Source: an optimization exercise on an open RTL-to-GDS flow (aim: small area). Production flows keep margins and buffers that such runs may drop. The RTL was checked by simulation tests, not by an equivalence proof against the original design. The series may have gaps, and a smaller design here may also do less where the tests do not look. Power and IR drop assume default switching activity.

run_1/detail.png
Window x 55 to 95, y 25 to 65 µm. Cells in gray, sequential cells in the stronger gray; small squares are vias.
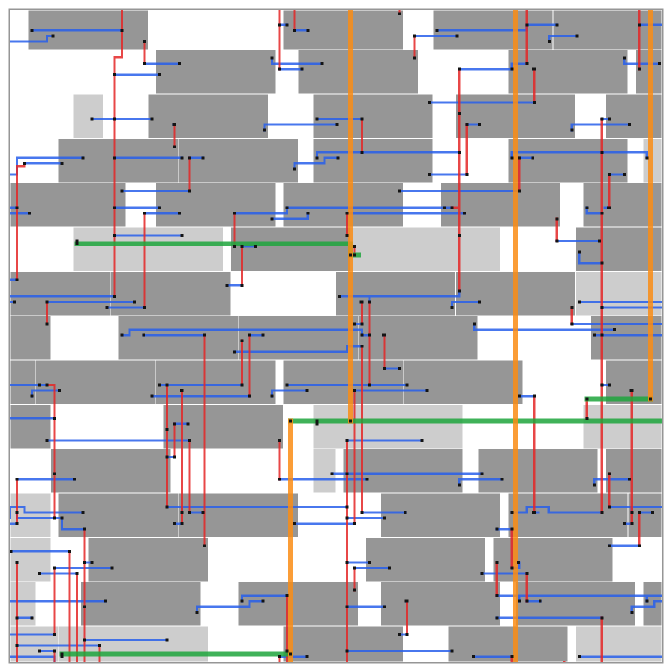
run_1/layer_met1.png
Drawn at 2 px/µm. Supply wires on this layer in gray.
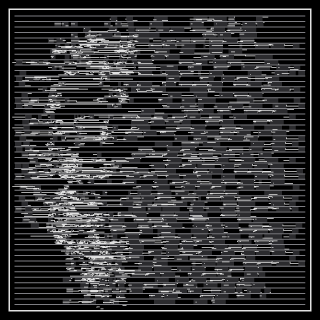
run_1/placement_by_type.png
Drawn at 4 px/µm. Fill, decap, tap and diode cells in gray.
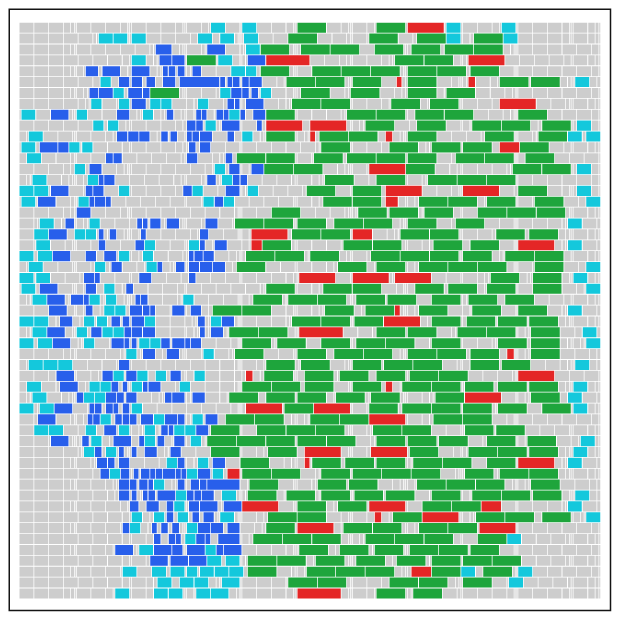
run_1/routing.png
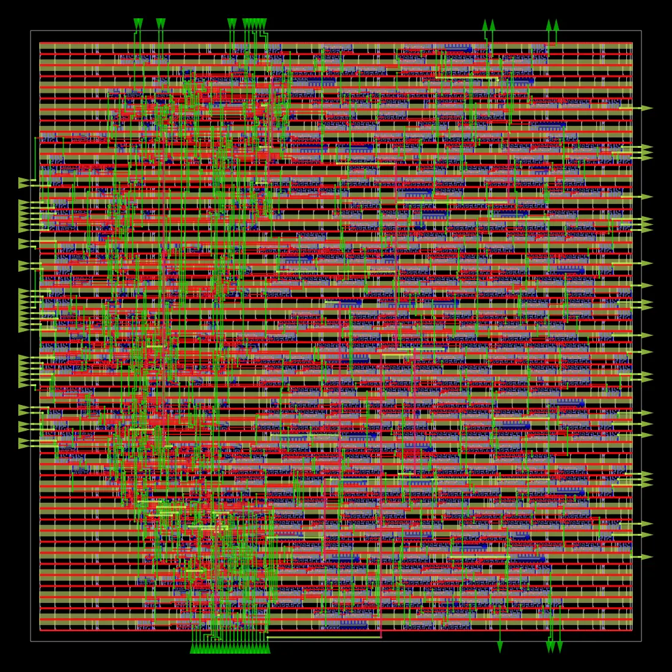
### config.mk
export PLATFORM = sky130hd
export DESIGN_NAME = cla_32bit
export DESIGN_NICKNAME = cla_32bit
export VERILOG_FILES = /design/flow/design.v
export SDC_FILE = /design/flow/constraint.sdc
export NUM_CORES = 4
export LEC_CHECK = 0
export CAP_MARGIN = 20
export CORE_MARGIN = 2
export CORE_UTILIZATION = 40
export SLEW_MARGIN = 20
### design.v
`timescale 1ns / 1ps
module cla_32bit(
    input i_clk,
    input [31:0]    in1,
    input [31:0]    in2,
    output [32:0]   out
    );
    reg [32:0] s0, s1, s2, s3, s4, s5, s6, s7, s8, s9;
    always @(posedge i_clk) begin
        s0 <= {1'b0, in1} + {1'b0, in2};
        s1 <= s0;
        s2 <= s1;
        s3 <= s2;
        s4 <= s3;
        s5 <= s4;
        s6 <= s5;
        s7 <= s6;
        s8 <= s7;
        s9 <= s8;
    end
    assign out = s9;
endmodule
### constraint.sdc
create_clock -name core_clock -period 2.5 [get_ports {i_clk}]
set_input_delay 0.5000 -clock core_clock [delete_from_list [all_inputs] [get_ports {i_clk}]]
set_output_delay 0.5000 -clock core_clock [all_outputs]
set_load 0.01 [all_outputs]
### run.sh
#!/bin/bash
# synth_recipe.tcl (not shown) runs the flow's synth.tcl, then flattens the netlist and writes it again
# the make line also repeats each setting of config.mk as NAME=value (left out here)
make -C /OpenROAD-flow-scripts/flow DESIGN_CONFIG=/design/flow/config.mk WORK_HOME=/design/flow/orfs CLKGATE_MAP_FILE= SYNTH_SCRIPT=/design/flow/synth_recipe.tcl finish
==> summary.txt, run 1 <==
Final layout
  – Clock-cell share: 7.81%
  – P&R area growth vs syn: 34.0%
  – Clock buffers: 35
  – Signal buf overhead: 14.9%
  – Non-CTS buffers: 193
  – Layout cells sized above 1: 18.7%
  – Inverter count: 7
  – Multi-input gate count: 254

Timing
  – Slew @ Worst Pin: 0.428 ns
  – Final worst clock skew: 0.00582 ns
  – Fmax: 428 MHz
  – Max_slew headroom: 71.5%
  – Fin. max-slew vios: 0

Yosys
  – Post-synthesis xor/xnor area fraction: 2.78%
  – Synth async-reset ratio: 0%
  – Yosys reg bits: 330
  – Synthesized Nets: 698
  – Gate Count Post-Synth: 600
  – Largest family of logic cells by synthesized area: compound AO/OA/AOI/OAI gates
  – Synth cell types: 52
  – Number of synthesized flops with an enable pin: 0
  – Simple-Gate Fraction of Synth Area: 4.88%
  – Synth top area cells: dfxtp_1 (78%), ha_1 (4.7%), a21oi_1 (1.9%)
  – Synth area leader: dfxtp_1

Setup path
  – Critical path peak fanout: 3
  – Crit Path Category: in -> reg
  – Critical Path RT: 2.96 ns
  – Reg2Reg Depth: 0
  – Worst-path cell chain: clkdlybuf4s50_1, ha_1, and2_4, a311o_1, o41ai_4, mux2_2, a221oi_1, and3b_1
  – CP Depth: 8

Floorplan
  – Die Y: 150 µm
  – Die X: 150 µm
  – Row count: 53
  – I/O pin total: 98
  – Placeable Area: 21,000 µm²
  – Number of tapcells: 275

Clock network
  – CTS H-Tree Depth: 1
  – Num Clock Sinks: 330
  – Cts-stage hold buffer count: 0
  – Bufs on Longest Clock Path: 3
  – Num CTS Buffers: 27

Place
  – PortBufs: 97
  – GP Congestion: 0.829

Drt
  – Post-route ant nets: 0
  – DRT iter0 DRCs: 215
  – Final WL: 12,500 µm

Power and ir drop
  – Pwr Density: 1040 nW/µm²

Worst hold path
  – Worst Hold Class: in -> reg
  – Worst hold stages: 2

Status
  – Status: finished clean

Global route
  – All-Layer GR Usage: 11.3%
  – Initial antenna violation count: 0
Back to the opening pictures, detail.png:
legend:
  blue:
    layer: metal 1
  red:
    layer: metal 2
  orange:
    layer: metal 4
  green:
    layer: metal 3
sequential cells in the window: 50
netlist names of flops here include: s1 (13), s2 (12), s3 (11)
cells with their middle in the window: 62
most frequent: dfxtp_1 (50), clkbuf_16 (7), clkinv_2 (2)

Back to the opening pictures, layer_met1.png:
longest straight run: 28.5 µm
main direction: horizontal
share of all routed wire: 48%

Back to the opening pictures, placement_by_type.png:
legend:
  cyan:
    class: remaining buffers and delay cells
    cells: 193
    share_of_their_area: 15%
  blue:
    class: combinational and other logic
    cells: 261
    share_of_their_area: 17%
  green:
    class: sequential cells
    cells: 330
    share_of_their_area: 60%
  red:
    class: clock drivers and dummy loads
    cells: 47
    share_of_their_area: 8.0%

Back to the opening pictures, routing.png:
WL per Instance: 11.3 µm
via count: 4,663

-- run 1: registers in the layout, indices dropped and copies added, names as in the netlist --
name  cells
s2       33
s4       33
s0       33
s7       33
s1       33
s6       33
s9       33
s5       33
s3       33
s8       33
-- run 1: cells in the final DEF, fill, tap and decap left out, drive strengths merged, types with 4 or more instances in the layout --
cell type	n
and3	5
dfxtp	330
xnor2	16
a31oi	5
clkinv	6
a211oi	7
clkbuf	35
inv	9
nor2	22
o21ai	13
ha	32
a21oi	34
clkdlybuf4s50	95
xor2	11
nand3	11
buf	96
a21o	16
o21a	4
nor3	9
and2	5
o211ai	8
nand2	18
-- run 1: repair_timing --
action	in CTS	in global routing
pin swaps	2	7
setup endpoints to repair	2	5
resized for setup	2	6
setup buffers	0	1
-- run 1: metrics by stage --
| step | cell area (µm²) | cells | util, % | power [mW] | setup slack (ns) |
|---|---|---|---|---|---|
| final | 11400 | 1106 | 54.5 | 11.9 | 0.164 |
| after floorplan | 8520 | 600 | - | 7.23 | 0.00640 |
| after CTS | 11400 | 1105 | 54.3 | 12.1 | 0.0542 |
| after global placement | 10500 | 1058 | 50.1 | 7.90 | -0.536 |
| after detailed placement | 10500 | 1058 | 50.1 | 7.95 | -0.631 |
| after global routing | 11400 | 1106 | 54.5 | 12.5 | 0.0113 |
-- run 1: worst paths after layout --
kind	from	end	slack [ns]
min reg2reg	s5[10]$_DFF_P_	s6[10]$_DFF_P_	0.32
max reg2reg	s0[27]$_DFF_P_	s1[27]$_DFF_P_	2.08
max	in1[26]	s0[31]$_DFF_P_	0.16
min	in1[0]	s0[0]$_DFF_P_	0.26
-- run 1: layer usage --
| metal | routed length (µm) | global-route usage (%) | vias to the layer above | part of all wire (%) |
|---|---|---|---|---|
| met2 | 5610 | 18.7 | 118 | 45 |
| met5 | 0 | 0 | - | 0 |
| li1 | - | - | 2473 | - |
| met1 | 5930 | 14.6 | 2045 | 48 |
| met3 | 565 | 1.74 | 27 | 4.5 |
| met4 | 360 | 5.24 | 0 | 2.9 |
-- run 1: power breakdown --
group / leakage [nW] / switching [mW] / internal, mW
clock: 0.441 / 1.67 / 2.41
sequential: 2.78 / 0.227 / 6.45
combinational: 1.69 / 0.479 / 0.660
total: 4.91 / 2.37 / 9.53
run_1/clk_routes.png
Drawn at 3 px/µm.
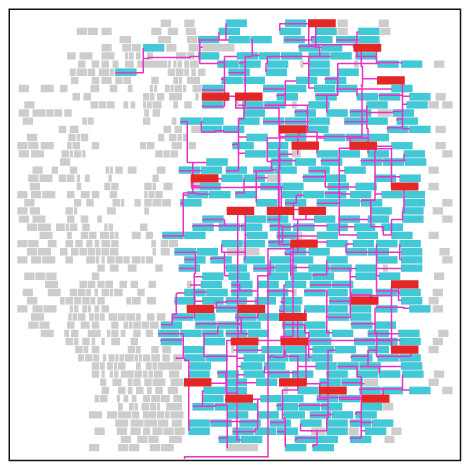

--- run 2 (changed files replaced; the others as in run 1) ---
removed: run.sh
==> design.v <==
`timescale 1ns / 1ps
module cla_32bit(input i_clk, input [31:0] in1, input [31:0] in2, output [32:0] out);
  wire [31:0] a = in1, b = in2;
  wire [32:0] sum;
  wire [31:0] p = a ^ b, g = a & b;
  wire G1 = g[1] | (p[1] & g[0]);
  wire P1 = p[1] & p[0];
  wire G2 = g[3] | (p[3] & g[2]);
  wire P2 = p[3] & p[2];
  wire G3 = g[5] | (p[5] & g[4]);
  wire P3 = p[5] & p[4];
  wire G4 = g[7] | (p[7] & g[6]);
  wire P4 = p[7] & p[6];
  wire G5 = g[9] | (p[9] & g[8]);
  wire P5 = p[9] & p[8];
  wire G6 = g[11] | (p[11] & g[10]);
  wire P6 = p[11] & p[10];
  wire G7 = g[13] | (p[13] & g[12]);
  wire P7 = p[13] & p[12];
  wire G8 = g[15] | (p[15] & g[14]);
  wire P8 = p[15] & p[14];
  wire G9 = g[17] | (p[17] & g[16]);
  wire P9 = p[17] & p[16];
  wire G10 = g[19] | (p[19] & g[18]);
  wire P10 = p[19] & p[18];
  wire G11 = g[21] | (p[21] & g[20]);
  wire P11 = p[21] & p[20];
  wire G12 = g[23] | (p[23] & g[22]);
  wire P12 = p[23] & p[22];
  wire G13 = g[25] | (p[25] & g[24]);
  wire P13 = p[25] & p[24];
  wire G14 = g[27] | (p[27] & g[26]);
  wire P14 = p[27] & p[26];
  wire G15 = g[29] | (p[29] & g[28]);
  wire P15 = p[29] & p[28];
  wire G16 = g[31] | (p[31] & g[30]);
  wire P16 = p[31] & p[30];
  wire G17 = G2 | (P2 & G1);
  wire P17 = P2 & P1;
  wire G18 = G4 | (P4 & G3);
  wire P18 = P4 & P3;
  wire G19 = G6 | (P6 & G5);
  wire P19 = P6 & P5;
  wire G20 = G8 | (P8 & G7);
  wire P20 = P8 & P7;
  wire G21 = G10 | (P10 & G9);
  wire P21 = P10 & P9;
  wire G22 = G12 | (P12 & G11);
  wire P22 = P12 & P11;
  wire G23 = G14 | (P14 & G13);
  wire P23 = P14 & P13;
  wire G24 = G16 | (P16 & G15);
  wire P24 = P16 & P15;
  wire G25 = G18 | (P18 & G17);
  wire P25 = P18 & P17;
  wire G26 = G20 | (P20 & G19);
  wire P26 = P20 & P19;
  wire G27 = G22 | (P22 & G21);
  wire P27 = P22 & P21;
  wire G28 = G24 | (P24 & G23);
  wire P28 = P24 & P23;
  wire G29 = G26 | (P26 & G25);
  wire P29 = P26 & P25;
  wire G30 = G28 | (P28 & G27);
  wire P30 = P28 & P27;
  wire G31 = G30 | (P30 & G29);
  wire P31 = P30 & P29;
  wire G32 = G27 | (P27 & G29);
  wire P32 = P27 & P29;
  wire G33 = G19 | (P19 & G25);
  wire P33 = P19 & P25;
  wire G34 = G21 | (P21 & G29);
  wire P34 = P21 & P29;
  wire G35 = G23 | (P23 & G32);
  wire P35 = P23 & P32;
  wire G36 = G3 | (P3 & G17);
  wire P36 = P3 & P17;
  wire G37 = G5 | (P5 & G25);
  wire P37 = P5 & P25;
  wire G38 = G7 | (P7 & G33);
  wire P38 = P7 & P33;
  wire G39 = G9 | (P9 & G29);
  wire P39 = P9 & P29;
  wire G40 = G11 | (P11 & G34);
  wire P40 = P11 & P34;
  wire G41 = G13 | (P13 & G32);
  wire P41 = P13 & P32;
  wire G42 = G15 | (P15 & G35);
  wire P42 = P15 & P35;
  wire G43 = g[2] | (p[2] & G1);
  wire P43 = p[2] & P1;
  wire G44 = g[4] | (p[4] & G17);
  wire P44 = p[4] & P17;
  wire G45 = g[6] | (p[6] & G36);
  wire P45 = p[6] & P36;
  wire G46 = g[8] | (p[8] & G25);
  wire P46 = p[8] & P25;
  wire G47 = g[10] | (p[10] & G37);
  wire P47 = p[10] & P37;
  wire G48 = g[12] | (p[12] & G33);
  wire P48 = p[12] & P33;
  wire G49 = g[14] | (p[14] & G38);
  wire P49 = p[14] & P38;
  wire G50 = g[16] | (p[16] & G29);
  wire P50 = p[16] & P29;
  wire G51 = g[18] | (p[18] & G39);
  wire P51 = p[18] & P39;
  wire G52 = g[20] | (p[20] & G34);
  wire P52 = p[20] & P34;
  wire G53 = g[22] | (p[22] & G40);
  wire P53 = p[22] & P40;
  wire G54 = g[24] | (p[24] & G32);
  wire P54 = p[24] & P32;
  wire G55 = g[26] | (p[26] & G41);
  wire P55 = p[26] & P41;
  wire G56 = g[28] | (p[28] & G35);
  wire P56 = p[28] & P35;
  wire G57 = g[30] | (p[30] & G42);
  wire P57 = p[30] & P42;
  assign sum[0] = p[0];
  assign sum[1] = p[1] ^ g[0];
  assign sum[2] = p[2] ^ G1;
  assign sum[3] = p[3] ^ G43;
  assign sum[4] = p[4] ^ G17;
  assign sum[5] = p[5] ^ G44;
  assign sum[6] = p[6] ^ G36;
  assign sum[7] = p[7] ^ G45;
  assign sum[8] = p[8] ^ G25;
  assign sum[9] = p[9] ^ G46;
  assign sum[10] = p[10] ^ G37;
  assign sum[11] = p[11] ^ G47;
  assign sum[12] = p[12] ^ G33;
  assign sum[13] = p[13] ^ G48;
  assign sum[14] = p[14] ^ G38;
  assign sum[15] = p[15] ^ G49;
  assign sum[16] = p[16] ^ G29;
  assign sum[17] = p[17] ^ G50;
  assign sum[18] = p[18] ^ G39;
  assign sum[19] = p[19] ^ G51;
  assign sum[20] = p[20] ^ G34;
  assign sum[21] = p[21] ^ G52;
  assign sum[22] = p[22] ^ G40;
  assign sum[23] = p[23] ^ G53;
  assign sum[24] = p[24] ^ G32;
  assign sum[25] = p[25] ^ G54;
  assign sum[26] = p[26] ^ G41;
  assign sum[27] = p[27] ^ G55;
  assign sum[28] = p[28] ^ G35;
  assign sum[29] = p[29] ^ G56;
  assign sum[30] = p[30] ^ G42;
  assign sum[31] = p[31] ^ G57;
  assign sum[32] = G31;
  reg [32:0] s0, s1, s2, s3, s4, s5, s6, s7, s8, s9;
  always @(posedge i_clk) begin
    s0 <= sum; s1 <= s0; s2 <= s1; s3 <= s2; s4 <= s3;
    s5 <= s4; s6 <= s5; s7 <= s6; s8 <= s7; s9 <= s8;
  end
  assign out = s9;
endmodule
==> flow/run.sh <==
#!/bin/bash
# Standard ORFS layout (standard.sh, standard synthesis unchanged) with:
#  - port buffers of the smallest buffer cell instead of the default delay buffer
#  - CTS with larger sink clusters of clkbuf_4/clkbuf_8 and no dummy loads
# Each tool's full output stays in orfs/logs/; make's own output goes to make.log here.
set -euo pipefail
bash standard.sh \
  "BUFFER_PORTS_ARGS=-buffer_cell sky130_fd_sc_hd__buf_1" \
  "CTS_ARGS=-sink_clustering_enable -repair_clock_nets -dont_use_dummy_load -sink_clustering_size 20 -sink_clustering_max_diameter 60 -buf_list {sky130_fd_sc_hd__clkbuf_4 sky130_fd_sc_hd__clkbuf_8}" \
  finish > make.log 2>&1
==> standard.sh <==
#!/bin/bash
# synth_recipe.tcl (not shown) runs the flow's synth.tcl, then flattens the netlist and writes it again
# the make line also repeats each setting of config.mk as NAME=value (left out here)
make -C /OpenROAD-flow-scripts/flow DESIGN_CONFIG=/design/flow/config.mk WORK_HOME=/design/flow/orfs CLKGATE_MAP_FILE= SYNTH_SCRIPT=/design/flow/synth_recipe.tcl "${@:-finish}"
==> config.mk <==
export PLATFORM = sky130hd
export DESIGN_NAME = cla_32bit
export DESIGN_NICKNAME = cla_32bit
export VERILOG_FILES = /design/flow/design.v
export SDC_FILE = /design/flow/constraint.sdc
export NUM_CORES = 4
export LEC_CHECK = 0
export ABC_AREA = 1
export CAP_MARGIN = 20
export CORE_MARGIN = 2
export CORE_UTILIZATION = 70
export GPL_TIMING_DRIVEN = 0
export SLEW_MARGIN = 20
run_2/clk_routes.png
Drawn at 4 px/µm.
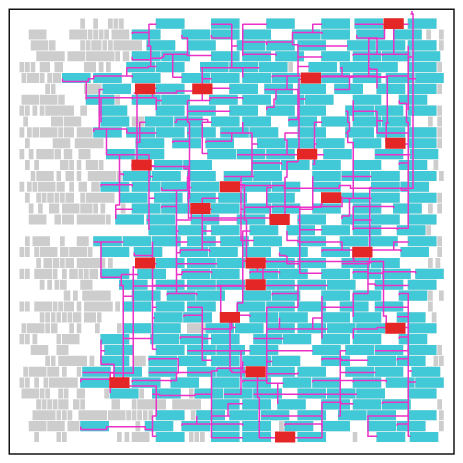
legend:
  red:
    item: clock drivers
    count: 20
  cyan:
    item: flip-flops
    count: 330
  magenta:
    item: clock wires
    length: 2,490 µm
routed clock nets: 21

run_2/placement_by_type.png
Drawn at 6 px/µm. Fill, decap, tap and diode cells in gray.
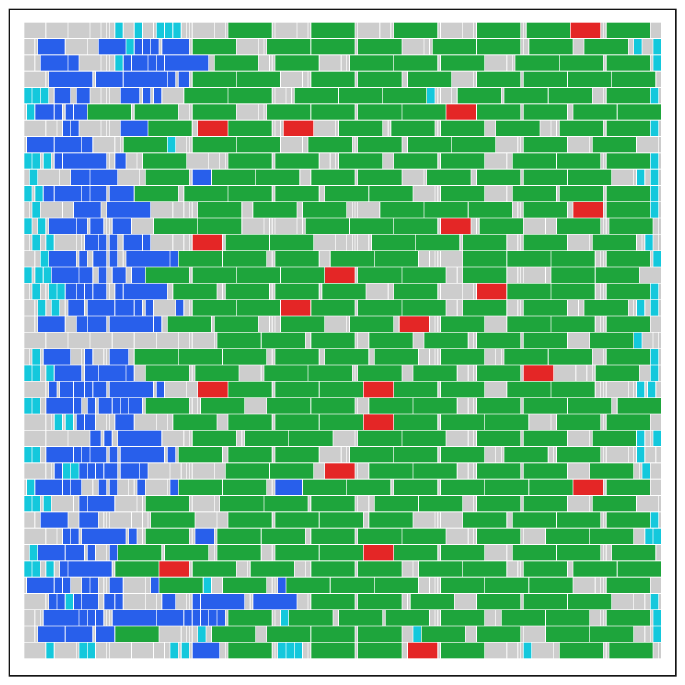
legend:
  cyan:
    class: remaining buffers and delay cells
    cells: 97
    share_of_their_area: 4.2%
  red:
    class: clock drivers
    cells: 20
    share_of_their_area: 3.2%
  blue:
    class: combinational and other logic
    cells: 180
    share_of_their_area: 16%
  green:
    class: sequential cells
    cells: 330
    share_of_their_area: 77%

run_2/detail.png
Window x 35 to 75, y 13 to 53 µm. Cells in gray, sequential cells in the stronger gray; small squares are vias.
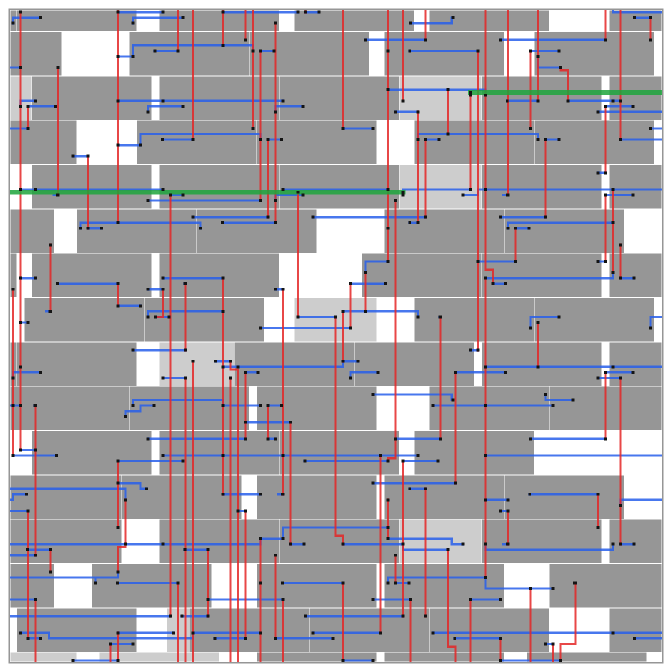
legend:
  green:
    layer: metal 3
  red:
    layer: metal 2
  blue:
    layer: metal 1
most frequent: dfxtp_1 (59), clkbuf_8 (4)
cells with their middle in the window: 65
sequential cells in the window: 59
netlist names of flops here include: s2 (13), s3 (12), s4 (10)

run_2/layer_met1.png
Drawn at 3 px/µm. Supply wires on this layer in gray.
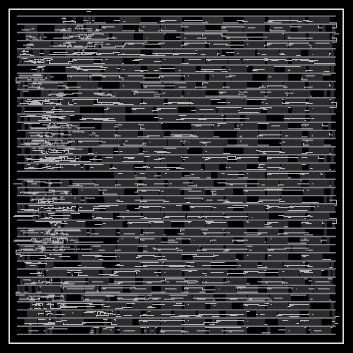
M1 GR Usage: 17.7%
via count: 3,452
final WL: 8640 µm

==> run 2 against run 1 <==
- critical endpoint unchanged
- sequential power about the same
- routed wire length down 31%
- area after synthesis down 6.2%
- highest routed layer unchanged
- synthesized cell count down 15%
- still clean on timing, DRC and antenna
- count of clock-buffer cells in the layout down 15
- global-route usage up 3.2 points
- worst hold slack better by 0.023 ns
==> summary.txt, run 2 <==
Timing
  – Slew @ Worst Pin: 0.236 ns (-0.192 ns)
  – Final worst clock skew: 0.0327 ns (+0.0268 ns)
  – Max_slew headroom: 84.2% (+13 points)
  – Fin. max-slew vios: 0 (unchanged)
  – RSZ-0062 raised after global routing: no
  – Fmax: 448 MHz (+4.5%)
  – Worst setup margin: 0.266 ns (+0.101 ns)

Floorplan
  – Row count: 39 (-26%)
  – I/O pin total: 98 (unchanged)
  – Die Y: 111 µm (-26%)
  – Placeable Area: 11,300 µm² (-46%)
  – Die X: 111 µm (-26%)

Setup path
  – Critical path capture point type: flop
  – Critical Path RT: 2.90 ns (-0.06 ns)
  – Critical path peak fanout: 3 (unchanged)

Yosys
  – Number of synthesized flops with an enable pin: 0 (unchanged)
  – Gate Count Post-Synth: 510 (-15%)
  – Synth top area cells: dfxtp_1 (83%), ha_1 (4.9%), fa_1 (4.0%)
  – Synthesized Nets: 622 (-11%)
  – Synth cell types: 20 (-62%)
  – Warnings, synthesis: 1
  – Synth async-reset ratio: 0% (unchanged)
  – Synth area leader: dfxtp_1
  – Yosys reg bits: 330 (unchanged)

Power and ir drop
  – Clk pwr share: 22.2% (-12 points)
  – Pwr Density: 1050 nW/µm² (+0.25%)
  – Sw Share: 20.2% (+0.31 points)
  – Power Internal: 7.34 mW (-23%)
  – Psw: 1.86 mW (-21%)
  – Combinational share of power: 5.3% (-4.3 points)
  – Power Total: 9.21 mW (-23%)
  – Seq pwr share: 72.5% (+16 points)

Drt
  – WL per Instance: 11.2 µm (-0.46%)
  – DRT iter0 DRCs: 120 (-44%)
  – Post-route ant nets: 0 (unchanged)

Final layout
  – Most frequent cells in the layout: dfxtp_1 (330), buf_1 (97), inv_1 (41)
  – Final Util: 78.1% (+24 points)
  – Commonest non-fill, non-tap cell in the layout: dfxtp_1
  – Final instance area: 8810 µm² (-23%)
  – P&R area growth vs syn: 10.2%
  – Non-Filler Instances: 770 (-30%)

Clock network
  – Bufs on Longest Clock Path: 3 (unchanged)
  – Cts-stage hold buffer count: 0 (unchanged)
  – CTS resizes: 0 (-2)
  – Root buf cell: clkbuf_8
  – CTS H-Tree Depth: 1 (unchanged)
  – Num CTS Buffers: 20 (-26%)
  – Post-CTS Setup Bufs: 0 (unchanged)

Place
  – Cells after DPL: 750 (-29%)
  – PortBufs: 97 (unchanged)
  – GP Congestion: 0.747 (-10%)
  – Placed cell area: 8530 µm² (-19%)
  – Setup WS pre-CTS: -0.233 ns (+0.398 ns)

Global route
  – Met2 Resource Use GR: 26.2% (+7.5 points)
  – Initial antenna violation count: 0 (unchanged)
  – All-Layer GR Usage: 14.5% (+3.2 points)
  – Met3 Usage GRT: 2.68% (+0.94 points)
  – Global route hottest layer: met2

Worst hold path
  – Worst Hold Class: in -> reg

Status
  – Status: finished clean
==> run 2: changes by cell type in the layout (fill, tap and decap cells not counted), sizes merged, moves of 6 or more <==
| cell | previous run | this run |
|---|---|---|
| xnor2 | 16 | 9 |
| o211ai | 8 | 0 |
| clkinv | 6 | 0 |
| nand2 | 18 | 39 |
| nand3 | 11 | 5 |
| fa | 1 | 16 |
| nor2 | 22 | 11 |
| nor3 | 9 | 0 |
| clkdlybuf4s50 | 95 | 0 |
| inv | 9 | 41 |
| a21oi | 34 | 9 |
| clkbuf | 35 | 20 |
| a21o | 16 | 2 |
| o21ai | 13 | 0 |
==> run 2: worst paths after layout <==
path,depth (start not counted),slack (ns),start,endpoint
max reg2reg,0,2.05,s0[3]$_DFF_P_,s1[3]$_DFF_P_
min reg2reg,0,0.29,s3[5]$_DFF_P_,s4[5]$_DFF_P_
max,17,0.27,in1[0],s0[31]$_DFF_P_
min,2,0.29,in2[0],s0[0]$_DFF_P_
==> run 2: metal layers <==
metal	vias to the layer above	share of wire [%]
met5	-	0
met4	0	1.8
met3	17	5.4
met2	105	49
met1	1533	44
li1	1797	-
==> run 2: final cells by class <==
cell class | instances | area [µm²] | share of cell area (%)
timing repair buffer | 97 | 364 | 4.13
inverter | 41 | 154 | 1.75
multi-input combinational | 139 | 1230 | 14.0
sequential | 330 | 6610 | 75.0
clock buffer | 20 | 275 | 3.12
tap | 143 | 179 | 2.03
==> run 2: kinds of logic after synthesis <==
family,after synthesis,share of synthesized area (%)
adders and majority gates,47,8.86
and+or+nand+nor,58,3.24
buffers and inverters,41,1.93
AOI/OAI and AO/OA,19,1.64
DFF,330,82.7
xor gates and xnor gates,15,1.64
==> run 2: critical path: stages <==
cell and delay [ns]:
buf_1 0.09, ha_1 0.22, fa_1 0.39, nand2_1 0.07, nand2_1 0.07, nand3_1 0.10, nand2_2 0.07, nand2_1 0.08
nand2_2 0.08, nand2_2 0.07, nand2_2 0.07, nand2_2 0.07, nand2_2 0.07, nand2_1 0.07, nand2_1 0.06, fa_1 0.38
xor2_1 0.17
==> run 2: power groups by stage <==
stage	combinational [mW]	sequential [mW]	clock, mW
after floorplan	0.238	6.76	0
after global placement	0.465	6.72	0
after detailed placement	0.487	6.81	0
after CTS	0.492	6.71	2.13
after global routing	0.552	6.79	2.32
final	0.486	6.68	2.04
run_2/routing.png
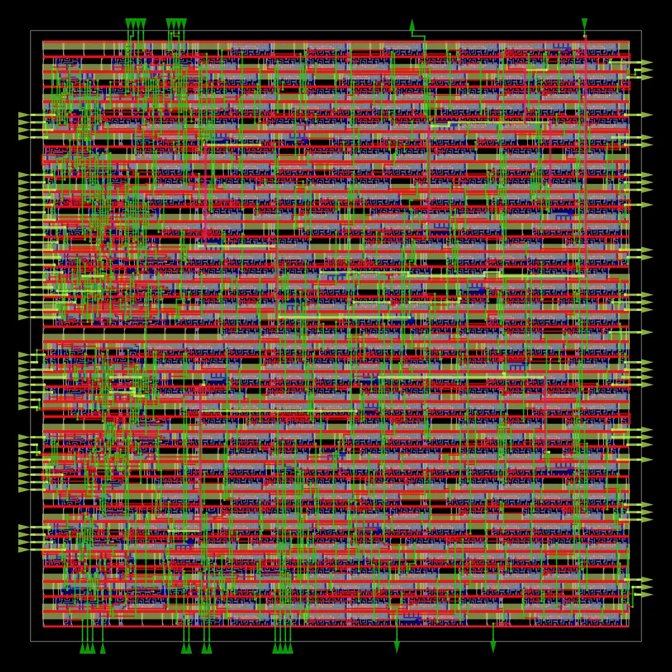

## Run 3: files that changed since run 2, shown whole
==> design.v <==
`timescale 1ns / 1ps
module cla_32bit(input i_clk, input [31:0] in1, input [31:0] in2, output [32:0] out);
  wire [31:0] a = in1, b = in2;
  wire [31:0] p = a ^ b, g = a & b;
  wire [32:0] sum;
  wire GG0 = (g[0] & p[1]) | (g[1]);
  wire PP0 = p[0] & p[1];
  wire GG1 = (g[2] & p[3]) | (g[3]);
  wire PP1 = p[2] & p[3];
  wire GG2 = (g[4] & p[5]) | (g[5]);
  wire PP2 = p[4] & p[5];
  wire GG3 = (g[6] & p[7]) | (g[7]);
  wire PP3 = p[6] & p[7];
  wire GG4 = (g[8] & p[9]) | (g[9]);
  wire PP4 = p[8] & p[9];
  wire GG5 = (g[10] & p[11]) | (g[11]);
  wire PP5 = p[10] & p[11];
  wire GG6 = (g[12] & p[13]) | (g[13]);
  wire PP6 = p[12] & p[13];
  wire GG7 = (g[14] & p[15]) | (g[15]);
  wire PP7 = p[14] & p[15];
  wire GG8 = (g[16] & p[17]) | (g[17]);
  wire PP8 = p[16] & p[17];
  wire GG9 = (g[18] & p[19]) | (g[19]);
  wire PP9 = p[18] & p[19];
  wire GG10 = (g[20] & p[21]) | (g[21]);
  wire PP10 = p[20] & p[21];
  wire GG11 = (g[22] & p[23]) | (g[23]);
  wire PP11 = p[22] & p[23];
  wire GG12 = (g[24] & p[25]) | (g[25]);
  wire PP12 = p[24] & p[25];
  wire GG13 = (g[26] & p[27]) | (g[27]);
  wire PP13 = p[26] & p[27];
  wire GG14 = (g[28] & p[29]) | (g[29]);
  wire PP14 = p[28] & p[29];
  wire GG15 = (g[30] & p[31]) | (g[31]);
  wire PP15 = p[30] & p[31];
  wire G1 = GG1 | (PP1 & GG0);
  wire P1 = PP1 & PP0;
  wire G2 = GG3 | (PP3 & GG2);
  wire P2 = PP3 & PP2;
  wire G3 = GG5 | (PP5 & GG4);
  wire P3 = PP5 & PP4;
  wire G4 = GG7 | (PP7 & GG6);
  wire P4 = PP7 & PP6;
  wire G5 = GG9 | (PP9 & GG8);
  wire P5 = PP9 & PP8;
  wire G6 = GG11 | (PP11 & GG10);
  wire P6 = PP11 & PP10;
  wire G7 = GG13 | (PP13 & GG12);
  wire P7 = PP13 & PP12;
  wire G8 = GG15 | (PP15 & GG14);
  wire P8 = PP15 & PP14;
  wire G9 = G2 | (P2 & G1);
  wire P9 = P2 & P1;
  wire G10 = G4 | (P4 & G3);
  wire P10 = P4 & P3;
  wire G11 = G6 | (P6 & G5);
  wire P11 = P6 & P5;
  wire G12 = G8 | (P8 & G7);
  wire P12 = P8 & P7;
  wire G13 = G10 | (P10 & G9);
  wire P13 = P10 & P9;
  wire G14 = G12 | (P12 & G11);
  wire P14 = P12 & P11;
  wire G15 = G14 | (P14 & G13);
  wire P15 = P14 & P13;
  wire G16 = G11 | (P11 & G13);
  wire P16 = P11 & P13;
  wire G17 = G3 | (P3 & G9);
  wire P17 = P3 & P9;
  wire G18 = G5 | (P5 & G13);
  wire P18 = P5 & P13;
  wire G19 = G7 | (P7 & G16);
  wire P19 = P7 & P16;
  wire G20 = GG2 | (PP2 & G1);
  wire P20 = PP2 & P1;
  wire G21 = GG4 | (PP4 & G9);
  wire P21 = PP4 & P9;
  wire G22 = GG6 | (PP6 & G17);
  wire P22 = PP6 & P17;
  wire G23 = GG8 | (PP8 & G13);
  wire P23 = PP8 & P13;
  wire G24 = GG10 | (PP10 & G18);
  wire P24 = PP10 & P18;
  wire G25 = GG12 | (PP12 & G16);
  wire P25 = PP12 & P16;
  wire G26 = GG14 | (PP14 & G19);
  wire P26 = PP14 & P19;
  wire ci0 = 1'b0;
  assign sum[0] = a[0] ^ b[0] ^ ci0;
  wire c1 = (a[0] & b[0]) | (a[0] & ci0) | (b[0] & ci0);
  assign sum[1] = a[1] ^ b[1] ^ c1;
  wire ci1 = GG0;
  assign sum[2] = a[2] ^ b[2] ^ ci1;
  wire c3 = (a[2] & b[2]) | (a[2] & ci1) | (b[2] & ci1);
  assign sum[3] = a[3] ^ b[3] ^ c3;
  wire ci2 = G1;
  assign sum[4] = a[4] ^ b[4] ^ ci2;
  wire c5 = (a[4] & b[4]) | (a[4] & ci2) | (b[4] & ci2);
  assign sum[5] = a[5] ^ b[5] ^ c5;
  wire ci3 = G20;
  assign sum[6] = a[6] ^ b[6] ^ ci3;
  wire c7 = (a[6] & b[6]) | (a[6] & ci3) | (b[6] & ci3);
  assign sum[7] = a[7] ^ b[7] ^ c7;
  wire ci4 = G9;
  assign sum[8] = a[8] ^ b[8] ^ ci4;
  wire c9 = (a[8] & b[8]) | (a[8] & ci4) | (b[8] & ci4);
  assign sum[9] = a[9] ^ b[9] ^ c9;
  wire ci5 = G21;
  assign sum[10] = a[10] ^ b[10] ^ ci5;
  wire c11 = (a[10] & b[10]) | (a[10] & ci5) | (b[10] & ci5);
  assign sum[11] = a[11] ^ b[11] ^ c11;
  wire ci6 = G17;
  assign sum[12] = a[12] ^ b[12] ^ ci6;
  wire c13 = (a[12] & b[12]) | (a[12] & ci6) | (b[12] & ci6);
  assign sum[13] = a[13] ^ b[13] ^ c13;
  wire ci7 = G22;
  assign sum[14] = a[14] ^ b[14] ^ ci7;
  wire c15 = (a[14] & b[14]) | (a[14] & ci7) | (b[14] & ci7);
  assign sum[15] = a[15] ^ b[15] ^ c15;
  wire ci8 = G13;
  assign sum[16] = a[16] ^ b[16] ^ ci8;
  wire c17 = (a[16] & b[16]) | (a[16] & ci8) | (b[16] & ci8);
  assign sum[17] = a[17] ^ b[17] ^ c17;
  wire ci9 = G23;
  assign sum[18] = a[18] ^ b[18] ^ ci9;
  wire c19 = (a[18] & b[18]) | (a[18] & ci9) | (b[18] & ci9);
  assign sum[19] = a[19] ^ b[19] ^ c19;
  wire ci10 = G18;
  assign sum[20] = a[20] ^ b[20] ^ ci10;
  wire c21 = (a[20] & b[20]) | (a[20] & ci10) | (b[20] & ci10);
  assign sum[21] = a[21] ^ b[21] ^ c21;
  wire ci11 = G24;
  assign sum[22] = a[22] ^ b[22] ^ ci11;
  wire c23 = (a[22] & b[22]) | (a[22] & ci11) | (b[22] & ci11);
  assign sum[23] = a[23] ^ b[23] ^ c23;
  wire ci12 = G16;
  assign sum[24] = a[24] ^ b[24] ^ ci12;
  wire c25 = (a[24] & b[24]) | (a[24] & ci12) | (b[24] & ci12);
  assign sum[25] = a[25] ^ b[25] ^ c25;
  wire ci13 = G25;
  assign sum[26] = a[26] ^ b[26] ^ ci13;
  wire c27 = (a[26] & b[26]) | (a[26] & ci13) | (b[26] & ci13);
  assign sum[27] = a[27] ^ b[27] ^ c27;
  wire ci14 = G19;
  assign sum[28] = a[28] ^ b[28] ^ ci14;
  wire c29 = (a[28] & b[28]) | (a[28] & ci14) | (b[28] & ci14);
  assign sum[29] = a[29] ^ b[29] ^ c29;
  wire ci15 = G26;
  assign sum[30] = a[30] ^ b[30] ^ ci15;
  wire c31 = (a[30] & b[30]) | (a[30] & ci15) | (b[30] & ci15);
  assign sum[31] = a[31] ^ b[31] ^ c31;
  assign sum[32] = G15;
  reg [32:0] s0, s1, s2, s3, s4, s5, s6, s7, s8, s9;
  always @(posedge i_clk) begin
    s0 <= sum; s1 <= s0; s2 <= s1; s3 <= s2; s4 <= s3;
    s5 <= s4; s6 <= s5; s7 <= s6; s8 <= s7; s9 <= s8;
  end
  assign out = s9;
endmodule
run_3/routing.png
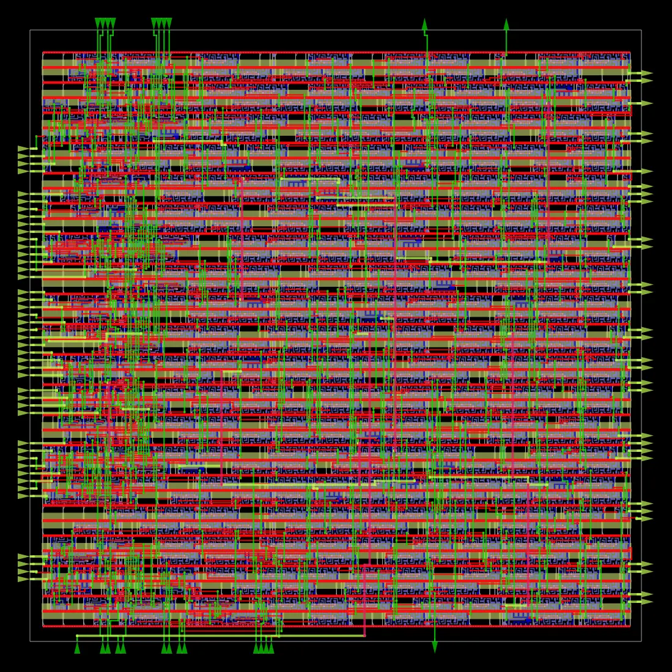
M1 WL: 3630 µm
Top Layer Used: met4
All-Layer GR Usage: 14.0%

run_3/placement_by_type.png
Drawn at 6 px/µm. Fill, decap, tap and diode cells in gray.
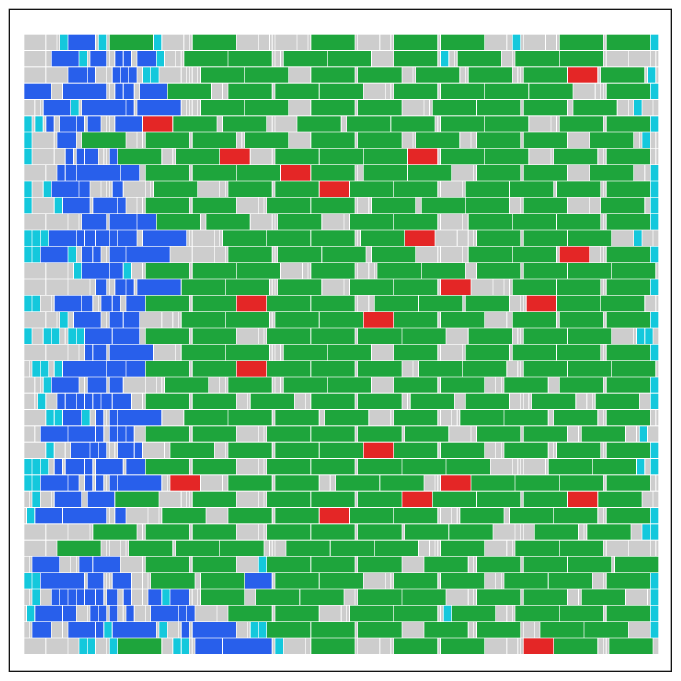
legend:
  red:
    class: clock drivers
    cells: 20
    share_of_their_area: 3.2%
  green:
    class: sequential cells
    cells: 330
    share_of_their_area: 78%
  cyan:
    class: remaining buffers and delay cells
    cells: 97
    share_of_their_area: 4.3%
  blue:
    class: combinational and other logic
    cells: 152
    share_of_their_area: 15%

run_3/detail.png
Window x 35 to 75, y 13 to 53 µm. Cells in gray, sequential cells in the stronger gray; small squares are vias.
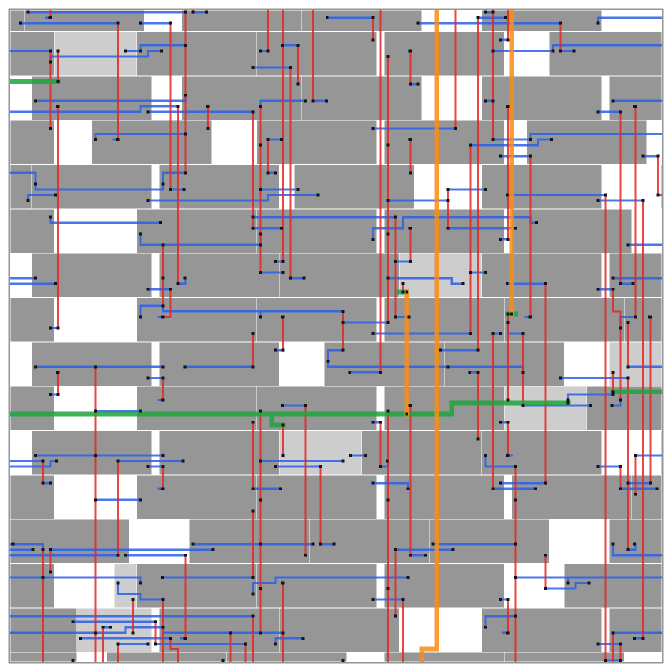

run_3/clk_routes.png
Drawn at 4 px/µm.
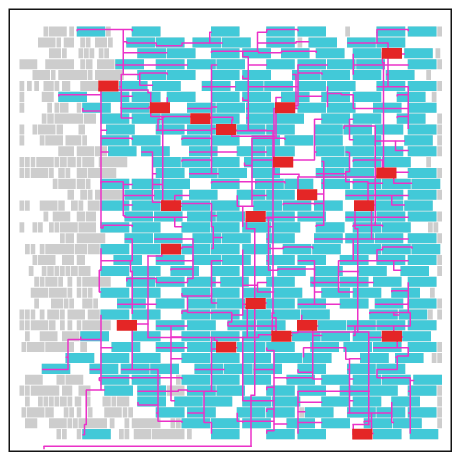
legend:
  cyan:
    item: flip-flops
    count: 330
  magenta:
    item: clock wires
    length: 2,450 µm
  red:
    item: clock drivers
    count: 20
routed clock nets: 21

==> run 3 against run 2 <==
- area after synthesis shrank 1.4%
- synthesized cell count shrank 5.5%
- final cell count shrank 4.0%
- sequential power about the same
- via count is 4.3% lower
- setup slack gained 0.018 ns
- clock skew decreased by 0.0031 ns
- power down 0.59%
- highest routed layer unchanged
- largest cell class unchanged
- core utilization grew 1.4 points
- worst hold slack worse by 0.050 ns
==> summary.txt, run 3 <==
Setup path
  – Critical path's top delay family: simple AND/OR/NAND/NOR gates
  – Critical path peak fanout: 4 (+1)
  – Type of origin of the critical path: primary input
  – Setup crit start: in1[0]
  – Reg2Reg Depth: 0 (unchanged)
  – CP Depth: 17 (unchanged)
  – Worst-path cell chain: buf_1, ha_1, fa_2, nand2_1, nand2_1, nand3_1, nand2_2, nand2_1, nand2_2, nand2_2, nand2_4, nand2_2, nand2_2, nand2_1, nand2_1, fa_1, xor2_1
  – Reg2reg end: s1[31]$_DFF_P_
  – Buf/Inv on CP: 1 (unchanged)
  – Critical path capture point type: flop
  – Flop2flop setup slack: 2.04 ns (about the same)
  – Critical Path RT: 2.90 ns (about the same)
  – End of the critical path: s0[31]$_DFF_P_
  – Crit Path Category: in -> reg
  – Slowest cell on the critical path: fa_1
  – Reg2Reg Launch Point: s0[31]$_DFF_P_
  – Max stage delay on crit path: 0.38 ns (about the same)

Final layout
  – # fillers: 558
  – Fin nets: 713
  – Commonest non-fill, non-tap cell in the layout: dfxtp_1
  – P&R area growth vs syn: 10.4%
  – Non-Filler Instances: 739 (-4.0%)
  – Most frequent cells in the layout: dfxtp_1 (330), buf_1 (97), nand2_1 (32)
  – Ant diodes: 0

Global route
  – Initial antenna violation count: 0 (unchanged)
  – First-pass GRT wire length: 13,300 µm
  – Largest net degree at the start of global routing: 21

Clock network
  – Bufs on Longest Clock Path: 3 (unchanged)
  – Root buf cell: clkbuf_8
  – CTS H-Tree Depth: 1 (unchanged)
  – Clock Latency Late Sink: 0.50 ns
  – CTS resizes: 0 (unchanged)
  – Cts-stage hold buffer count: 0 (unchanged)
  – Num Clock Sinks: 330
  – Num CTS Buffers: 20 (unchanged)
  – Post-CTS Setup Bufs: 0 (unchanged)

Status
  – Status: finished clean

Timing
  – Final worst clock skew: 0.0295 ns (-0.00315 ns)
  – Setup TNS: 0 ns
  – Max_slew headroom: 81.6% (-2.6 points)
  – RSZ-0062 raised after global routing: no
  – Fin. max-slew vios: 0 (unchanged)
  – Fmax: 451 MHz (+0.81%)
  – Slew @ Worst Pin: 0.276 ns (+0.0397 ns)
  – Final Hold Vio Count: 0

Drt
  – Number of vias per cell: 4.47
  – DR pass1 iterations: 4
  – DRT iter0 DRCs: 126 (+5.0%)
  – Via count: 3,303 (-4.3%)
  – WL per Instance: 11.0 µm (-2.3%)
  – Post-route ant nets: 0 (unchanged)
  – Final WL: 8100 µm (-6.3%)

Yosys
  – Synth top area cells: dfxtp_1 (84%), ha_1 (4.9%), fa_1 (4.1%)
  – Largest family of logic cells by synthesized area: adder cells
  – Mux share of post-synthesis cell area: 0% (unchanged)
  – Post-Synth Adder-Cell Area: 8.99% (+0.12 points)
  – Synth Area per Inst: 16.4 µm²
  – Synth async-reset ratio: 0% (unchanged)
  – Cell with the most instances after synthesis: dfxtp_1
  – Gate Count Post-Synth: 482 (-5.5%)
  – Simple-Gate Fraction of Synth Area: 3.43% (+0.19 points)
  – Synth area leader: dfxtp_1
  – Synthesized Nets: 594 (-4.5%)
  – Yosys reg bits: 330 (unchanged)
  – Synth cell types: 19 (-5.0%)
  – Sequential share of the synthesized area: 83.8%
  – Number of synthesized flops with an enable pin: 0 (unchanged)
  – Yosys top cell area share: 83.8%
  – Syn Std Cell Area: 7880 µm²
  – Warnings, synthesis: 1 (unchanged)
  – Post-synthesis xor/xnor area fraction: 1.67% (+0.023 points)
  – Synth Area in Compound Gates: 1.48% (-0.17 points)

Floorplan
  – Die footprint: 12,100 µm²
  – Placeable Area: 10,900 µm² (-3.0%)
  – Die X: 110 µm (-0.66%)
  – Die Y: 110 µm (-0.66%)
  – I/O pin total: 98 (unchanged)
  – Row count: 38 (-2.6%)

Place
  – Hpwl dp: 5610 µm
  – Cells after DPL: 719 (-4.1%)
  – GP Congestion: 0.788 (+5.4%)
  – PortBufs: 97 (unchanged)

Worst hold path
  – Worst Hold Class: in -> reg

Power and ir drop
  – Power Total: 9.15 mW (-0.59%)
  – Pwr Density: 1050 nW/µm² (+0.66%)
  – Leakage: 3.72 nW
  – Max VDD drop: 0.725 mV

Flow run
  – Max_cap viols: 0
[run 3: cell families after synthesis]
kind of cell,after synthesis
AOI/OAI and AO/OA,18
and+or+nand+nor,59
xor gates and xnor gates,15
adders and majority gates,47
buffers and inverters,13
DFF,330
[run 3: final cells by class]
class | instances | area [µm²] | area share [%]
inverter | 13 | 48.8 | 0.561
timing repair buffer | 97 | 364 | 4.19
clock buffer | 20 | 275 | 3.16
tap | 140 | 175 | 2.01
multi-input combinational | 139 | 1230 | 14.1
sequential | 330 | 6610 | 75.9
[run 3: how the worst min path moves through the flow]
stage	start	cells past startpoint	to	slack, ns
6_report	in1[0]	2	s0[0]$_DFF_P_	0.24
5_1_grt	in1[0]	2	s0[0]$_DFF_P_	0.22
4_1_cts	in2[0]	2	s0[0]$_DFF_P_	0.19
3_5_place_dp	s0[0]$_DFF_P_	0	s1[0]$_DFF_P_	0.31
3_3_place_gp	s5[1]$_DFF_P_	0	s6[1]$_DFF_P_	0.31
2_1_floorplan	s0[0]$_DFF_P_	0	s1[0]$_DFF_P_	0.31
[run 3: report_power, final]
part	leakage (nW)	switching [mW]	internal, mW
logic	0.795	0.267	0.186
registers	2.78	0.253	6.42
clock network	0.144	1.30	0.726
total	3.72	1.82	7.33
[run 3: metrics by stage]
| step | worst slack, ns | utilization [%] | cell area, µm² |
|---|---|---|---|
| after detailed placement | -0.255 | 77.0 | 8420 |
| after global routing | 0.132 | 79.5 | 8700 |
| after floorplan | 0.0440 | - | 7880 |
| after CTS | 0.303 | 79.5 | 8700 |
| final | 0.284 | 79.5 | 8700 |
| after global placement | -0.167 | 77.0 | 8420 |
[run 3: layer usage]
metal  GRT usage [%]  vias up  wire [µm]
met3            3.47       20        479
met5               0        -          0
met2            23.9      106       3750
met4            6.61        0        238
met1            16.9     1435       3630
li1                -     1742          -
run_3/layer_met1.png
Drawn at 3 px/µm. Supply wires on this layer in gray.
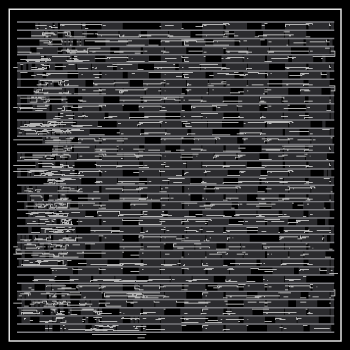

==> run 4: a larger rewrite; changed files in full <==
==> design.v <==
`timescale 1ns / 1ps
module cla_32bit(
    input i_clk,
    input [31:0]    in1,
    input [31:0]    in2,
    output [32:0]   out
    );
    reg [32:0] s0, s1, s2, s3, s4, s5, s6, s7, s8, s9;
    always @(posedge i_clk) begin
        s0 <= {1'b0, in1} + {1'b0, in2};
        s1 <= s0;
        s2 <= s1;
        s3 <= s2;
        s4 <= s3;
        s5 <= s4;
        s6 <= s5;
        s7 <= s6;
        s8 <= s7;
        s9 <= s8;
    end
    assign out = s9;
endmodule
==> flow/run.sh <==
#!/bin/bash
# Layout flow: the standard ORFS layout (standard.sh) with
#  - the standard synthesis run unchanged, then its adder logic (everything but the registers)
#    replaced by the hand-mapped adder in add33.v (splice.py); registers are kept as synthesised
#  - port buffers of the smallest buffer cell instead of the default delay buffer
#  - CTS with larger sink clusters of clkbuf_4/clkbuf_8 and no dummy loads
# make's output goes to synth.log / make.log here; each tool's full log stays in orfs/logs/.
set -euo pipefail
ARGS=(
  "BUFFER_PORTS_ARGS=-buffer_cell sky130_fd_sc_hd__buf_1"
  "CTS_ARGS=-sink_clustering_enable -repair_clock_nets -dont_use_dummy_load -sink_clustering_size 20 -sink_clustering_max_diameter 60 -buf_list {sky130_fd_sc_hd__clkbuf_4 sky130_fd_sc_hd__clkbuf_8}"
)
R=orfs/results/${FLOW_PLATFORM:-sky130hd}/cla_32bit/base
bash standard.sh "${ARGS[@]}" synth > synth.log 2>&1
cp "$R/1_2_yosys.v" standard_synth.v
python3 flow/splice.py "$R/1_2_yosys.v" flow/add33.v > splice.log 2>&1
rm -f "$R/1_synth.odb" "$R/1_synth.sdc"
bash standard.sh "${ARGS[@]}" finish > make.log 2>&1
==> flow/add33.v <==
module add33(input [31:0] in1, input [31:0] in2, output [32:0] sum);
  wire w_G1;
  wire w_G10;
  wire w_G11;
  wire w_G12;
  wire w_G13;
  wire w_G14;
  wire w_G15;
  wire w_G16;
  wire w_G17;
  wire w_G17_n;
  wire w_G18;
  wire w_G19;
  wire w_G1_n;
  wire w_G2;
  wire w_G20;
  wire w_G21;
  wire w_G22;
  wire w_G23;
  wire w_G24;
  wire w_G25;
  wire w_G25_n;
  wire w_G26;
  wire w_G27;
  wire w_G28;
  wire w_G29;
  wire w_G29_n;
  wire w_G3;
  wire w_G30;
  wire w_G31;
  wire w_G32;
  wire w_G32_n;
  wire w_G33;
  wire w_G33_n;
  wire w_G34;
  wire w_G35;
  wire w_G35_n;
  wire w_G36;
  wire w_G37;
  wire w_G38;
  wire w_G39;
  wire w_G4;
  wire w_G40;
  wire w_G41;
  wire w_G41_n;
  wire w_G42;
  wire w_G43;
  wire w_G44;
  wire w_G45;
  wire w_G46;
  wire w_G47;
  wire w_G48;
  wire w_G49;
  wire w_G5;
  wire w_G50;
  wire w_G51;
  wire w_G52;
  wire w_G53;
  wire w_G54;
  wire w_G55;
  wire w_G56;
  wire w_G57;
  wire w_G6;
  wire w_G7;
  wire w_G8;
  wire w_G9;
  wire w_P10;
  wire w_P11;
  wire w_P12;
  wire w_P13;
  wire w_P14;
  wire w_P15;
  wire w_P16;
  wire w_P18;
  wire w_P19;
  wire w_P2;
  wire w_P20;
  wire w_P21;
  wire w_P22;
  wire w_P23;
  wire w_P24;
  wire w_P26;
  wire w_P27;
  wire w_P28;
  wire w_P3;
  wire w_P30;
  wire w_P4;
  wire w_P5;
  wire w_P6;
  wire w_P7;
  wire w_P8;
  wire w_P9;
  wire w_g0;
  wire w_g1;
  wire w_g10;
  wire w_g11;
  wire w_g12;
  wire w_g13;
  wire w_g14;
  wire w_g15;
  wire w_g16;
  wire w_g17;
  wire w_g18;
  wire w_g19;
  wire w_g2;
  wire w_g20;
  wire w_g21;
  wire w_g22;
  wire w_g23;
  wire w_g24;
  wire w_g25;
  wire w_g26;
  wire w_g27;
  wire w_g28;
  wire w_g29;
  wire w_g3;
  wire w_g30;
  wire w_g31;
  wire w_g4;
  wire w_g5;
  wire w_g6;
  wire w_g7;
  wire w_g8;
  wire w_g9;
  wire w_p0;
  wire w_p1;
  wire w_p10;
  wire w_p11;
  wire w_p12;
  wire w_p13;
  wire w_p14;
  wire w_p15;
  wire w_p16;
  wire w_p17;
  wire w_p18;
  wire w_p19;
  wire w_p2;
  wire w_p20;
  wire w_p21;
  wire w_p22;
  wire w_p23;
  wire w_p24;
  wire w_p25;
  wire w_p26;
  wire w_p27;
  wire w_p28;
  wire w_p29;
  wire w_p3;
  wire w_p30;
  wire w_p31;
  wire w_p4;
  wire w_p5;
  wire w_p6;
  wire w_p7;
  wire w_p8;
  wire w_p9;
  sky130_fd_sc_hd__ha_1 c_h0 (.A(in1[0]), .B(in2[0]), .COUT(w_g0), .SUM(w_p0));
  sky130_fd_sc_hd__ha_1 c_h1 (.A(in1[1]), .B(in2[1]), .COUT(w_g1), .SUM(w_p1));
  sky130_fd_sc_hd__ha_1 c_h2 (.A(in1[2]), .B(in2[2]), .COUT(w_g2), .SUM(w_p2));
  sky130_fd_sc_hd__ha_1 c_h3 (.A(in1[3]), .B(in2[3]), .COUT(w_g3), .SUM(w_p3));
  sky130_fd_sc_hd__nand2_1 c_g4 (.A(in1[4]), .B(in2[4]), .Y(w_g4));
  sky130_fd_sc_hd__xnor2_1 c_p4 (.A(in1[4]), .B(in2[4]), .Y(w_p4));
  sky130_fd_sc_hd__nand2_1 c_g5 (.A(in1[5]), .B(in2[5]), .Y(w_g5));
  sky130_fd_sc_hd__xnor2_1 c_p5 (.A(in1[5]), .B(in2[5]), .Y(w_p5));
  sky130_fd_sc_hd__ha_1 c_h6 (.A(in1[6]), .B(in2[6]), .COUT(w_g6), .SUM(w_p6));
  sky130_fd_sc_hd__ha_1 c_h7 (.A(in1[7]), .B(in2[7]), .COUT(w_g7), .SUM(w_p7));
  sky130_fd_sc_hd__ha_1 c_h8 (.A(in1[8]), .B(in2[8]), .COUT(w_g8), .SUM(w_p8));
  sky130_fd_sc_hd__ha_1 c_h9 (.A(in1[9]), .B(in2[9]), .COUT(w_g9), .SUM(w_p9));
  sky130_fd_sc_hd__nand2_1 c_g10 (.A(in1[10]), .B(in2[10]), .Y(w_g10));
  sky130_fd_sc_hd__xnor2_1 c_p10 (.A(in1[10]), .B(in2[10]), .Y(w_p10));
  sky130_fd_sc_hd__nand2_1 c_g11 (.A(in1[11]), .B(in2[11]), .Y(w_g11));
  sky130_fd_sc_hd__xnor2_1 c_p11 (.A(in1[11]), .B(in2[11]), .Y(w_p11));
  sky130_fd_sc_hd__nand2_1 c_g12 (.A(in1[12]), .B(in2[12]), .Y(w_g12));
  sky130_fd_sc_hd__xnor2_1 c_p12 (.A(in1[12]), .B(in2[12]), .Y(w_p12));
  sky130_fd_sc_hd__nand2_1 c_g13 (.A(in1[13]), .B(in2[13]), .Y(w_g13));
  sky130_fd_sc_hd__xnor2_1 c_p13 (.A(in1[13]), .B(in2[13]), .Y(w_p13));
  sky130_fd_sc_hd__nand2_1 c_g14 (.A(in1[14]), .B(in2[14]), .Y(w_g14));
  sky130_fd_sc_hd__xnor2_1 c_p14 (.A(in1[14]), .B(in2[14]), .Y(w_p14));
  sky130_fd_sc_hd__nand2_1 c_g15 (.A(in1[15]), .B(in2[15]), .Y(w_g15));
  sky130_fd_sc_hd__xnor2_1 c_p15 (.A(in1[15]), .B(in2[15]), .Y(w_p15));
  sky130_fd_sc_hd__ha_1 c_h16 (.A(in1[16]), .B(in2[16]), .COUT(w_g16), .SUM(w_p16));
  sky130_fd_sc_hd__ha_1 c_h17 (.A(in1[17]), .B(in2[17]), .COUT(w_g17), .SUM(w_p17));
  sky130_fd_sc_hd__ha_1 c_h18 (.A(in1[18]), .B(in2[18]), .COUT(w_g18), .SUM(w_p18));
  sky130_fd_sc_hd__ha_1 c_h19 (.A(in1[19]), .B(in2[19]), .COUT(w_g19), .SUM(w_p19));
  sky130_fd_sc_hd__nand2_1 c_g20 (.A(in1[20]), .B(in2[20]), .Y(w_g20));
  sky130_fd_sc_hd__xnor2_1 c_p20 (.A(in1[20]), .B(in2[20]), .Y(w_p20));
  sky130_fd_sc_hd__nand2_1 c_g21 (.A(in1[21]), .B(in2[21]), .Y(w_g21));
  sky130_fd_sc_hd__xnor2_1 c_p21 (.A(in1[21]), .B(in2[21]), .Y(w_p21));
  sky130_fd_sc_hd__ha_1 c_h22 (.A(in1[22]), .B(in2[22]), .COUT(w_g22), .SUM(w_p22));
  sky130_fd_sc_hd__ha_1 c_h23 (.A(in1[23]), .B(in2[23]), .COUT(w_g23), .SUM(w_p23));
  sky130_fd_sc_hd__nand2_1 c_g24 (.A(in1[24]), .B(in2[24]), .Y(w_g24));
  sky130_fd_sc_hd__xnor2_1 c_p24 (.A(in1[24]), .B(in2[24]), .Y(w_p24));
  sky130_fd_sc_hd__nand2_1 c_g25 (.A(in1[25]), .B(in2[25]), .Y(w_g25));
  sky130_fd_sc_hd__xnor2_1 c_p25 (.A(in1[25]), .B(in2[25]), .Y(w_p25));
  sky130_fd_sc_hd__ha_1 c_h26 (.A(in1[26]), .B(in2[26]), .COUT(w_g26), .SUM(w_p26));
  sky130_fd_sc_hd__ha_1 c_h27 (.A(in1[27]), .B(in2[27]), .COUT(w_g27), .SUM(w_p27));
  sky130_fd_sc_hd__ha_1 c_h28 (.A(in1[28]), .B(in2[28]), .COUT(w_g28), .SUM(w_p28));
  sky130_fd_sc_hd__ha_1 c_h29 (.A(in1[29]), .B(in2[29]), .COUT(w_g29), .SUM(w_p29));
  sky130_fd_sc_hd__ha_1 c_h30 (.A(in1[30]), .B(in2[30]), .COUT(w_g30), .SUM(w_p30));
  sky130_fd_sc_hd__ha_1 c_h31 (.A(in1[31]), .B(in2[31]), .COUT(w_g31), .SUM(w_p31));
  sky130_fd_sc_hd__a21oi_1 c_G1 (.A1(w_p1), .A2(w_g0), .B1(w_g1), .Y(w_G1));
  sky130_fd_sc_hd__a21oi_1 c_G2 (.A1(w_p3), .A2(w_g2), .B1(w_g3), .Y(w_G2));
  sky130_fd_sc_hd__nand2_1 c_P2 (.A(w_p3), .B(w_p2), .Y(w_P2));
  sky130_fd_sc_hd__o21a_1 c_G3 (.A1(w_p5), .A2(w_g4), .B1(w_g5), .X(w_G3));
  sky130_fd_sc_hd__or2_1 c_P3 (.A(w_p5), .B(w_p4), .X(w_P3));
  sky130_fd_sc_hd__a21oi_1 c_G4 (.A1(w_p7), .A2(w_g6), .B1(w_g7), .Y(w_G4));
  sky130_fd_sc_hd__nand2_1 c_P4 (.A(w_p7), .B(w_p6), .Y(w_P4));
  sky130_fd_sc_hd__a21o_1 c_G5 (.A1(w_p9), .A2(w_g8), .B1(w_g9), .X(w_G5));
  sky130_fd_sc_hd__and2_1 c_P5 (.A(w_p9), .B(w_p8), .X(w_P5));
  sky130_fd_sc_hd__o21ai_0 c_G6 (.A1(w_p11), .A2(w_g10), .B1(w_g11), .Y(w_G6));
  sky130_fd_sc_hd__nor2_1 c_P6 (.A(w_p11), .B(w_p10), .Y(w_P6));
  sky130_fd_sc_hd__o21ai_0 c_G7 (.A1(w_p13), .A2(w_g12), .B1(w_g13), .Y(w_G7));
  sky130_fd_sc_hd__nor2_1 c_P7 (.A(w_p13), .B(w_p12), .Y(w_P7));
  sky130_fd_sc_hd__o21ai_0 c_G8 (.A1(w_p15), .A2(w_g14), .B1(w_g15), .Y(w_G8));
  sky130_fd_sc_hd__nor2_1 c_P8 (.A(w_p15), .B(w_p14), .Y(w_P8));
  sky130_fd_sc_hd__a21oi_1 c_G9 (.A1(w_p17), .A2(w_g16), .B1(w_g17), .Y(w_G9));
  sky130_fd_sc_hd__nand2_1 c_P9 (.A(w_p17), .B(w_p16), .Y(w_P9));
  sky130_fd_sc_hd__a21oi_1 c_G10 (.A1(w_p19), .A2(w_g18), .B1(w_g19), .Y(w_G10));
  sky130_fd_sc_hd__nand2_1 c_P10 (.A(w_p19), .B(w_p18), .Y(w_P10));
  sky130_fd_sc_hd__o21a_1 c_G11 (.A1(w_p21), .A2(w_g20), .B1(w_g21), .X(w_G11));
  sky130_fd_sc_hd__or2_1 c_P11 (.A(w_p21), .B(w_p20), .X(w_P11));
  sky130_fd_sc_hd__a21oi_1 c_G12 (.A1(w_p23), .A2(w_g22), .B1(w_g23), .Y(w_G12));
  sky130_fd_sc_hd__nand2_1 c_P12 (.A(w_p23), .B(w_p22), .Y(w_P12));
  sky130_fd_sc_hd__o21ai_0 c_G13 (.A1(w_p25), .A2(w_g24), .B1(w_g25), .Y(w_G13));
  sky130_fd_sc_hd__nor2_1 c_P13 (.A(w_p25), .B(w_p24), .Y(w_P13));
  sky130_fd_sc_hd__a21o_1 c_G14 (.A1(w_p27), .A2(w_g26), .B1(w_g27), .X(w_G14));
  sky130_fd_sc_hd__and2_1 c_P14 (.A(w_p27), .B(w_p26), .X(w_P14));
  sky130_fd_sc_hd__a21oi_1 c_G15 (.A1(w_p29), .A2(w_g28), .B1(w_g29), .Y(w_G15));
  sky130_fd_sc_hd__nand2_1 c_P15 (.A(w_p29), .B(w_p28), .Y(w_P15));
  sky130_fd_sc_hd__a21oi_1 c_G16 (.A1(w_p31), .A2(w_g30), .B1(w_g31), .Y(w_G16));
  sky130_fd_sc_hd__nand2_1 c_P16 (.A(w_p31), .B(w_p30), .Y(w_P16));
  sky130_fd_sc_hd__o21ai_0 c_G17 (.A1(w_P2), .A2(w_G1), .B1(w_G2), .Y(w_G17));
  sky130_fd_sc_hd__o21ai_0 c_G18 (.A1(w_P4), .A2(w_G3), .B1(w_G4), .Y(w_G18));
  sky130_fd_sc_hd__nor2_1 c_P18 (.A(w_P4), .B(w_P3), .Y(w_P18));
  sky130_fd_sc_hd__a21oi_1 c_G19 (.A1(w_P6), .A2(w_G5), .B1(w_G6), .Y(w_G19));
  sky130_fd_sc_hd__nand2_1 c_P19 (.A(w_P6), .B(w_P5), .Y(w_P19));
  sky130_fd_sc_hd__a21oi_1 c_G20 (.A1(w_P8), .A2(w_G7), .B1(w_G8), .Y(w_G20));
  sky130_fd_sc_hd__nand2_1 c_P20 (.A(w_P8), .B(w_P7), .Y(w_P20));
  sky130_fd_sc_hd__o21ai_0 c_G21 (.A1(w_P10), .A2(w_G9), .B1(w_G10), .Y(w_G21));
  sky130_fd_sc_hd__nor2_1 c_P21 (.A(w_P10), .B(w_P9), .Y(w_P21));
  sky130_fd_sc_hd__o21ai_0 c_G22 (.A1(w_P12), .A2(w_G11), .B1(w_G12), .Y(w_G22));
  sky130_fd_sc_hd__nor2_1 c_P22 (.A(w_P12), .B(w_P11), .Y(w_P22));
  sky130_fd_sc_hd__a21oi_1 c_G23 (.A1(w_P14), .A2(w_G13), .B1(w_G14), .Y(w_G23));
  sky130_fd_sc_hd__nand2_1 c_P23 (.A(w_P14), .B(w_P13), .Y(w_P23));
  sky130_fd_sc_hd__o21a_1 c_G24 (.A1(w_P16), .A2(w_G15), .B1(w_G16), .X(w_G24));
  sky130_fd_sc_hd__or2_1 c_P24 (.A(w_P16), .B(w_P15), .X(w_P24));
  sky130_fd_sc_hd__a21oi_1 c_G25 (.A1(w_P18), .A2(w_G17), .B1(w_G18), .Y(w_G25));
  sky130_fd_sc_hd__o21a_1 c_G26 (.A1(w_P20), .A2(w_G19), .B1(w_G20), .X(w_G26));
  sky130_fd_sc_hd__or2_1 c_P26 (.A(w_P20), .B(w_P19), .X(w_P26));
  sky130_fd_sc_hd__a21o_1 c_G27 (.A1(w_P22), .A2(w_G21), .B1(w_G22), .X(w_G27));
  sky130_fd_sc_hd__and2_1 c_P27 (.A(w_P22), .B(w_P21), .X(w_P27));
  sky130_fd_sc_hd__o21ai_0 c_G28 (.A1(w_P24), .A2(w_G23), .B1(w_G24), .Y(w_G28));
  sky130_fd_sc_hd__nor2_1 c_P28 (.A(w_P24), .B(w_P23), .Y(w_P28));
  sky130_fd_sc_hd__o21ai_0 c_G29 (.A1(w_P26), .A2(w_G25), .B1(w_G26), .Y(w_G29));
  sky130_fd_sc_hd__a21oi_1 c_G30 (.A1(w_P28), .A2(w_G27), .B1(w_G28), .Y(w_G30));
  sky130_fd_sc_hd__nand2_1 c_P30 (.A(w_P28), .B(w_P27), .Y(w_P30));
  sky130_fd_sc_hd__inv_1 i_G29 (.A(w_G29), .Y(w_G29_n));
  sky130_fd_sc_hd__o21ai_0 c_G31 (.A1(w_P30), .A2(w_G29_n), .B1(w_G30), .Y(w_G31));
  sky130_fd_sc_hd__a21oi_1 c_G32 (.A1(w_P27), .A2(w_G29), .B1(w_G27), .Y(w_G32));
  sky130_fd_sc_hd__o21ai_0 c_G33 (.A1(w_P19), .A2(w_G25), .B1(w_G19), .Y(w_G33));
  sky130_fd_sc_hd__a21oi_1 c_G34 (.A1(w_P21), .A2(w_G29), .B1(w_G21), .Y(w_G34));
  sky130_fd_sc_hd__o21ai_0 c_G35 (.A1(w_P23), .A2(w_G32), .B1(w_G23), .Y(w_G35));
  sky130_fd_sc_hd__inv_1 i_G17 (.A(w_G17), .Y(w_G17_n));
  sky130_fd_sc_hd__o21ai_0 c_G36 (.A1(w_P3), .A2(w_G17_n), .B1(w_G3), .Y(w_G36));
  sky130_fd_sc_hd__inv_1 i_G25 (.A(w_G25), .Y(w_G25_n));
  sky130_fd_sc_hd__a21oi_1 c_G37 (.A1(w_P5), .A2(w_G25_n), .B1(w_G5), .Y(w_G37));
  sky130_fd_sc_hd__a21oi_1 c_G38 (.A1(w_P7), .A2(w_G33), .B1(w_G7), .Y(w_G38));
  sky130_fd_sc_hd__o21ai_0 c_G39 (.A1(w_P9), .A2(w_G29_n), .B1(w_G9), .Y(w_G39));
  sky130_fd_sc_hd__o21ai_0 c_G40 (.A1(w_P11), .A2(w_G34), .B1(w_G11), .Y(w_G40));
  sky130_fd_sc_hd__inv_1 i_G32 (.A(w_G32), .Y(w_G32_n));
  sky130_fd_sc_hd__a21oi_1 c_G41 (.A1(w_P13), .A2(w_G32_n), .B1(w_G13), .Y(w_G41));
  sky130_fd_sc_hd__inv_1 i_G35 (.A(w_G35), .Y(w_G35_n));
  sky130_fd_sc_hd__o21ai_0 c_G42 (.A1(w_P15), .A2(w_G35_n), .B1(w_G15), .Y(w_G42));
  sky130_fd_sc_hd__inv_1 i_G1 (.A(w_G1), .Y(w_G1_n));
  sky130_fd_sc_hd__a21oi_1 c_G43 (.A1(w_p2), .A2(w_G1_n), .B1(w_g2), .Y(w_G43));
  sky130_fd_sc_hd__o21ai_0 c_G44 (.A1(w_p4), .A2(w_G17_n), .B1(w_g4), .Y(w_G44));
  sky130_fd_sc_hd__a21oi_1 c_G45 (.A1(w_p6), .A2(w_G36), .B1(w_g6), .Y(w_G45));
  sky130_fd_sc_hd__a21oi_1 c_G46 (.A1(w_p8), .A2(w_G25_n), .B1(w_g8), .Y(w_G46));
  sky130_fd_sc_hd__o21ai_0 c_G47 (.A1(w_p10), .A2(w_G37), .B1(w_g10), .Y(w_G47));
  sky130_fd_sc_hd__inv_1 i_G33 (.A(w_G33), .Y(w_G33_n));
  sky130_fd_sc_hd__o21ai_0 c_G48 (.A1(w_p12), .A2(w_G33_n), .B1(w_g12), .Y(w_G48));
  sky130_fd_sc_hd__o21ai_0 c_G49 (.A1(w_p14), .A2(w_G38), .B1(w_g14), .Y(w_G49));
  sky130_fd_sc_hd__a21oi_1 c_G50 (.A1(w_p16), .A2(w_G29), .B1(w_g16), .Y(w_G50));
  sky130_fd_sc_hd__a21oi_1 c_G51 (.A1(w_p18), .A2(w_G39), .B1(w_g18), .Y(w_G51));
  sky130_fd_sc_hd__o21ai_0 c_G52 (.A1(w_p20), .A2(w_G34), .B1(w_g20), .Y(w_G52));
  sky130_fd_sc_hd__a21oi_1 c_G53 (.A1(w_p22), .A2(w_G40), .B1(w_g22), .Y(w_G53));
  sky130_fd_sc_hd__o21ai_0 c_G54 (.A1(w_p24), .A2(w_G32), .B1(w_g24), .Y(w_G54));
  sky130_fd_sc_hd__inv_1 i_G41 (.A(w_G41), .Y(w_G41_n));
  sky130_fd_sc_hd__a21oi_1 c_G55 (.A1(w_p26), .A2(w_G41_n), .B1(w_g26), .Y(w_G55));
  sky130_fd_sc_hd__a21oi_1 c_G56 (.A1(w_p28), .A2(w_G35), .B1(w_g28), .Y(w_G56));
  sky130_fd_sc_hd__a21oi_1 c_G57 (.A1(w_p30), .A2(w_G42), .B1(w_g30), .Y(w_G57));
  sky130_fd_sc_hd__xor2_1 c_s1 (.A(w_p1), .B(w_g0), .X(sum[1]));
  sky130_fd_sc_hd__xnor2_1 c_s2 (.A(w_p2), .B(w_G1), .Y(sum[2]));
  sky130_fd_sc_hd__xnor2_1 c_s3 (.A(w_p3), .B(w_G43), .Y(sum[3]));
  sky130_fd_sc_hd__xnor2_1 c_s4 (.A(w_p4), .B(w_G17), .Y(sum[4]));
  sky130_fd_sc_hd__xnor2_1 c_s5 (.A(w_p5), .B(w_G44), .Y(sum[5]));
  sky130_fd_sc_hd__xor2_1 c_s6 (.A(w_p6), .B(w_G36), .X(sum[6]));
  sky130_fd_sc_hd__xnor2_1 c_s7 (.A(w_p7), .B(w_G45), .Y(sum[7]));
  sky130_fd_sc_hd__xnor2_1 c_s8 (.A(w_p8), .B(w_G25), .Y(sum[8]));
  sky130_fd_sc_hd__xnor2_1 c_s9 (.A(w_p9), .B(w_G46), .Y(sum[9]));
  sky130_fd_sc_hd__xor2_1 c_s10 (.A(w_p10), .B(w_G37), .X(sum[10]));
  sky130_fd_sc_hd__xnor2_1 c_s11 (.A(w_p11), .B(w_G47), .Y(sum[11]));
  sky130_fd_sc_hd__xnor2_1 c_s12 (.A(w_p12), .B(w_G33), .Y(sum[12]));
  sky130_fd_sc_hd__xnor2_1 c_s13 (.A(w_p13), .B(w_G48), .Y(sum[13]));
  sky130_fd_sc_hd__xor2_1 c_s14 (.A(w_p14), .B(w_G38), .X(sum[14]));
  sky130_fd_sc_hd__xnor2_1 c_s15 (.A(w_p15), .B(w_G49), .Y(sum[15]));
  sky130_fd_sc_hd__xor2_1 c_s16 (.A(w_p16), .B(w_G29), .X(sum[16]));
  sky130_fd_sc_hd__xnor2_1 c_s17 (.A(w_p17), .B(w_G50), .Y(sum[17]));
  sky130_fd_sc_hd__xor2_1 c_s18 (.A(w_p18), .B(w_G39), .X(sum[18]));
  sky130_fd_sc_hd__xnor2_1 c_s19 (.A(w_p19), .B(w_G51), .Y(sum[19]));
  sky130_fd_sc_hd__xor2_1 c_s20 (.A(w_p20), .B(w_G34), .X(sum[20]));
  sky130_fd_sc_hd__xnor2_1 c_s21 (.A(w_p21), .B(w_G52), .Y(sum[21]));
  sky130_fd_sc_hd__xor2_1 c_s22 (.A(w_p22), .B(w_G40), .X(sum[22]));
  sky130_fd_sc_hd__xnor2_1 c_s23 (.A(w_p23), .B(w_G53), .Y(sum[23]));
  sky130_fd_sc_hd__xor2_1 c_s24 (.A(w_p24), .B(w_G32), .X(sum[24]));
  sky130_fd_sc_hd__xnor2_1 c_s25 (.A(w_p25), .B(w_G54), .Y(sum[25]));
  sky130_fd_sc_hd__xnor2_1 c_s26 (.A(w_p26), .B(w_G41), .Y(sum[26]));
  sky130_fd_sc_hd__xnor2_1 c_s27 (.A(w_p27), .B(w_G55), .Y(sum[27]));
  sky130_fd_sc_hd__xor2_1 c_s28 (.A(w_p28), .B(w_G35), .X(sum[28]));
  sky130_fd_sc_hd__xnor2_1 c_s29 (.A(w_p29), .B(w_G56), .Y(sum[29]));
  sky130_fd_sc_hd__xor2_1 c_s30 (.A(w_p30), .B(w_G42), .X(sum[30]));
  sky130_fd_sc_hd__xnor2_1 c_s31 (.A(w_p31), .B(w_G57), .Y(sum[31]));
  assign sum[0] = w_p0;
  assign sum[32] = w_G31;
endmodule
==> flow/splice.py <==
#!/usr/bin/env python3
"""Replace the adder logic of the standard synthesis netlist with the hand-mapped one.

usage: splice.py NETLIST ADDER_NETLIST
NETLIST is the standard synthesis result (1_2_yosys.v, top cla_32bit). Every register
(sky130_fd_sc_hd__dfxtp_*) is kept exactly as synthesised; every other cell is dropped, and
the cells of module add33 in ADDER_NETLIST are added in their place, reading the in1/in2 ports
and driving the D nets of the first register rank s0[0..32]. The file is rewritten in place."""
import re, sys

path, adder_path = sys.argv[1], sys.argv[2]
text = open(path).read()
inst_re = re.compile(r"^\s*(sky130_fd_sc_hd__\w+)\s+(\\\S+|\S+)\s*\((.*?)\);\s*$", re.S | re.M)
head_end = text.index("endmodule")
body = text[:head_end]

insts = list(inst_re.finditer(body))
assert insts, "no cell instances found"
keep, dropped = [], 0
d_net = {}
for m in insts:
    cell, name, pins = m.group(1), m.group(2), m.group(3)
    if cell.startswith("sky130_fd_sc_hd__dfxtp_"):
        keep.append(m.group(0).rstrip())
        r = re.fullmatch(r"\\s0\[(\d+)\]\$_DFF_P_", name)
        if r:
            d = re.search(r"\.D\((.*?)\)", pins, re.S).group(1).strip()
            d_net[int(r.group(1))] = d
    else:
        dropped += 1
assert sorted(d_net) == list(range(33)), f"s0 D nets not found: {sorted(d_net)}"
assert "assign" not in body, "unexpected assign in netlist"

# header: everything before the first instance (port and wire declarations)
header = body[:insts[0].start()]

# adder cells, with nets renamed into the top module
adder = open(adder_path).read()
a_insts = re.findall(r"^\s*(sky130_fd_sc_hd__\w+)\s+(\S+)\s*\((.*?)\);", adder, re.M)
a_assign = re.findall(r"^\s*assign\s+(\S+)\s*=\s*(\S+);", adder, re.M)
alias = {}
for lhs, rhs in a_assign:
    m = re.fullmatch(r"sum\[(\d+)\]", lhs)
    assert m, lhs
    alias[rhs] = d_net[int(m.group(1))]
new_wires = set()
def mapnet(n):
    n = n.strip()
    if n in alias:
        return alias[n]
    m = re.fullmatch(r"sum\[(\d+)\]", n)
    if m:
        return d_net[int(m.group(1))]
    if re.fullmatch(r"in[12]\[\d+\]", n):
        return n
    w = "hm_" + n
    new_wires.add(w)
    return w
lines = []
for cell, name, pins in a_insts:
    conns = re.findall(r"\.(\w+)\((.*?)\)", pins)
    lines.append(f"  {cell} hm_{name} (" + ", ".join(f".{p}({mapnet(n)} )" if mapnet(n).startswith('\\') else f".{p}({mapnet(n)})" for p, n in conns) + ");")
# D nets driven by an assign in the adder (sum = wire) are now the wire itself: check none left
for rhs, dn in alias.items():
    # the adder cell that drove rhs must now drive dn directly: rename
    pass
out = header + "\n".join(f"  wire {w};" for w in sorted(new_wires)) + "\n" + "\n".join(keep) + "\n" + "\n".join(lines) + "\nendmodule\n"
open(path, "w").write(out)
print(f"splice: kept {len(keep)} registers, dropped {dropped} cells, added {len(lines)} adder cells")
run_4/layer_met1.png
Drawn at 3 px/µm. Supply wires on this layer in gray.
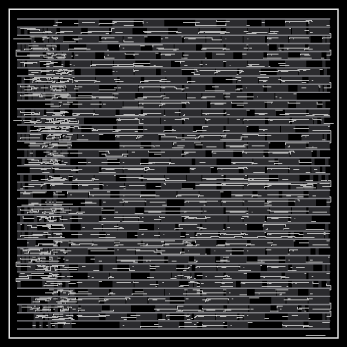
M1 GR Usage: 16.6%
final WL: 7980 µm
via count: 3,353

run_4/detail.png
Window x 35 to 75, y 13 to 53 µm. Cells in gray, sequential cells in the stronger gray; small squares are vias.
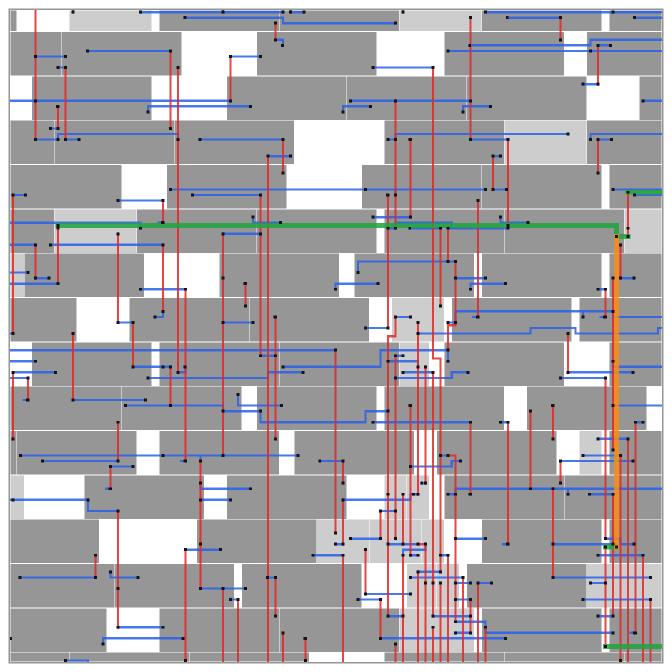
legend:
  green:
    layer: metal 3
  orange:
    layer: metal 4
  blue:
    layer: metal 1
  red:
    layer: metal 2
netlist names of flops here include: s3 (10), s4 (10), s2 (8)
most frequent: dfxtp_1 (57), clkbuf_8 (3), buf_1 (3)
sequential cells in the window: 57
cells with their middle in the window: 71

==> run 4 against run 3 <==
- area after synthesis fell by 2.0%
- routed wire length fell by 1.4%
- critical path depth fell by 5
- sequential power barely moved
- still clean on timing, DRC and antenna
- maximum frequency fell by 3.8%
==> summary.txt, run 4 <==
Status
  – Status: finished clean

Place
  – Cells after DPL: 733 (+1.9%)
  – GP Congestion: 0.791 (+0.48%)
  – Setup WS pre-CTS: -0.612 ns (-0.357 ns)
  – Placed cell area: 8270 µm² (-1.8%)
  – PortBufs: 97 (unchanged)
  – Hpwl dp: 5560 µm (-0.97%)

Global route
  – All-Layer GR Usage: 13.5% (-0.52 points)
  – Vias in the first global route: 3,169
  – Initial antenna violation count: 0 (unchanged)
  – Largest net degree at the start of global routing: 21 (unchanged)
  – First-pass GRT wire length: 13,000 µm (-2.5%)

Power and ir drop
  – Pwr Density: 1070 nW/µm² (+2.0%)
  – Clk pwr share: 22.0% (-0.2 points)
  – Leakage: 3.53 nW (-5.2%)
  – Seq pwr share: 72.6% (-0.3 points)
  – Combinational share of power: 5.4% (+0.4 points)
  – Sw Share: 19.9% (-0.034 points)
  – Psw: 1.83 mW (+0.23%)
  – Power Internal: 7.36 mW (+0.44%)

Clock network
  – Bufs on Longest Clock Path: 3 (unchanged)
  – Post-CTS Setup Bufs: 0 (unchanged)
  – CTS tree: done
  – Clock Pin Slew Worst Setup and Hold Paths: 0.10 ns
  – Cts-stage hold buffer count: 0 (unchanged)
  – CTS H-Tree Depth: 1 (unchanged)
  – Root buf cell: clkbuf_8
  – Num CTS Buffers: 20 (unchanged)
  – Num Clock Sinks: 330 (unchanged)
  – CTS resizes: 1 (+1)

Final layout
  – Final instance area: 8560 µm² (-1.6%)
  – Commonest non-fill, non-tap cell in the layout: dfxtp_1
  – Fin nets: 700 (-1.8%)
  – Ant diodes: 0 (unchanged)
  – Non-Filler Instances: 753 (+1.9%)

Flow run
  – Max_cap viols: 0 (unchanged)

Timing
  – Worst setup margin: 0.196 ns (-0.0880 ns)
  – Max_slew headroom: 77.0% (-4.6 points)
  – Final hold slack: 0.272 ns
  – Final worst clock skew: 0.0354 ns (+0.00587 ns)
  – Slew @ Worst Pin: 0.342 ns (+0.0659 ns)
  – Fmax: 434 MHz (-3.8%)
  – Fin. max-slew vios: 0 (unchanged)
  – Final Hold Vio Count: 0 (unchanged)

Floorplan
  – I/O pin total: 98 (unchanged)
  – Placeable Area: 10,800 µm² (-1.3%)
  – Die footprint: 11,900 µm² (-1.9%)
  – Initial Util: 71.6%
  – Row count: 38 (unchanged)
  – Die Y: 109 µm (-0.95%)

Yosys
  – Synthesized Nets: 581 (-2.2%)
  – Syn Std Cell Area: 7730 µm² (-2.0%)
  – Synth Area per Inst: 15.6 µm² (-4.7%)
  – Warnings, synthesis: 1 (unchanged)
  – Gate Count Post-Synth: 496 (+2.9%)

Drt
  – Post-route ant nets: 0 (unchanged)
  – DRT iter0 DRCs: 109 (-13%)
  – DR pass1 iterations: 4 (unchanged)
  – Number of vias per cell: 4.45 (-0.37%)
  – WL per Instance: 10.6 µm (-3.2%)

Setup path
  – Critical Path RT: 2.88 ns (-0.02 ns)
  – Type of origin of the critical path: primary input
  – Critical path peak fanout: 5 (+1)
  – Critical path capture point type: flop
  – Crit Path Category: in -> reg

Worst hold path
  – Worst Hold Class: in -> reg
run_4/clk_routes.png
Drawn at 4 px/µm.
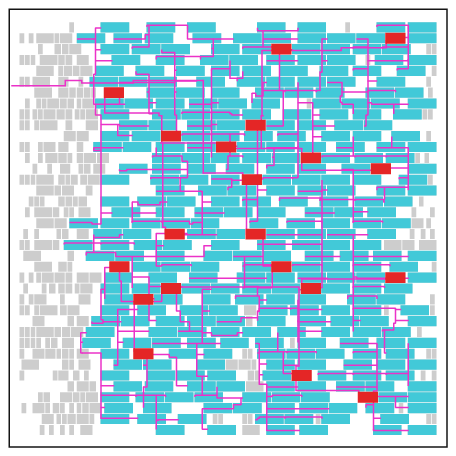
legend:
  red:
    item: clock drivers
    count: 20
  magenta:
    item: clock wires
    length: 2,400 µm
  cyan:
    item: flip-flops
    count: 330
routed clock nets: 21
flops lie: widely spread

run_4/routing.png
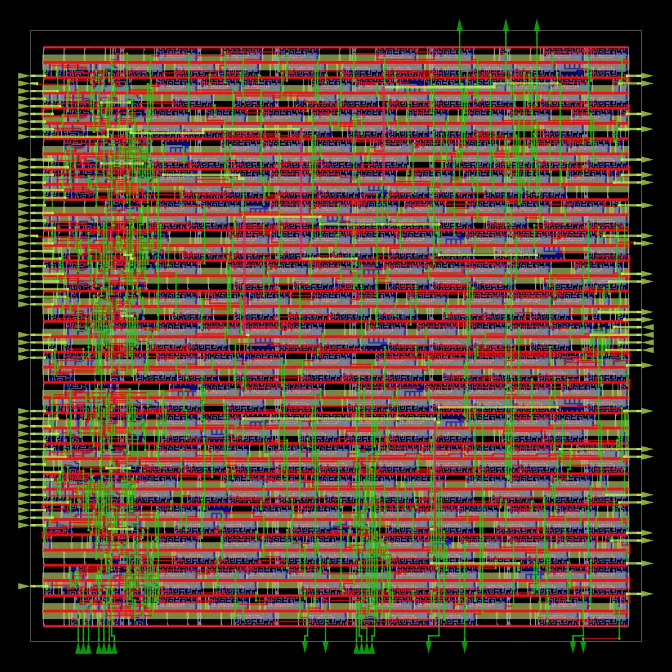
M1 WL: 3770 µm
met2 WL: 3580 µm

==> run 4: cell count changes in the layout (fill, tap and decap cells not counted), moves of 4 or more <==
cell / delta
a21oi_1: +15
fa_1: -15
ha_1: -11
inv_1: -5
nand2_1: -9
nand2_2: -6
nand3_1: -7
o21a_1: +4
o21ai_0: +20
xnor2_1: +32
xor2_1: -4
==> run 4: layout make-up <==
| cell class | instances | area (µm²) |
|---|---|---|
| multi-input combinational | 158 | 1110 |
| timing repair buffer | 97 | 364 |
| inverter | 8 | 30.0 |
| tap | 140 | 175 |
| fill | 602 | 2230 |
| sequential | 330 | 6610 |
| clock buffer | 20 | 275 |
==> run 4: critical path, cell delays in order <==
cell     delay, ns
buf_1         0.08
ha_1          0.33
and2_1        0.17
nand2_1       0.08
or2_1         0.24
o21ai_2       0.33
a21oi_2       0.14
o21ai_1       0.25
inv_1         0.07
o21ai_0       0.24
a21oi_1       0.12
xnor2_1       0.13
==> run 4: layer usage <==
metal | part of all wire, % | wire (µm) | vias to the layer above | GRT usage (%)
li1 | - | - | 1799 | -
met1 | 47 | 3770 | 1434 | 16.6
met2 | 45 | 3580 | 112 | 23.0
met3 | 6.8 | 544 | 8 | 3.53
met4 | 0.99 | 79 | 0 | 5.04
met5 | 0 | 0 | - | 0
==> run 4: worst paths after layout <==
check | start | endpoint | slack, ns | cells after the start
min reg2reg | s0[7]$_DFF_P_ | s1[7]$_DFF_P_ | 0.29 | 0
min | in1[0] | s0[0]$_DFF_P_ | 0.27 | 2
max | in1[8] | s0[31]$_DFF_P_ | 0.20 | 12
max reg2reg | s0[9]$_DFF_P_ | s1[9]$_DFF_P_ | 2.05 | 0
==> run 4: metrics by stage <==
| stage | setup TNS, ns | total power [mW] |
|---|---|---|
| after floorplan | 0 | 7.02 |
| after global placement | -3.63 | 7.23 |
| after detailed placement | -4.47 | 7.32 |
| after CTS | 0 | 9.30 |
| after global routing | -0.0110 | 9.64 |
| final | 0 | 9.19 |
==> run 4: power by group through the flow <==
stage                     registers, mW  logic [mW]  clock network [mW]
after floorplan                    6.78       0.249                   0
after global placement             6.75       0.474                   0
after detailed placement           6.83       0.490                   0
after CTS                          6.70       0.494                2.11
after global routing               6.79       0.559                2.28
final                              6.67       0.493                2.02
run_4/placement_by_type.png
Drawn at 6 px/µm. Fill, decap, tap and diode cells in gray.
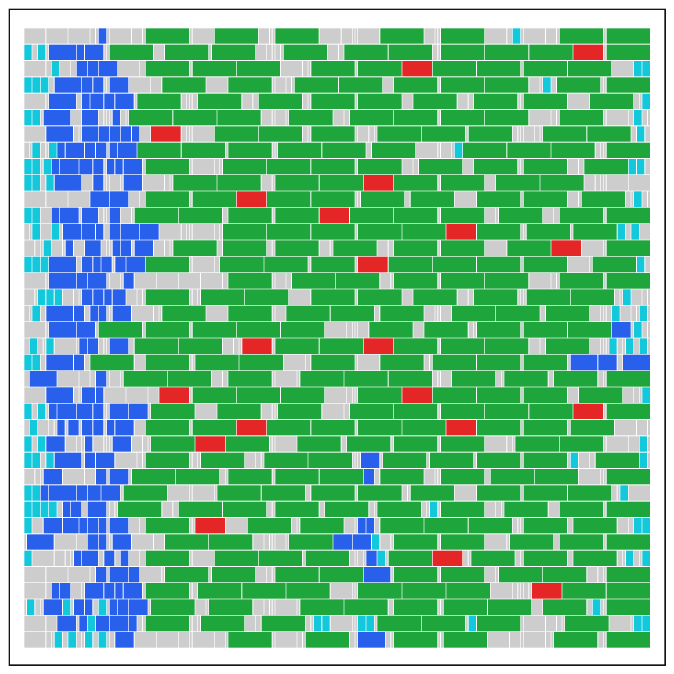

--- run 5: outline of the changes from run 4 ---
changed, not shown: flow/run.sh
changed, not shown: flow/add33.v
run_5/placement_by_type.png
Drawn at 6 px/µm. Fill, decap, tap and diode cells in gray.
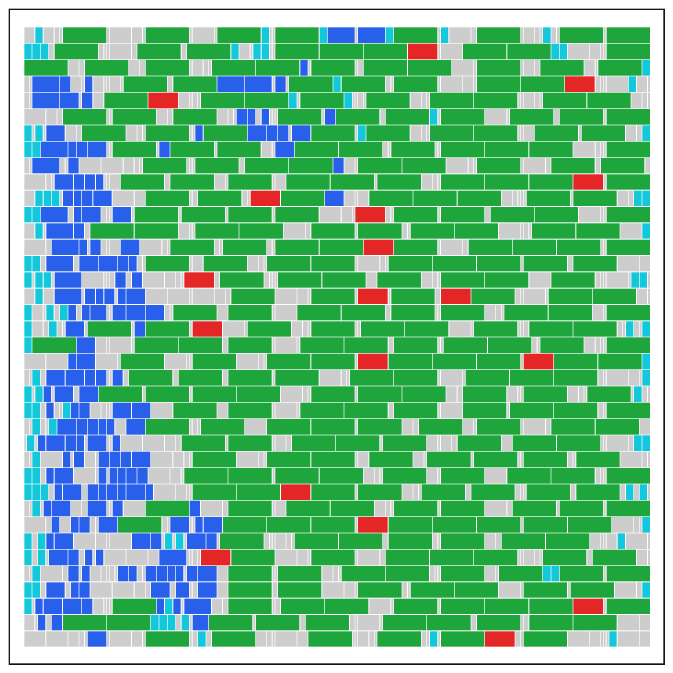
sequential portion of the cell area: 77.7%
final instance area: 8500 µm²
Placeable Area: 10,800 µm²

run_5/routing.png
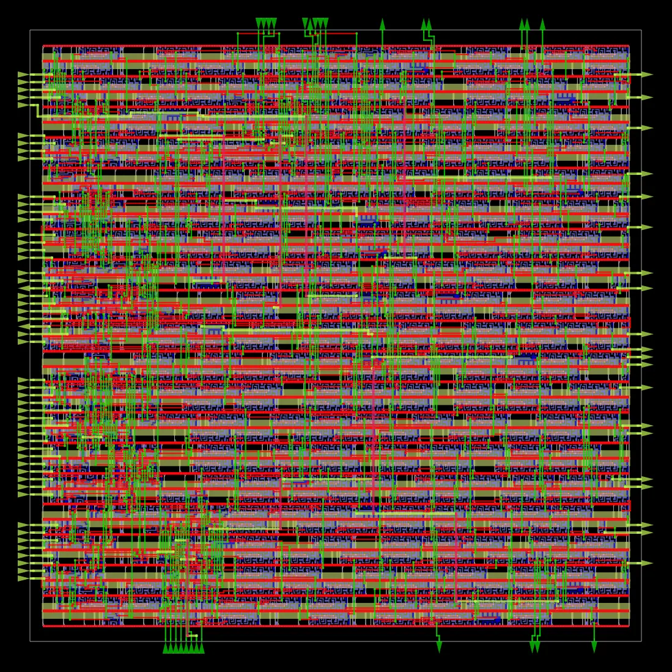
All-Layer GR Usage: 14.4%
M1 WL: 3780 µm
WL per Instance: 11.3 µm

run_5/detail.png
Window x 34 to 74, y 13 to 53 µm. Cells in gray, sequential cells in the stronger gray; small squares are vias.
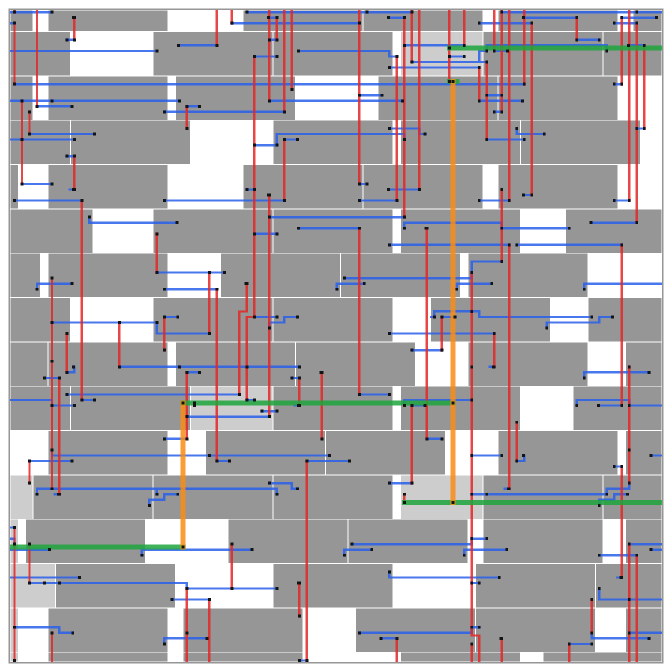
legend:
  orange:
    layer: metal 4
  red:
    layer: metal 2
  blue:
    layer: metal 1
  green:
    layer: metal 3
sequential cells in the window: 60
most frequent: dfxtp_1 (60), clkbuf_8 (4)
cells with their middle in the window: 64
netlist names of flops here include: s3 (13), s2 (12), s1 (10)

run_5/layer_met1.png
Drawn at 3 px/µm. Supply wires on this layer in gray.
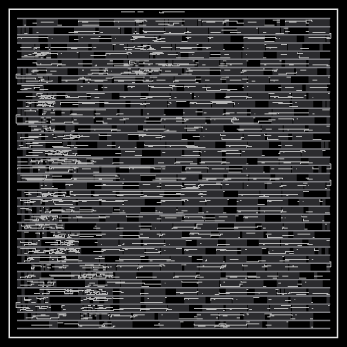
wire length on this layer: 3,780 µm
nets with wire on the layer: 615
main direction: horizontal

==> run 5 against run 4 <==
- clock skew is 0.022 ns lower
- non-clock buffer count stayed put
- sequential power hardly changed
- critical path type unchanged
- largest power group unchanged
==> summary.txt, run 5 <==
Timing
  – # setup viols final: 0
  – Slew @ Worst Pin: 0.395 ns (+0.0538 ns)
  – RSZ-0062 raised after global routing: no
  – Setup TNS: 0 ns (unchanged)
  – Fin. max-slew vios: 0 (unchanged)
  – Worst setup margin: 0.200 ns (+0.00476 ns)
  – Fmax: 435 MHz (+0.21%)
  – Max_slew headroom: 73.4% (-3.6 points)
  – Final worst clock skew: 0.0138 ns (-0.0216 ns)
  – Final Hold Vio Count: 0 (unchanged)
  – Final hold slack: 0.211 ns (-0.0612 ns)

Clock network
  – Bufs on Longest Clock Path: 3 (unchanged)
  – CTS tree: done
  – Root buf cell: clkbuf_8
  – CTS H-Tree Depth: 1 (unchanged)
  – Cts-stage hold buffer count: 0 (unchanged)
  – Clock Pin Slew Worst Setup and Hold Paths: 0.11 ns (about the same)
  – Num Clock Sinks: 330 (unchanged)
  – Num CTS Buffers: 18 (-10%)
  – CTS resizes: 1 (unchanged)

Final layout
  – Ant diodes: 0 (unchanged)
  – Most frequent cells in the layout: dfxtp_1 (330), buf_1 (97), xnor2_1 (31)
  – Fin nets: 699 (-0.14%)

Global route
  – Largest net degree at the start of global routing: 23 (+9.5%)
  – First-pass GRT wire length: 13,700 µm (+5.7%)
  – Initial antenna violation count: 0 (unchanged)
  – Vias in the first global route: 3,269 (+3.2%)

Drt
  – DR pass1 iterations: 6 (+2)
  – Via count: 3,448 (+2.8%)
  – DRT iter0 DRCs: 104 (-4.6%)
  – Number of vias per cell: 4.56 (+2.4%)
  – Final WL: 8510 µm (+6.6%)
  – Post-route ant nets: 0 (unchanged)

Setup path
  – Crit Path Category: in -> reg
  – Max stage delay on crit path: 0.32 ns (about the same)
  – CP Depth: 11 (-1)
  – Critical path's top delay family: compound AO/OA/AOI/OAI gates
  – Flop2flop setup slack: 2.02 ns (-0.03 ns)
  – Reg2reg end: s9[23]$_DFF_P_
  – Critical path capture point type: flop
  – Buf/Inv on CP: 1 (-1)
  – Setup crit start: in1[1]
  – Reg2Reg Launch Point: s8[23]$_DFF_P_
  – Type of origin of the critical path: primary input
  – Reg2Reg Depth: 0 (unchanged)
  – End of the critical path: s0[31]$_DFF_P_
  – Slowest cell on the critical path: ha_1
  – Worst-path cell chain: buf_1, ha_1, a21oi_1, o21ai_1, a21oi_2, o21ai_2, a21oi_2, o21ai_1, a21oi_1, o21ai_0, xnor2_1
  – Critical Path RT: 2.88 ns (about the same)
  – Critical path peak fanout: 4 (-1)

Yosys
  – Warnings, synthesis: 1 (unchanged)
  – Synth Area per Inst: 15.4 µm² (-1.3%)
  – Syn Std Cell Area: 7700 µm² (-0.28%)
  – Synthesized Nets: 582 (+0.17%)
  – Gate Count Post-Synth: 501 (+1.0%)

Place
  – GP Congestion: 0.834 (+5.3%)
  – Setup WS pre-CTS: -0.547 ns (+0.0651 ns)
  – Placed cell area: 8250 µm² (-0.26%)
  – PortBufs: 97 (unchanged)
  – Hpwl dp: 5880 µm (+5.7%)

Worst hold path
  – Worst Hold Class: in -> reg

Status
  – Status: finished clean

Power and ir drop
  – Pwr Density: 1080 nW/µm² (+0.13%)
  – Leakage: 3.50 nW (-0.78%)

Floorplan
  – Initial Util: 71.4% (-0.20 points)
  – Row count: 38 (unchanged)
  – I/O pin total: 98 (unchanged)
  – Die footprint: 11,900 µm² (-0.27%)
  – Die Y: 109 µm (-0.13%)

Flow run
  – Max_cap viols: 0 (unchanged)
==> run 5: area by class of cell <==
class / instances / area [µm²]
clock buffer: 18 / 248
fill: 623 / 2290
inverter: 9 / 33.8
multi-input combinational: 162 / 1080
sequential: 330 / 6610
tap: 140 / 175
timing repair buffer: 97 / 364
==> run 5: where the power goes <==
group	internal, mW	switching (mW)	leakage, nW	total, mW
combinational	0.197	0.289	0.588	0.486
clock	0.657	1.31	0.129	1.96
sequential	6.43	0.260	2.78	6.69
total	7.29	1.85	3.50	9.14
==> run 5: layer usage <==
layer / wire, µm / up-vias / track usage (%) / share of wire (%)
li1: - / 1810 / - / -
met1: 3780 / 1515 / 17.6 / 44
met2: 4020 / 104 / 25.1 / 47
met3: 525 / 19 / 3.47 / 6.2
met4: 184 / 0 / 4.76 / 2.2
met5: 0 / - / 0 / 0
==> run 5: stage by stage <==
step / instances / power [mW]
finish: 756 / 9.14
detailed placement: 738 / 7.32
global route: 756 / 9.59
floorplan: 501 / 7.02
CTS: 756 / 9.25
global placement: 738 / 7.22
==> run 5: worst min path at each step <==
stage / from / to / slack [ns] / cells after the start
after global placement: s7[1]$_DFF_P_ / s8[1]$_DFF_P_ / 0.31 / 0
after CTS: in2[0] / s0[0]$_DFF_P_ / 0.19 / 2
final: in2[0] / s0[0]$_DFF_P_ / 0.21 / 2
after detailed placement: s0[30]$_DFF_P_ / s1[30]$_DFF_P_ / 0.31 / 0
after global routing: in2[0] / s0[0]$_DFF_P_ / 0.20 / 2
after floorplan: s0[0]$_DFF_P_ / s1[0]$_DFF_P_ / 0.31 / 0
run_5/clk_routes.png
Drawn at 4 px/µm.
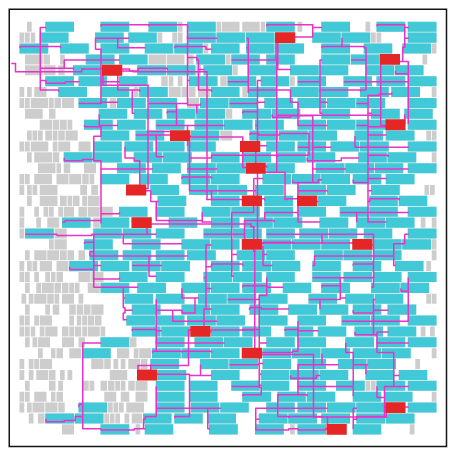

==> run 6, diff against run 5 <==
==> flow/run.sh (replaced) <==
#!/bin/bash
# Layout flow: the standard ORFS layout (standard.sh) with
#  - the standard synthesis run unchanged, then its adder logic (everything but the registers)
#    replaced by the hand-mapped adder in add33.v (splice.py); registers are kept as synthesised
#  - port buffers of the smallest buffer cell instead of the default delay buffer
#  - CTS with sink clusters of 22 registers on clkbuf_8, clkbuf_4 above them, no dummy loads
# make's output goes to synth.log / make.log here; each tool's full log stays in orfs/logs/.
set -euo pipefail
ARGS=(
  "BUFFER_PORTS_ARGS=-buffer_cell sky130_fd_sc_hd__buf_1"
  "CTS_ARGS=-sink_clustering_enable -repair_clock_nets -dont_use_dummy_load -sink_clustering_size 22 -sink_clustering_max_diameter 60 -buf_list sky130_fd_sc_hd__clkbuf_8 -root_buf sky130_fd_sc_hd__clkbuf_4 -tree_buf sky130_fd_sc_hd__clkbuf_4"
)
R=orfs/results/${FLOW_PLATFORM:-sky130hd}/cla_32bit/base
bash standard.sh "${ARGS[@]}" synth > synth.log 2>&1
cp "$R/1_2_yosys.v" standard_synth.v
python3 flow/splice.py "$R/1_2_yosys.v" flow/add33.v > splice.log 2>&1
rm -f "$R/1_synth.odb" "$R/1_synth.sdc"
bash standard.sh "${ARGS[@]}" finish > make.log 2>&1
run_6/clk_routes.png
Drawn at 4 px/µm.
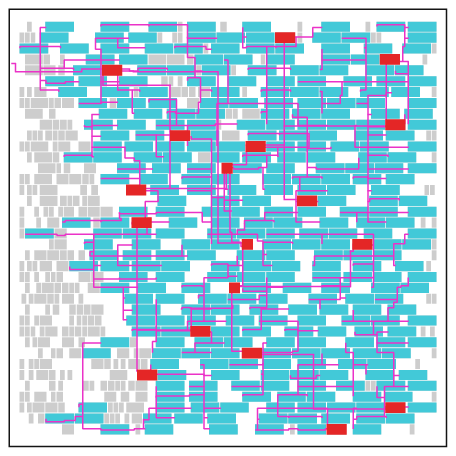
legend:
  magenta:
    item: clock wires
    length: 2,510 µm
  cyan:
    item: flip-flops
    count: 330
  red:
    item: clock drivers
    count: 18
routed clock nets: 19

run_6/routing.png
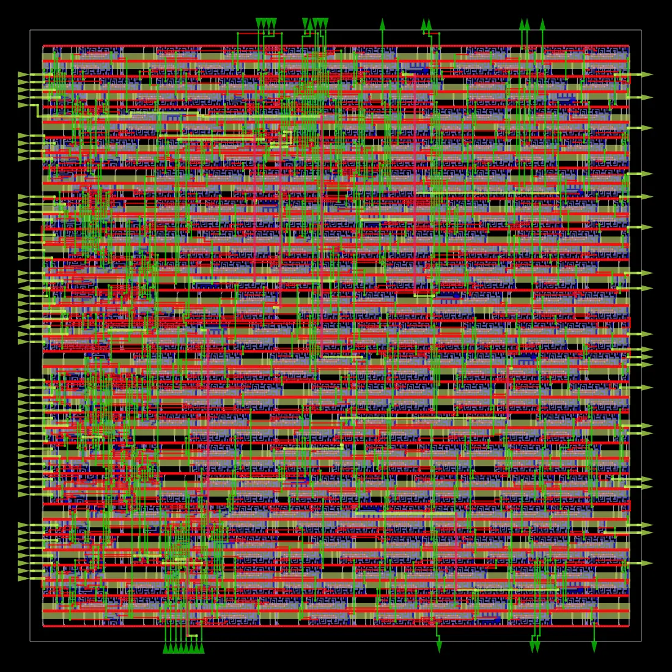
metal3 WL: 525 µm
All-Layer GR Usage: 14.5%
via count: 3,461
met2 WL: 3990 µm
final WL: 8540 µm

run_6/layer_met1.png
Drawn at 3 px/µm. Supply wires on this layer in gray.
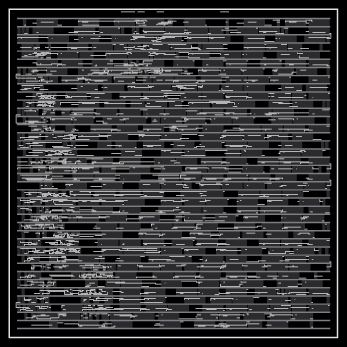
M1 GR Usage: 18.0%

run_6/detail.png
Window x 34 to 74, y 13 to 53 µm. Cells in gray, sequential cells in the stronger gray; small squares are vias.
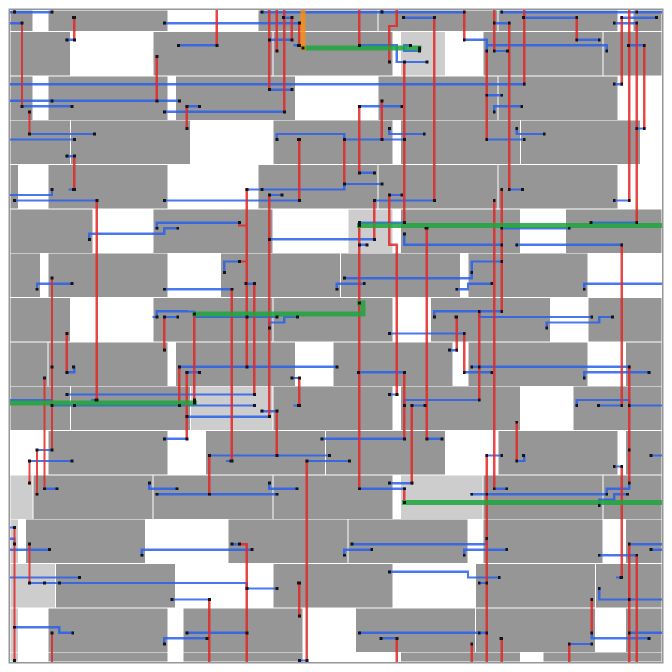
legend:
  blue:
    layer: metal 1
  orange:
    layer: metal 4
  red:
    layer: metal 2
  green:
    layer: metal 3
sequential cells in the window: 59
netlist names of flops here include: s2 (13), s3 (11), s1 (10)
most frequent: dfxtp_1 (59), clkbuf_8 (3), clkbuf_4 (2)
cells with their middle in the window: 64

==> run 6 against run 5 <==
- still clean
- setup slack better by 0.0087 ns
- final cell count stayed put
- via count is 0.38% higher
- critical endpoint is now s0[23]$_DFF_P_
- largest cell class unchanged
==> summary.txt, run 6 <==
Flow run
  – Max_cap viols: 0 (unchanged)

Final layout
  – P&R area growth vs syn: 10.1%
  – Multi-input gate area: 1080 µm² (unchanged)
  – Fin nets: 699 (unchanged)
  – Reg area: 6610 µm² (unchanged)
  – Most frequent cells in the layout: dfxtp_1 (330), buf_1 (97), xnor2_1 (31)
  – # fillers: 629 (+0.96%)
  – Ant diodes: 0 (unchanged)

Place
  – PortBufs: 97 (unchanged)
  – Hpwl dp: 5880 µm (unchanged)
  – GP Congestion: 0.834 (unchanged)

Timing
  – RSZ-0062 raised after global routing: no
  – Max_slew headroom: 70.0% (-3.4 points)
  – Final Hold Vio Count: 0 (unchanged)
  – Period utilisation layout: 91.6%
  – Slew @ Worst Pin: 0.445 ns (+0.0497 ns)
  – Fin. max-slew vios: 0 (unchanged)
  – # setup viols final: 0 (unchanged)
  – Final worst clock skew: 0.0206 ns (+0.00679 ns)
  – Fmax: 437 MHz (+0.38%)
  – Final hold slack: 0.116 ns (-0.0951 ns)

Drt
  – WL per Instance: 11.3 µm (+0.38%)
  – Drt drc: 0
  – DR pass1 iterations: 4 (-2)
  – DRT iter0 DRCs: 117 (+13%)
  – Number of vias per cell: 4.58 (+0.38%)
  – Post-route ant nets: 0 (unchanged)

Setup path
  – Reg2reg end: s9[23]$_DFF_P_
  – Critical Path RT: 3.01 ns (+0.13 ns)
  – Reg2Reg Depth: 0 (unchanged)
  – Crit Path Category: in -> reg
  – Max stage delay on crit path: 0.39 ns (+0.07 ns)
  – Critical path capture point type: flop
  – Type of origin of the critical path: primary input
  – Flop2flop setup slack: 2.02 ns (about the same)
  – WP data arrival: 2.80 ns
  – Setup crit start: in2[1]
  – Reg2Reg Launch Point: s8[23]$_DFF_P_
  – Critical path peak fanout: 4 (unchanged)
  – Slowest cell on the critical path: o21ai_0
  – Worst-path cell chain: buf_1, ha_1, a21oi_1, o21ai_1, a21oi_2, o21ai_2, inv_1, o21ai_0, a21oi_1, o21ai_0, xnor2_1

Floorplan
  – Initial Util: 71.4% (unchanged)
  – I/O pin total: 98 (unchanged)
  – Row count: 38 (unchanged)
  – Die footprint: 11,900 µm² (unchanged)
  – Placeable Area: 10,800 µm² (unchanged)
  – Die Y: 109 µm (unchanged)
  – Die X: 109 µm

Power and ir drop
  – Pwr Density: 1070 nW/µm² (-0.50%)
  – Power Total: 9.08 mW (-0.72%)
  – Leakage: 3.49 nW (-0.22%)

Worst hold path
  – Worst hold stages: 2 (unchanged)
  – Min-delay src: in2[0]
  – Worst Hold Class: in -> reg
  – Worst Hold End: s0[0]$_DFF_P_

Global route
  – Initial antenna violation count: 0 (unchanged)
  – Largest net degree at the start of global routing: 23 (unchanged)
  – Met3 Usage GRT: 3.53% (+0.060 points)
  – Vias in the first global route: 3,241 (-0.86%)
  – Global route hottest layer: met2
  – Met2 Resource Use GR: 24.4% (-0.75 points)
  – First-pass GRT wire length: 13,700 µm (-0.15%)

Clock network
  – Clock Latency Late Sink: 0.58 ns
  – Cts-stage hold buffer count: 0 (unchanged)
  – Num CTS Buffers: 18 (unchanged)
  – Bufs on Longest Clock Path: 3 (unchanged)
  – Post-CTS Setup Bufs: 0
  – CTS tree: done
  – CTS H-Tree Depth: 1 (unchanged)
  – Clock Pin Slew Worst Setup and Hold Paths: 0.12 ns (about the same)
  – Root buf cell: clkbuf_4
  – CTS resizes: 0 (-1)
  – Num Clock Sinks: 330 (unchanged)

Yosys
  – Syn Std Cell Area: 7700 µm² (unchanged)
  – Synth Area per Inst: 15.4 µm² (unchanged)
  – Warnings, synthesis: 1 (unchanged)
  – Synthesized Nets: 582 (unchanged)
  – Gate Count Post-Synth: 501 (unchanged)

Status
  – Status: finished clean
## run 6: where the power goes
group,internal (mW),switching [mW],leakage [nW]
Sequential,6.43,0.258,2.78
Combinational,0.197,0.289,0.588
Clock,0.598,1.30,0.122
## run 6: layout make-up
type | instances | area share [%]
sequential | 330 | 77.9
tap | 140 | 2.06
inverter | 9 | 0.398
timing repair buffer | 97 | 4.29
multi-input combinational | 162 | 12.7
clock buffer | 18 | 2.70
## run 6: worst max-delay path: cells and delay by family
| kind | cells | cell delay [ns] |
|---|---|---|
| buffers and inverters | 2 | 0.18 |
| AOI/OAI and AO/OA | 7 | 1.67 |
| adders and majority gates | 1 | 0.30 |
| xor gates and xnor gates | 1 | 0.15 |
## run 6: worst max path at each step
| stage | end | slack [ns] |
|---|---|---|
| after global placement | s0[31]$_DFF_P_ | -0.40 |
| after global routing | s0[23]$_DFF_P_ | 0.06 |
| after CTS | s0[31]$_DFF_P_ | 0.08 |
| final | s0[23]$_DFF_P_ | 0.21 |
| after floorplan | s0[31]$_DFF_P_ | 0.004 |
| after detailed placement | s0[31]$_DFF_P_ | -0.55 |
## run 6: per-layer routing
metal | vias to the layer above | share of wire, %
met1 | 1526 | 45
met2 | 107 | 47
met5 | - | 0
met3 | 20 | 6.1
met4 | 0 | 2.5
li1 | 1808 | -
## run 6: per-stage QoR
| step | utilization, % | area [µm²] | setup TNS, ns | cells | setup WS, ns |
|---|---|---|---|---|---|
| 2_1_floorplan | - | 7710 | 0 | 501 | 0.00355 |
| 3_3_place_gp | 76.5 | 8250 | -2.49 | 738 | -0.404 |
| 3_5_place_dp | 76.5 | 8250 | -3.88 | 738 | -0.547 |
| 4_1_cts | 78.6 | 8480 | 0 | 756 | 0.0784 |
| 5_1_grt | 78.6 | 8480 | 0 | 756 | 0.0562 |
| 6_report | 78.6 | 8480 | 0 | 756 | 0.209 |

==> separate check: timing with driven ports <==
No port has a modelled driver above. Below, the same layouts with a new extraction and two added sets of constraints. Step 1 assumes that a clkbuf_16 drives the clock port and a buf_2 every other input. Step 2, shift: input delay + t, output delay - t, t = (earliest + latest rising clock arrival at the registers) / 2. This alone moves slack from input paths to output paths. Three values: no drivers, after step 1, after step 2; two values: the first two.
| run | shift t [ns] | slack for setup (ns) | worst register clock-pin slew, ns |
|---|---|---|---|
| run 1 | 0.547 | 0.164 / 0.172 / -0.375 | 0.06 / 0.06 |
| run 2 | 0.506 | 0.266 / 0.278 / -0.228 | 0.11 / 0.11 |
| run 3 | 0.518 | 0.284 / 0.288 / -0.229 | 0.11 / 0.11 |
| run 4 | 0.497 | 0.196 / 0.200 / -0.297 | 0.11 / 0.11 |
| run 5 | 0.516 | 0.200 / 0.208 / -0.308 | 0.12 / 0.12 |
| run 6 | 0.607 | 0.209 / 0.217 / -0.390 | 0.12 / 0.12 |
Met with ideal ports but missed after step 2: setup timing in every run listed. For run 6, which loses most, drivers alone change the setup slack by +0.008 ns; drivers and shift together by -0.599 ns.
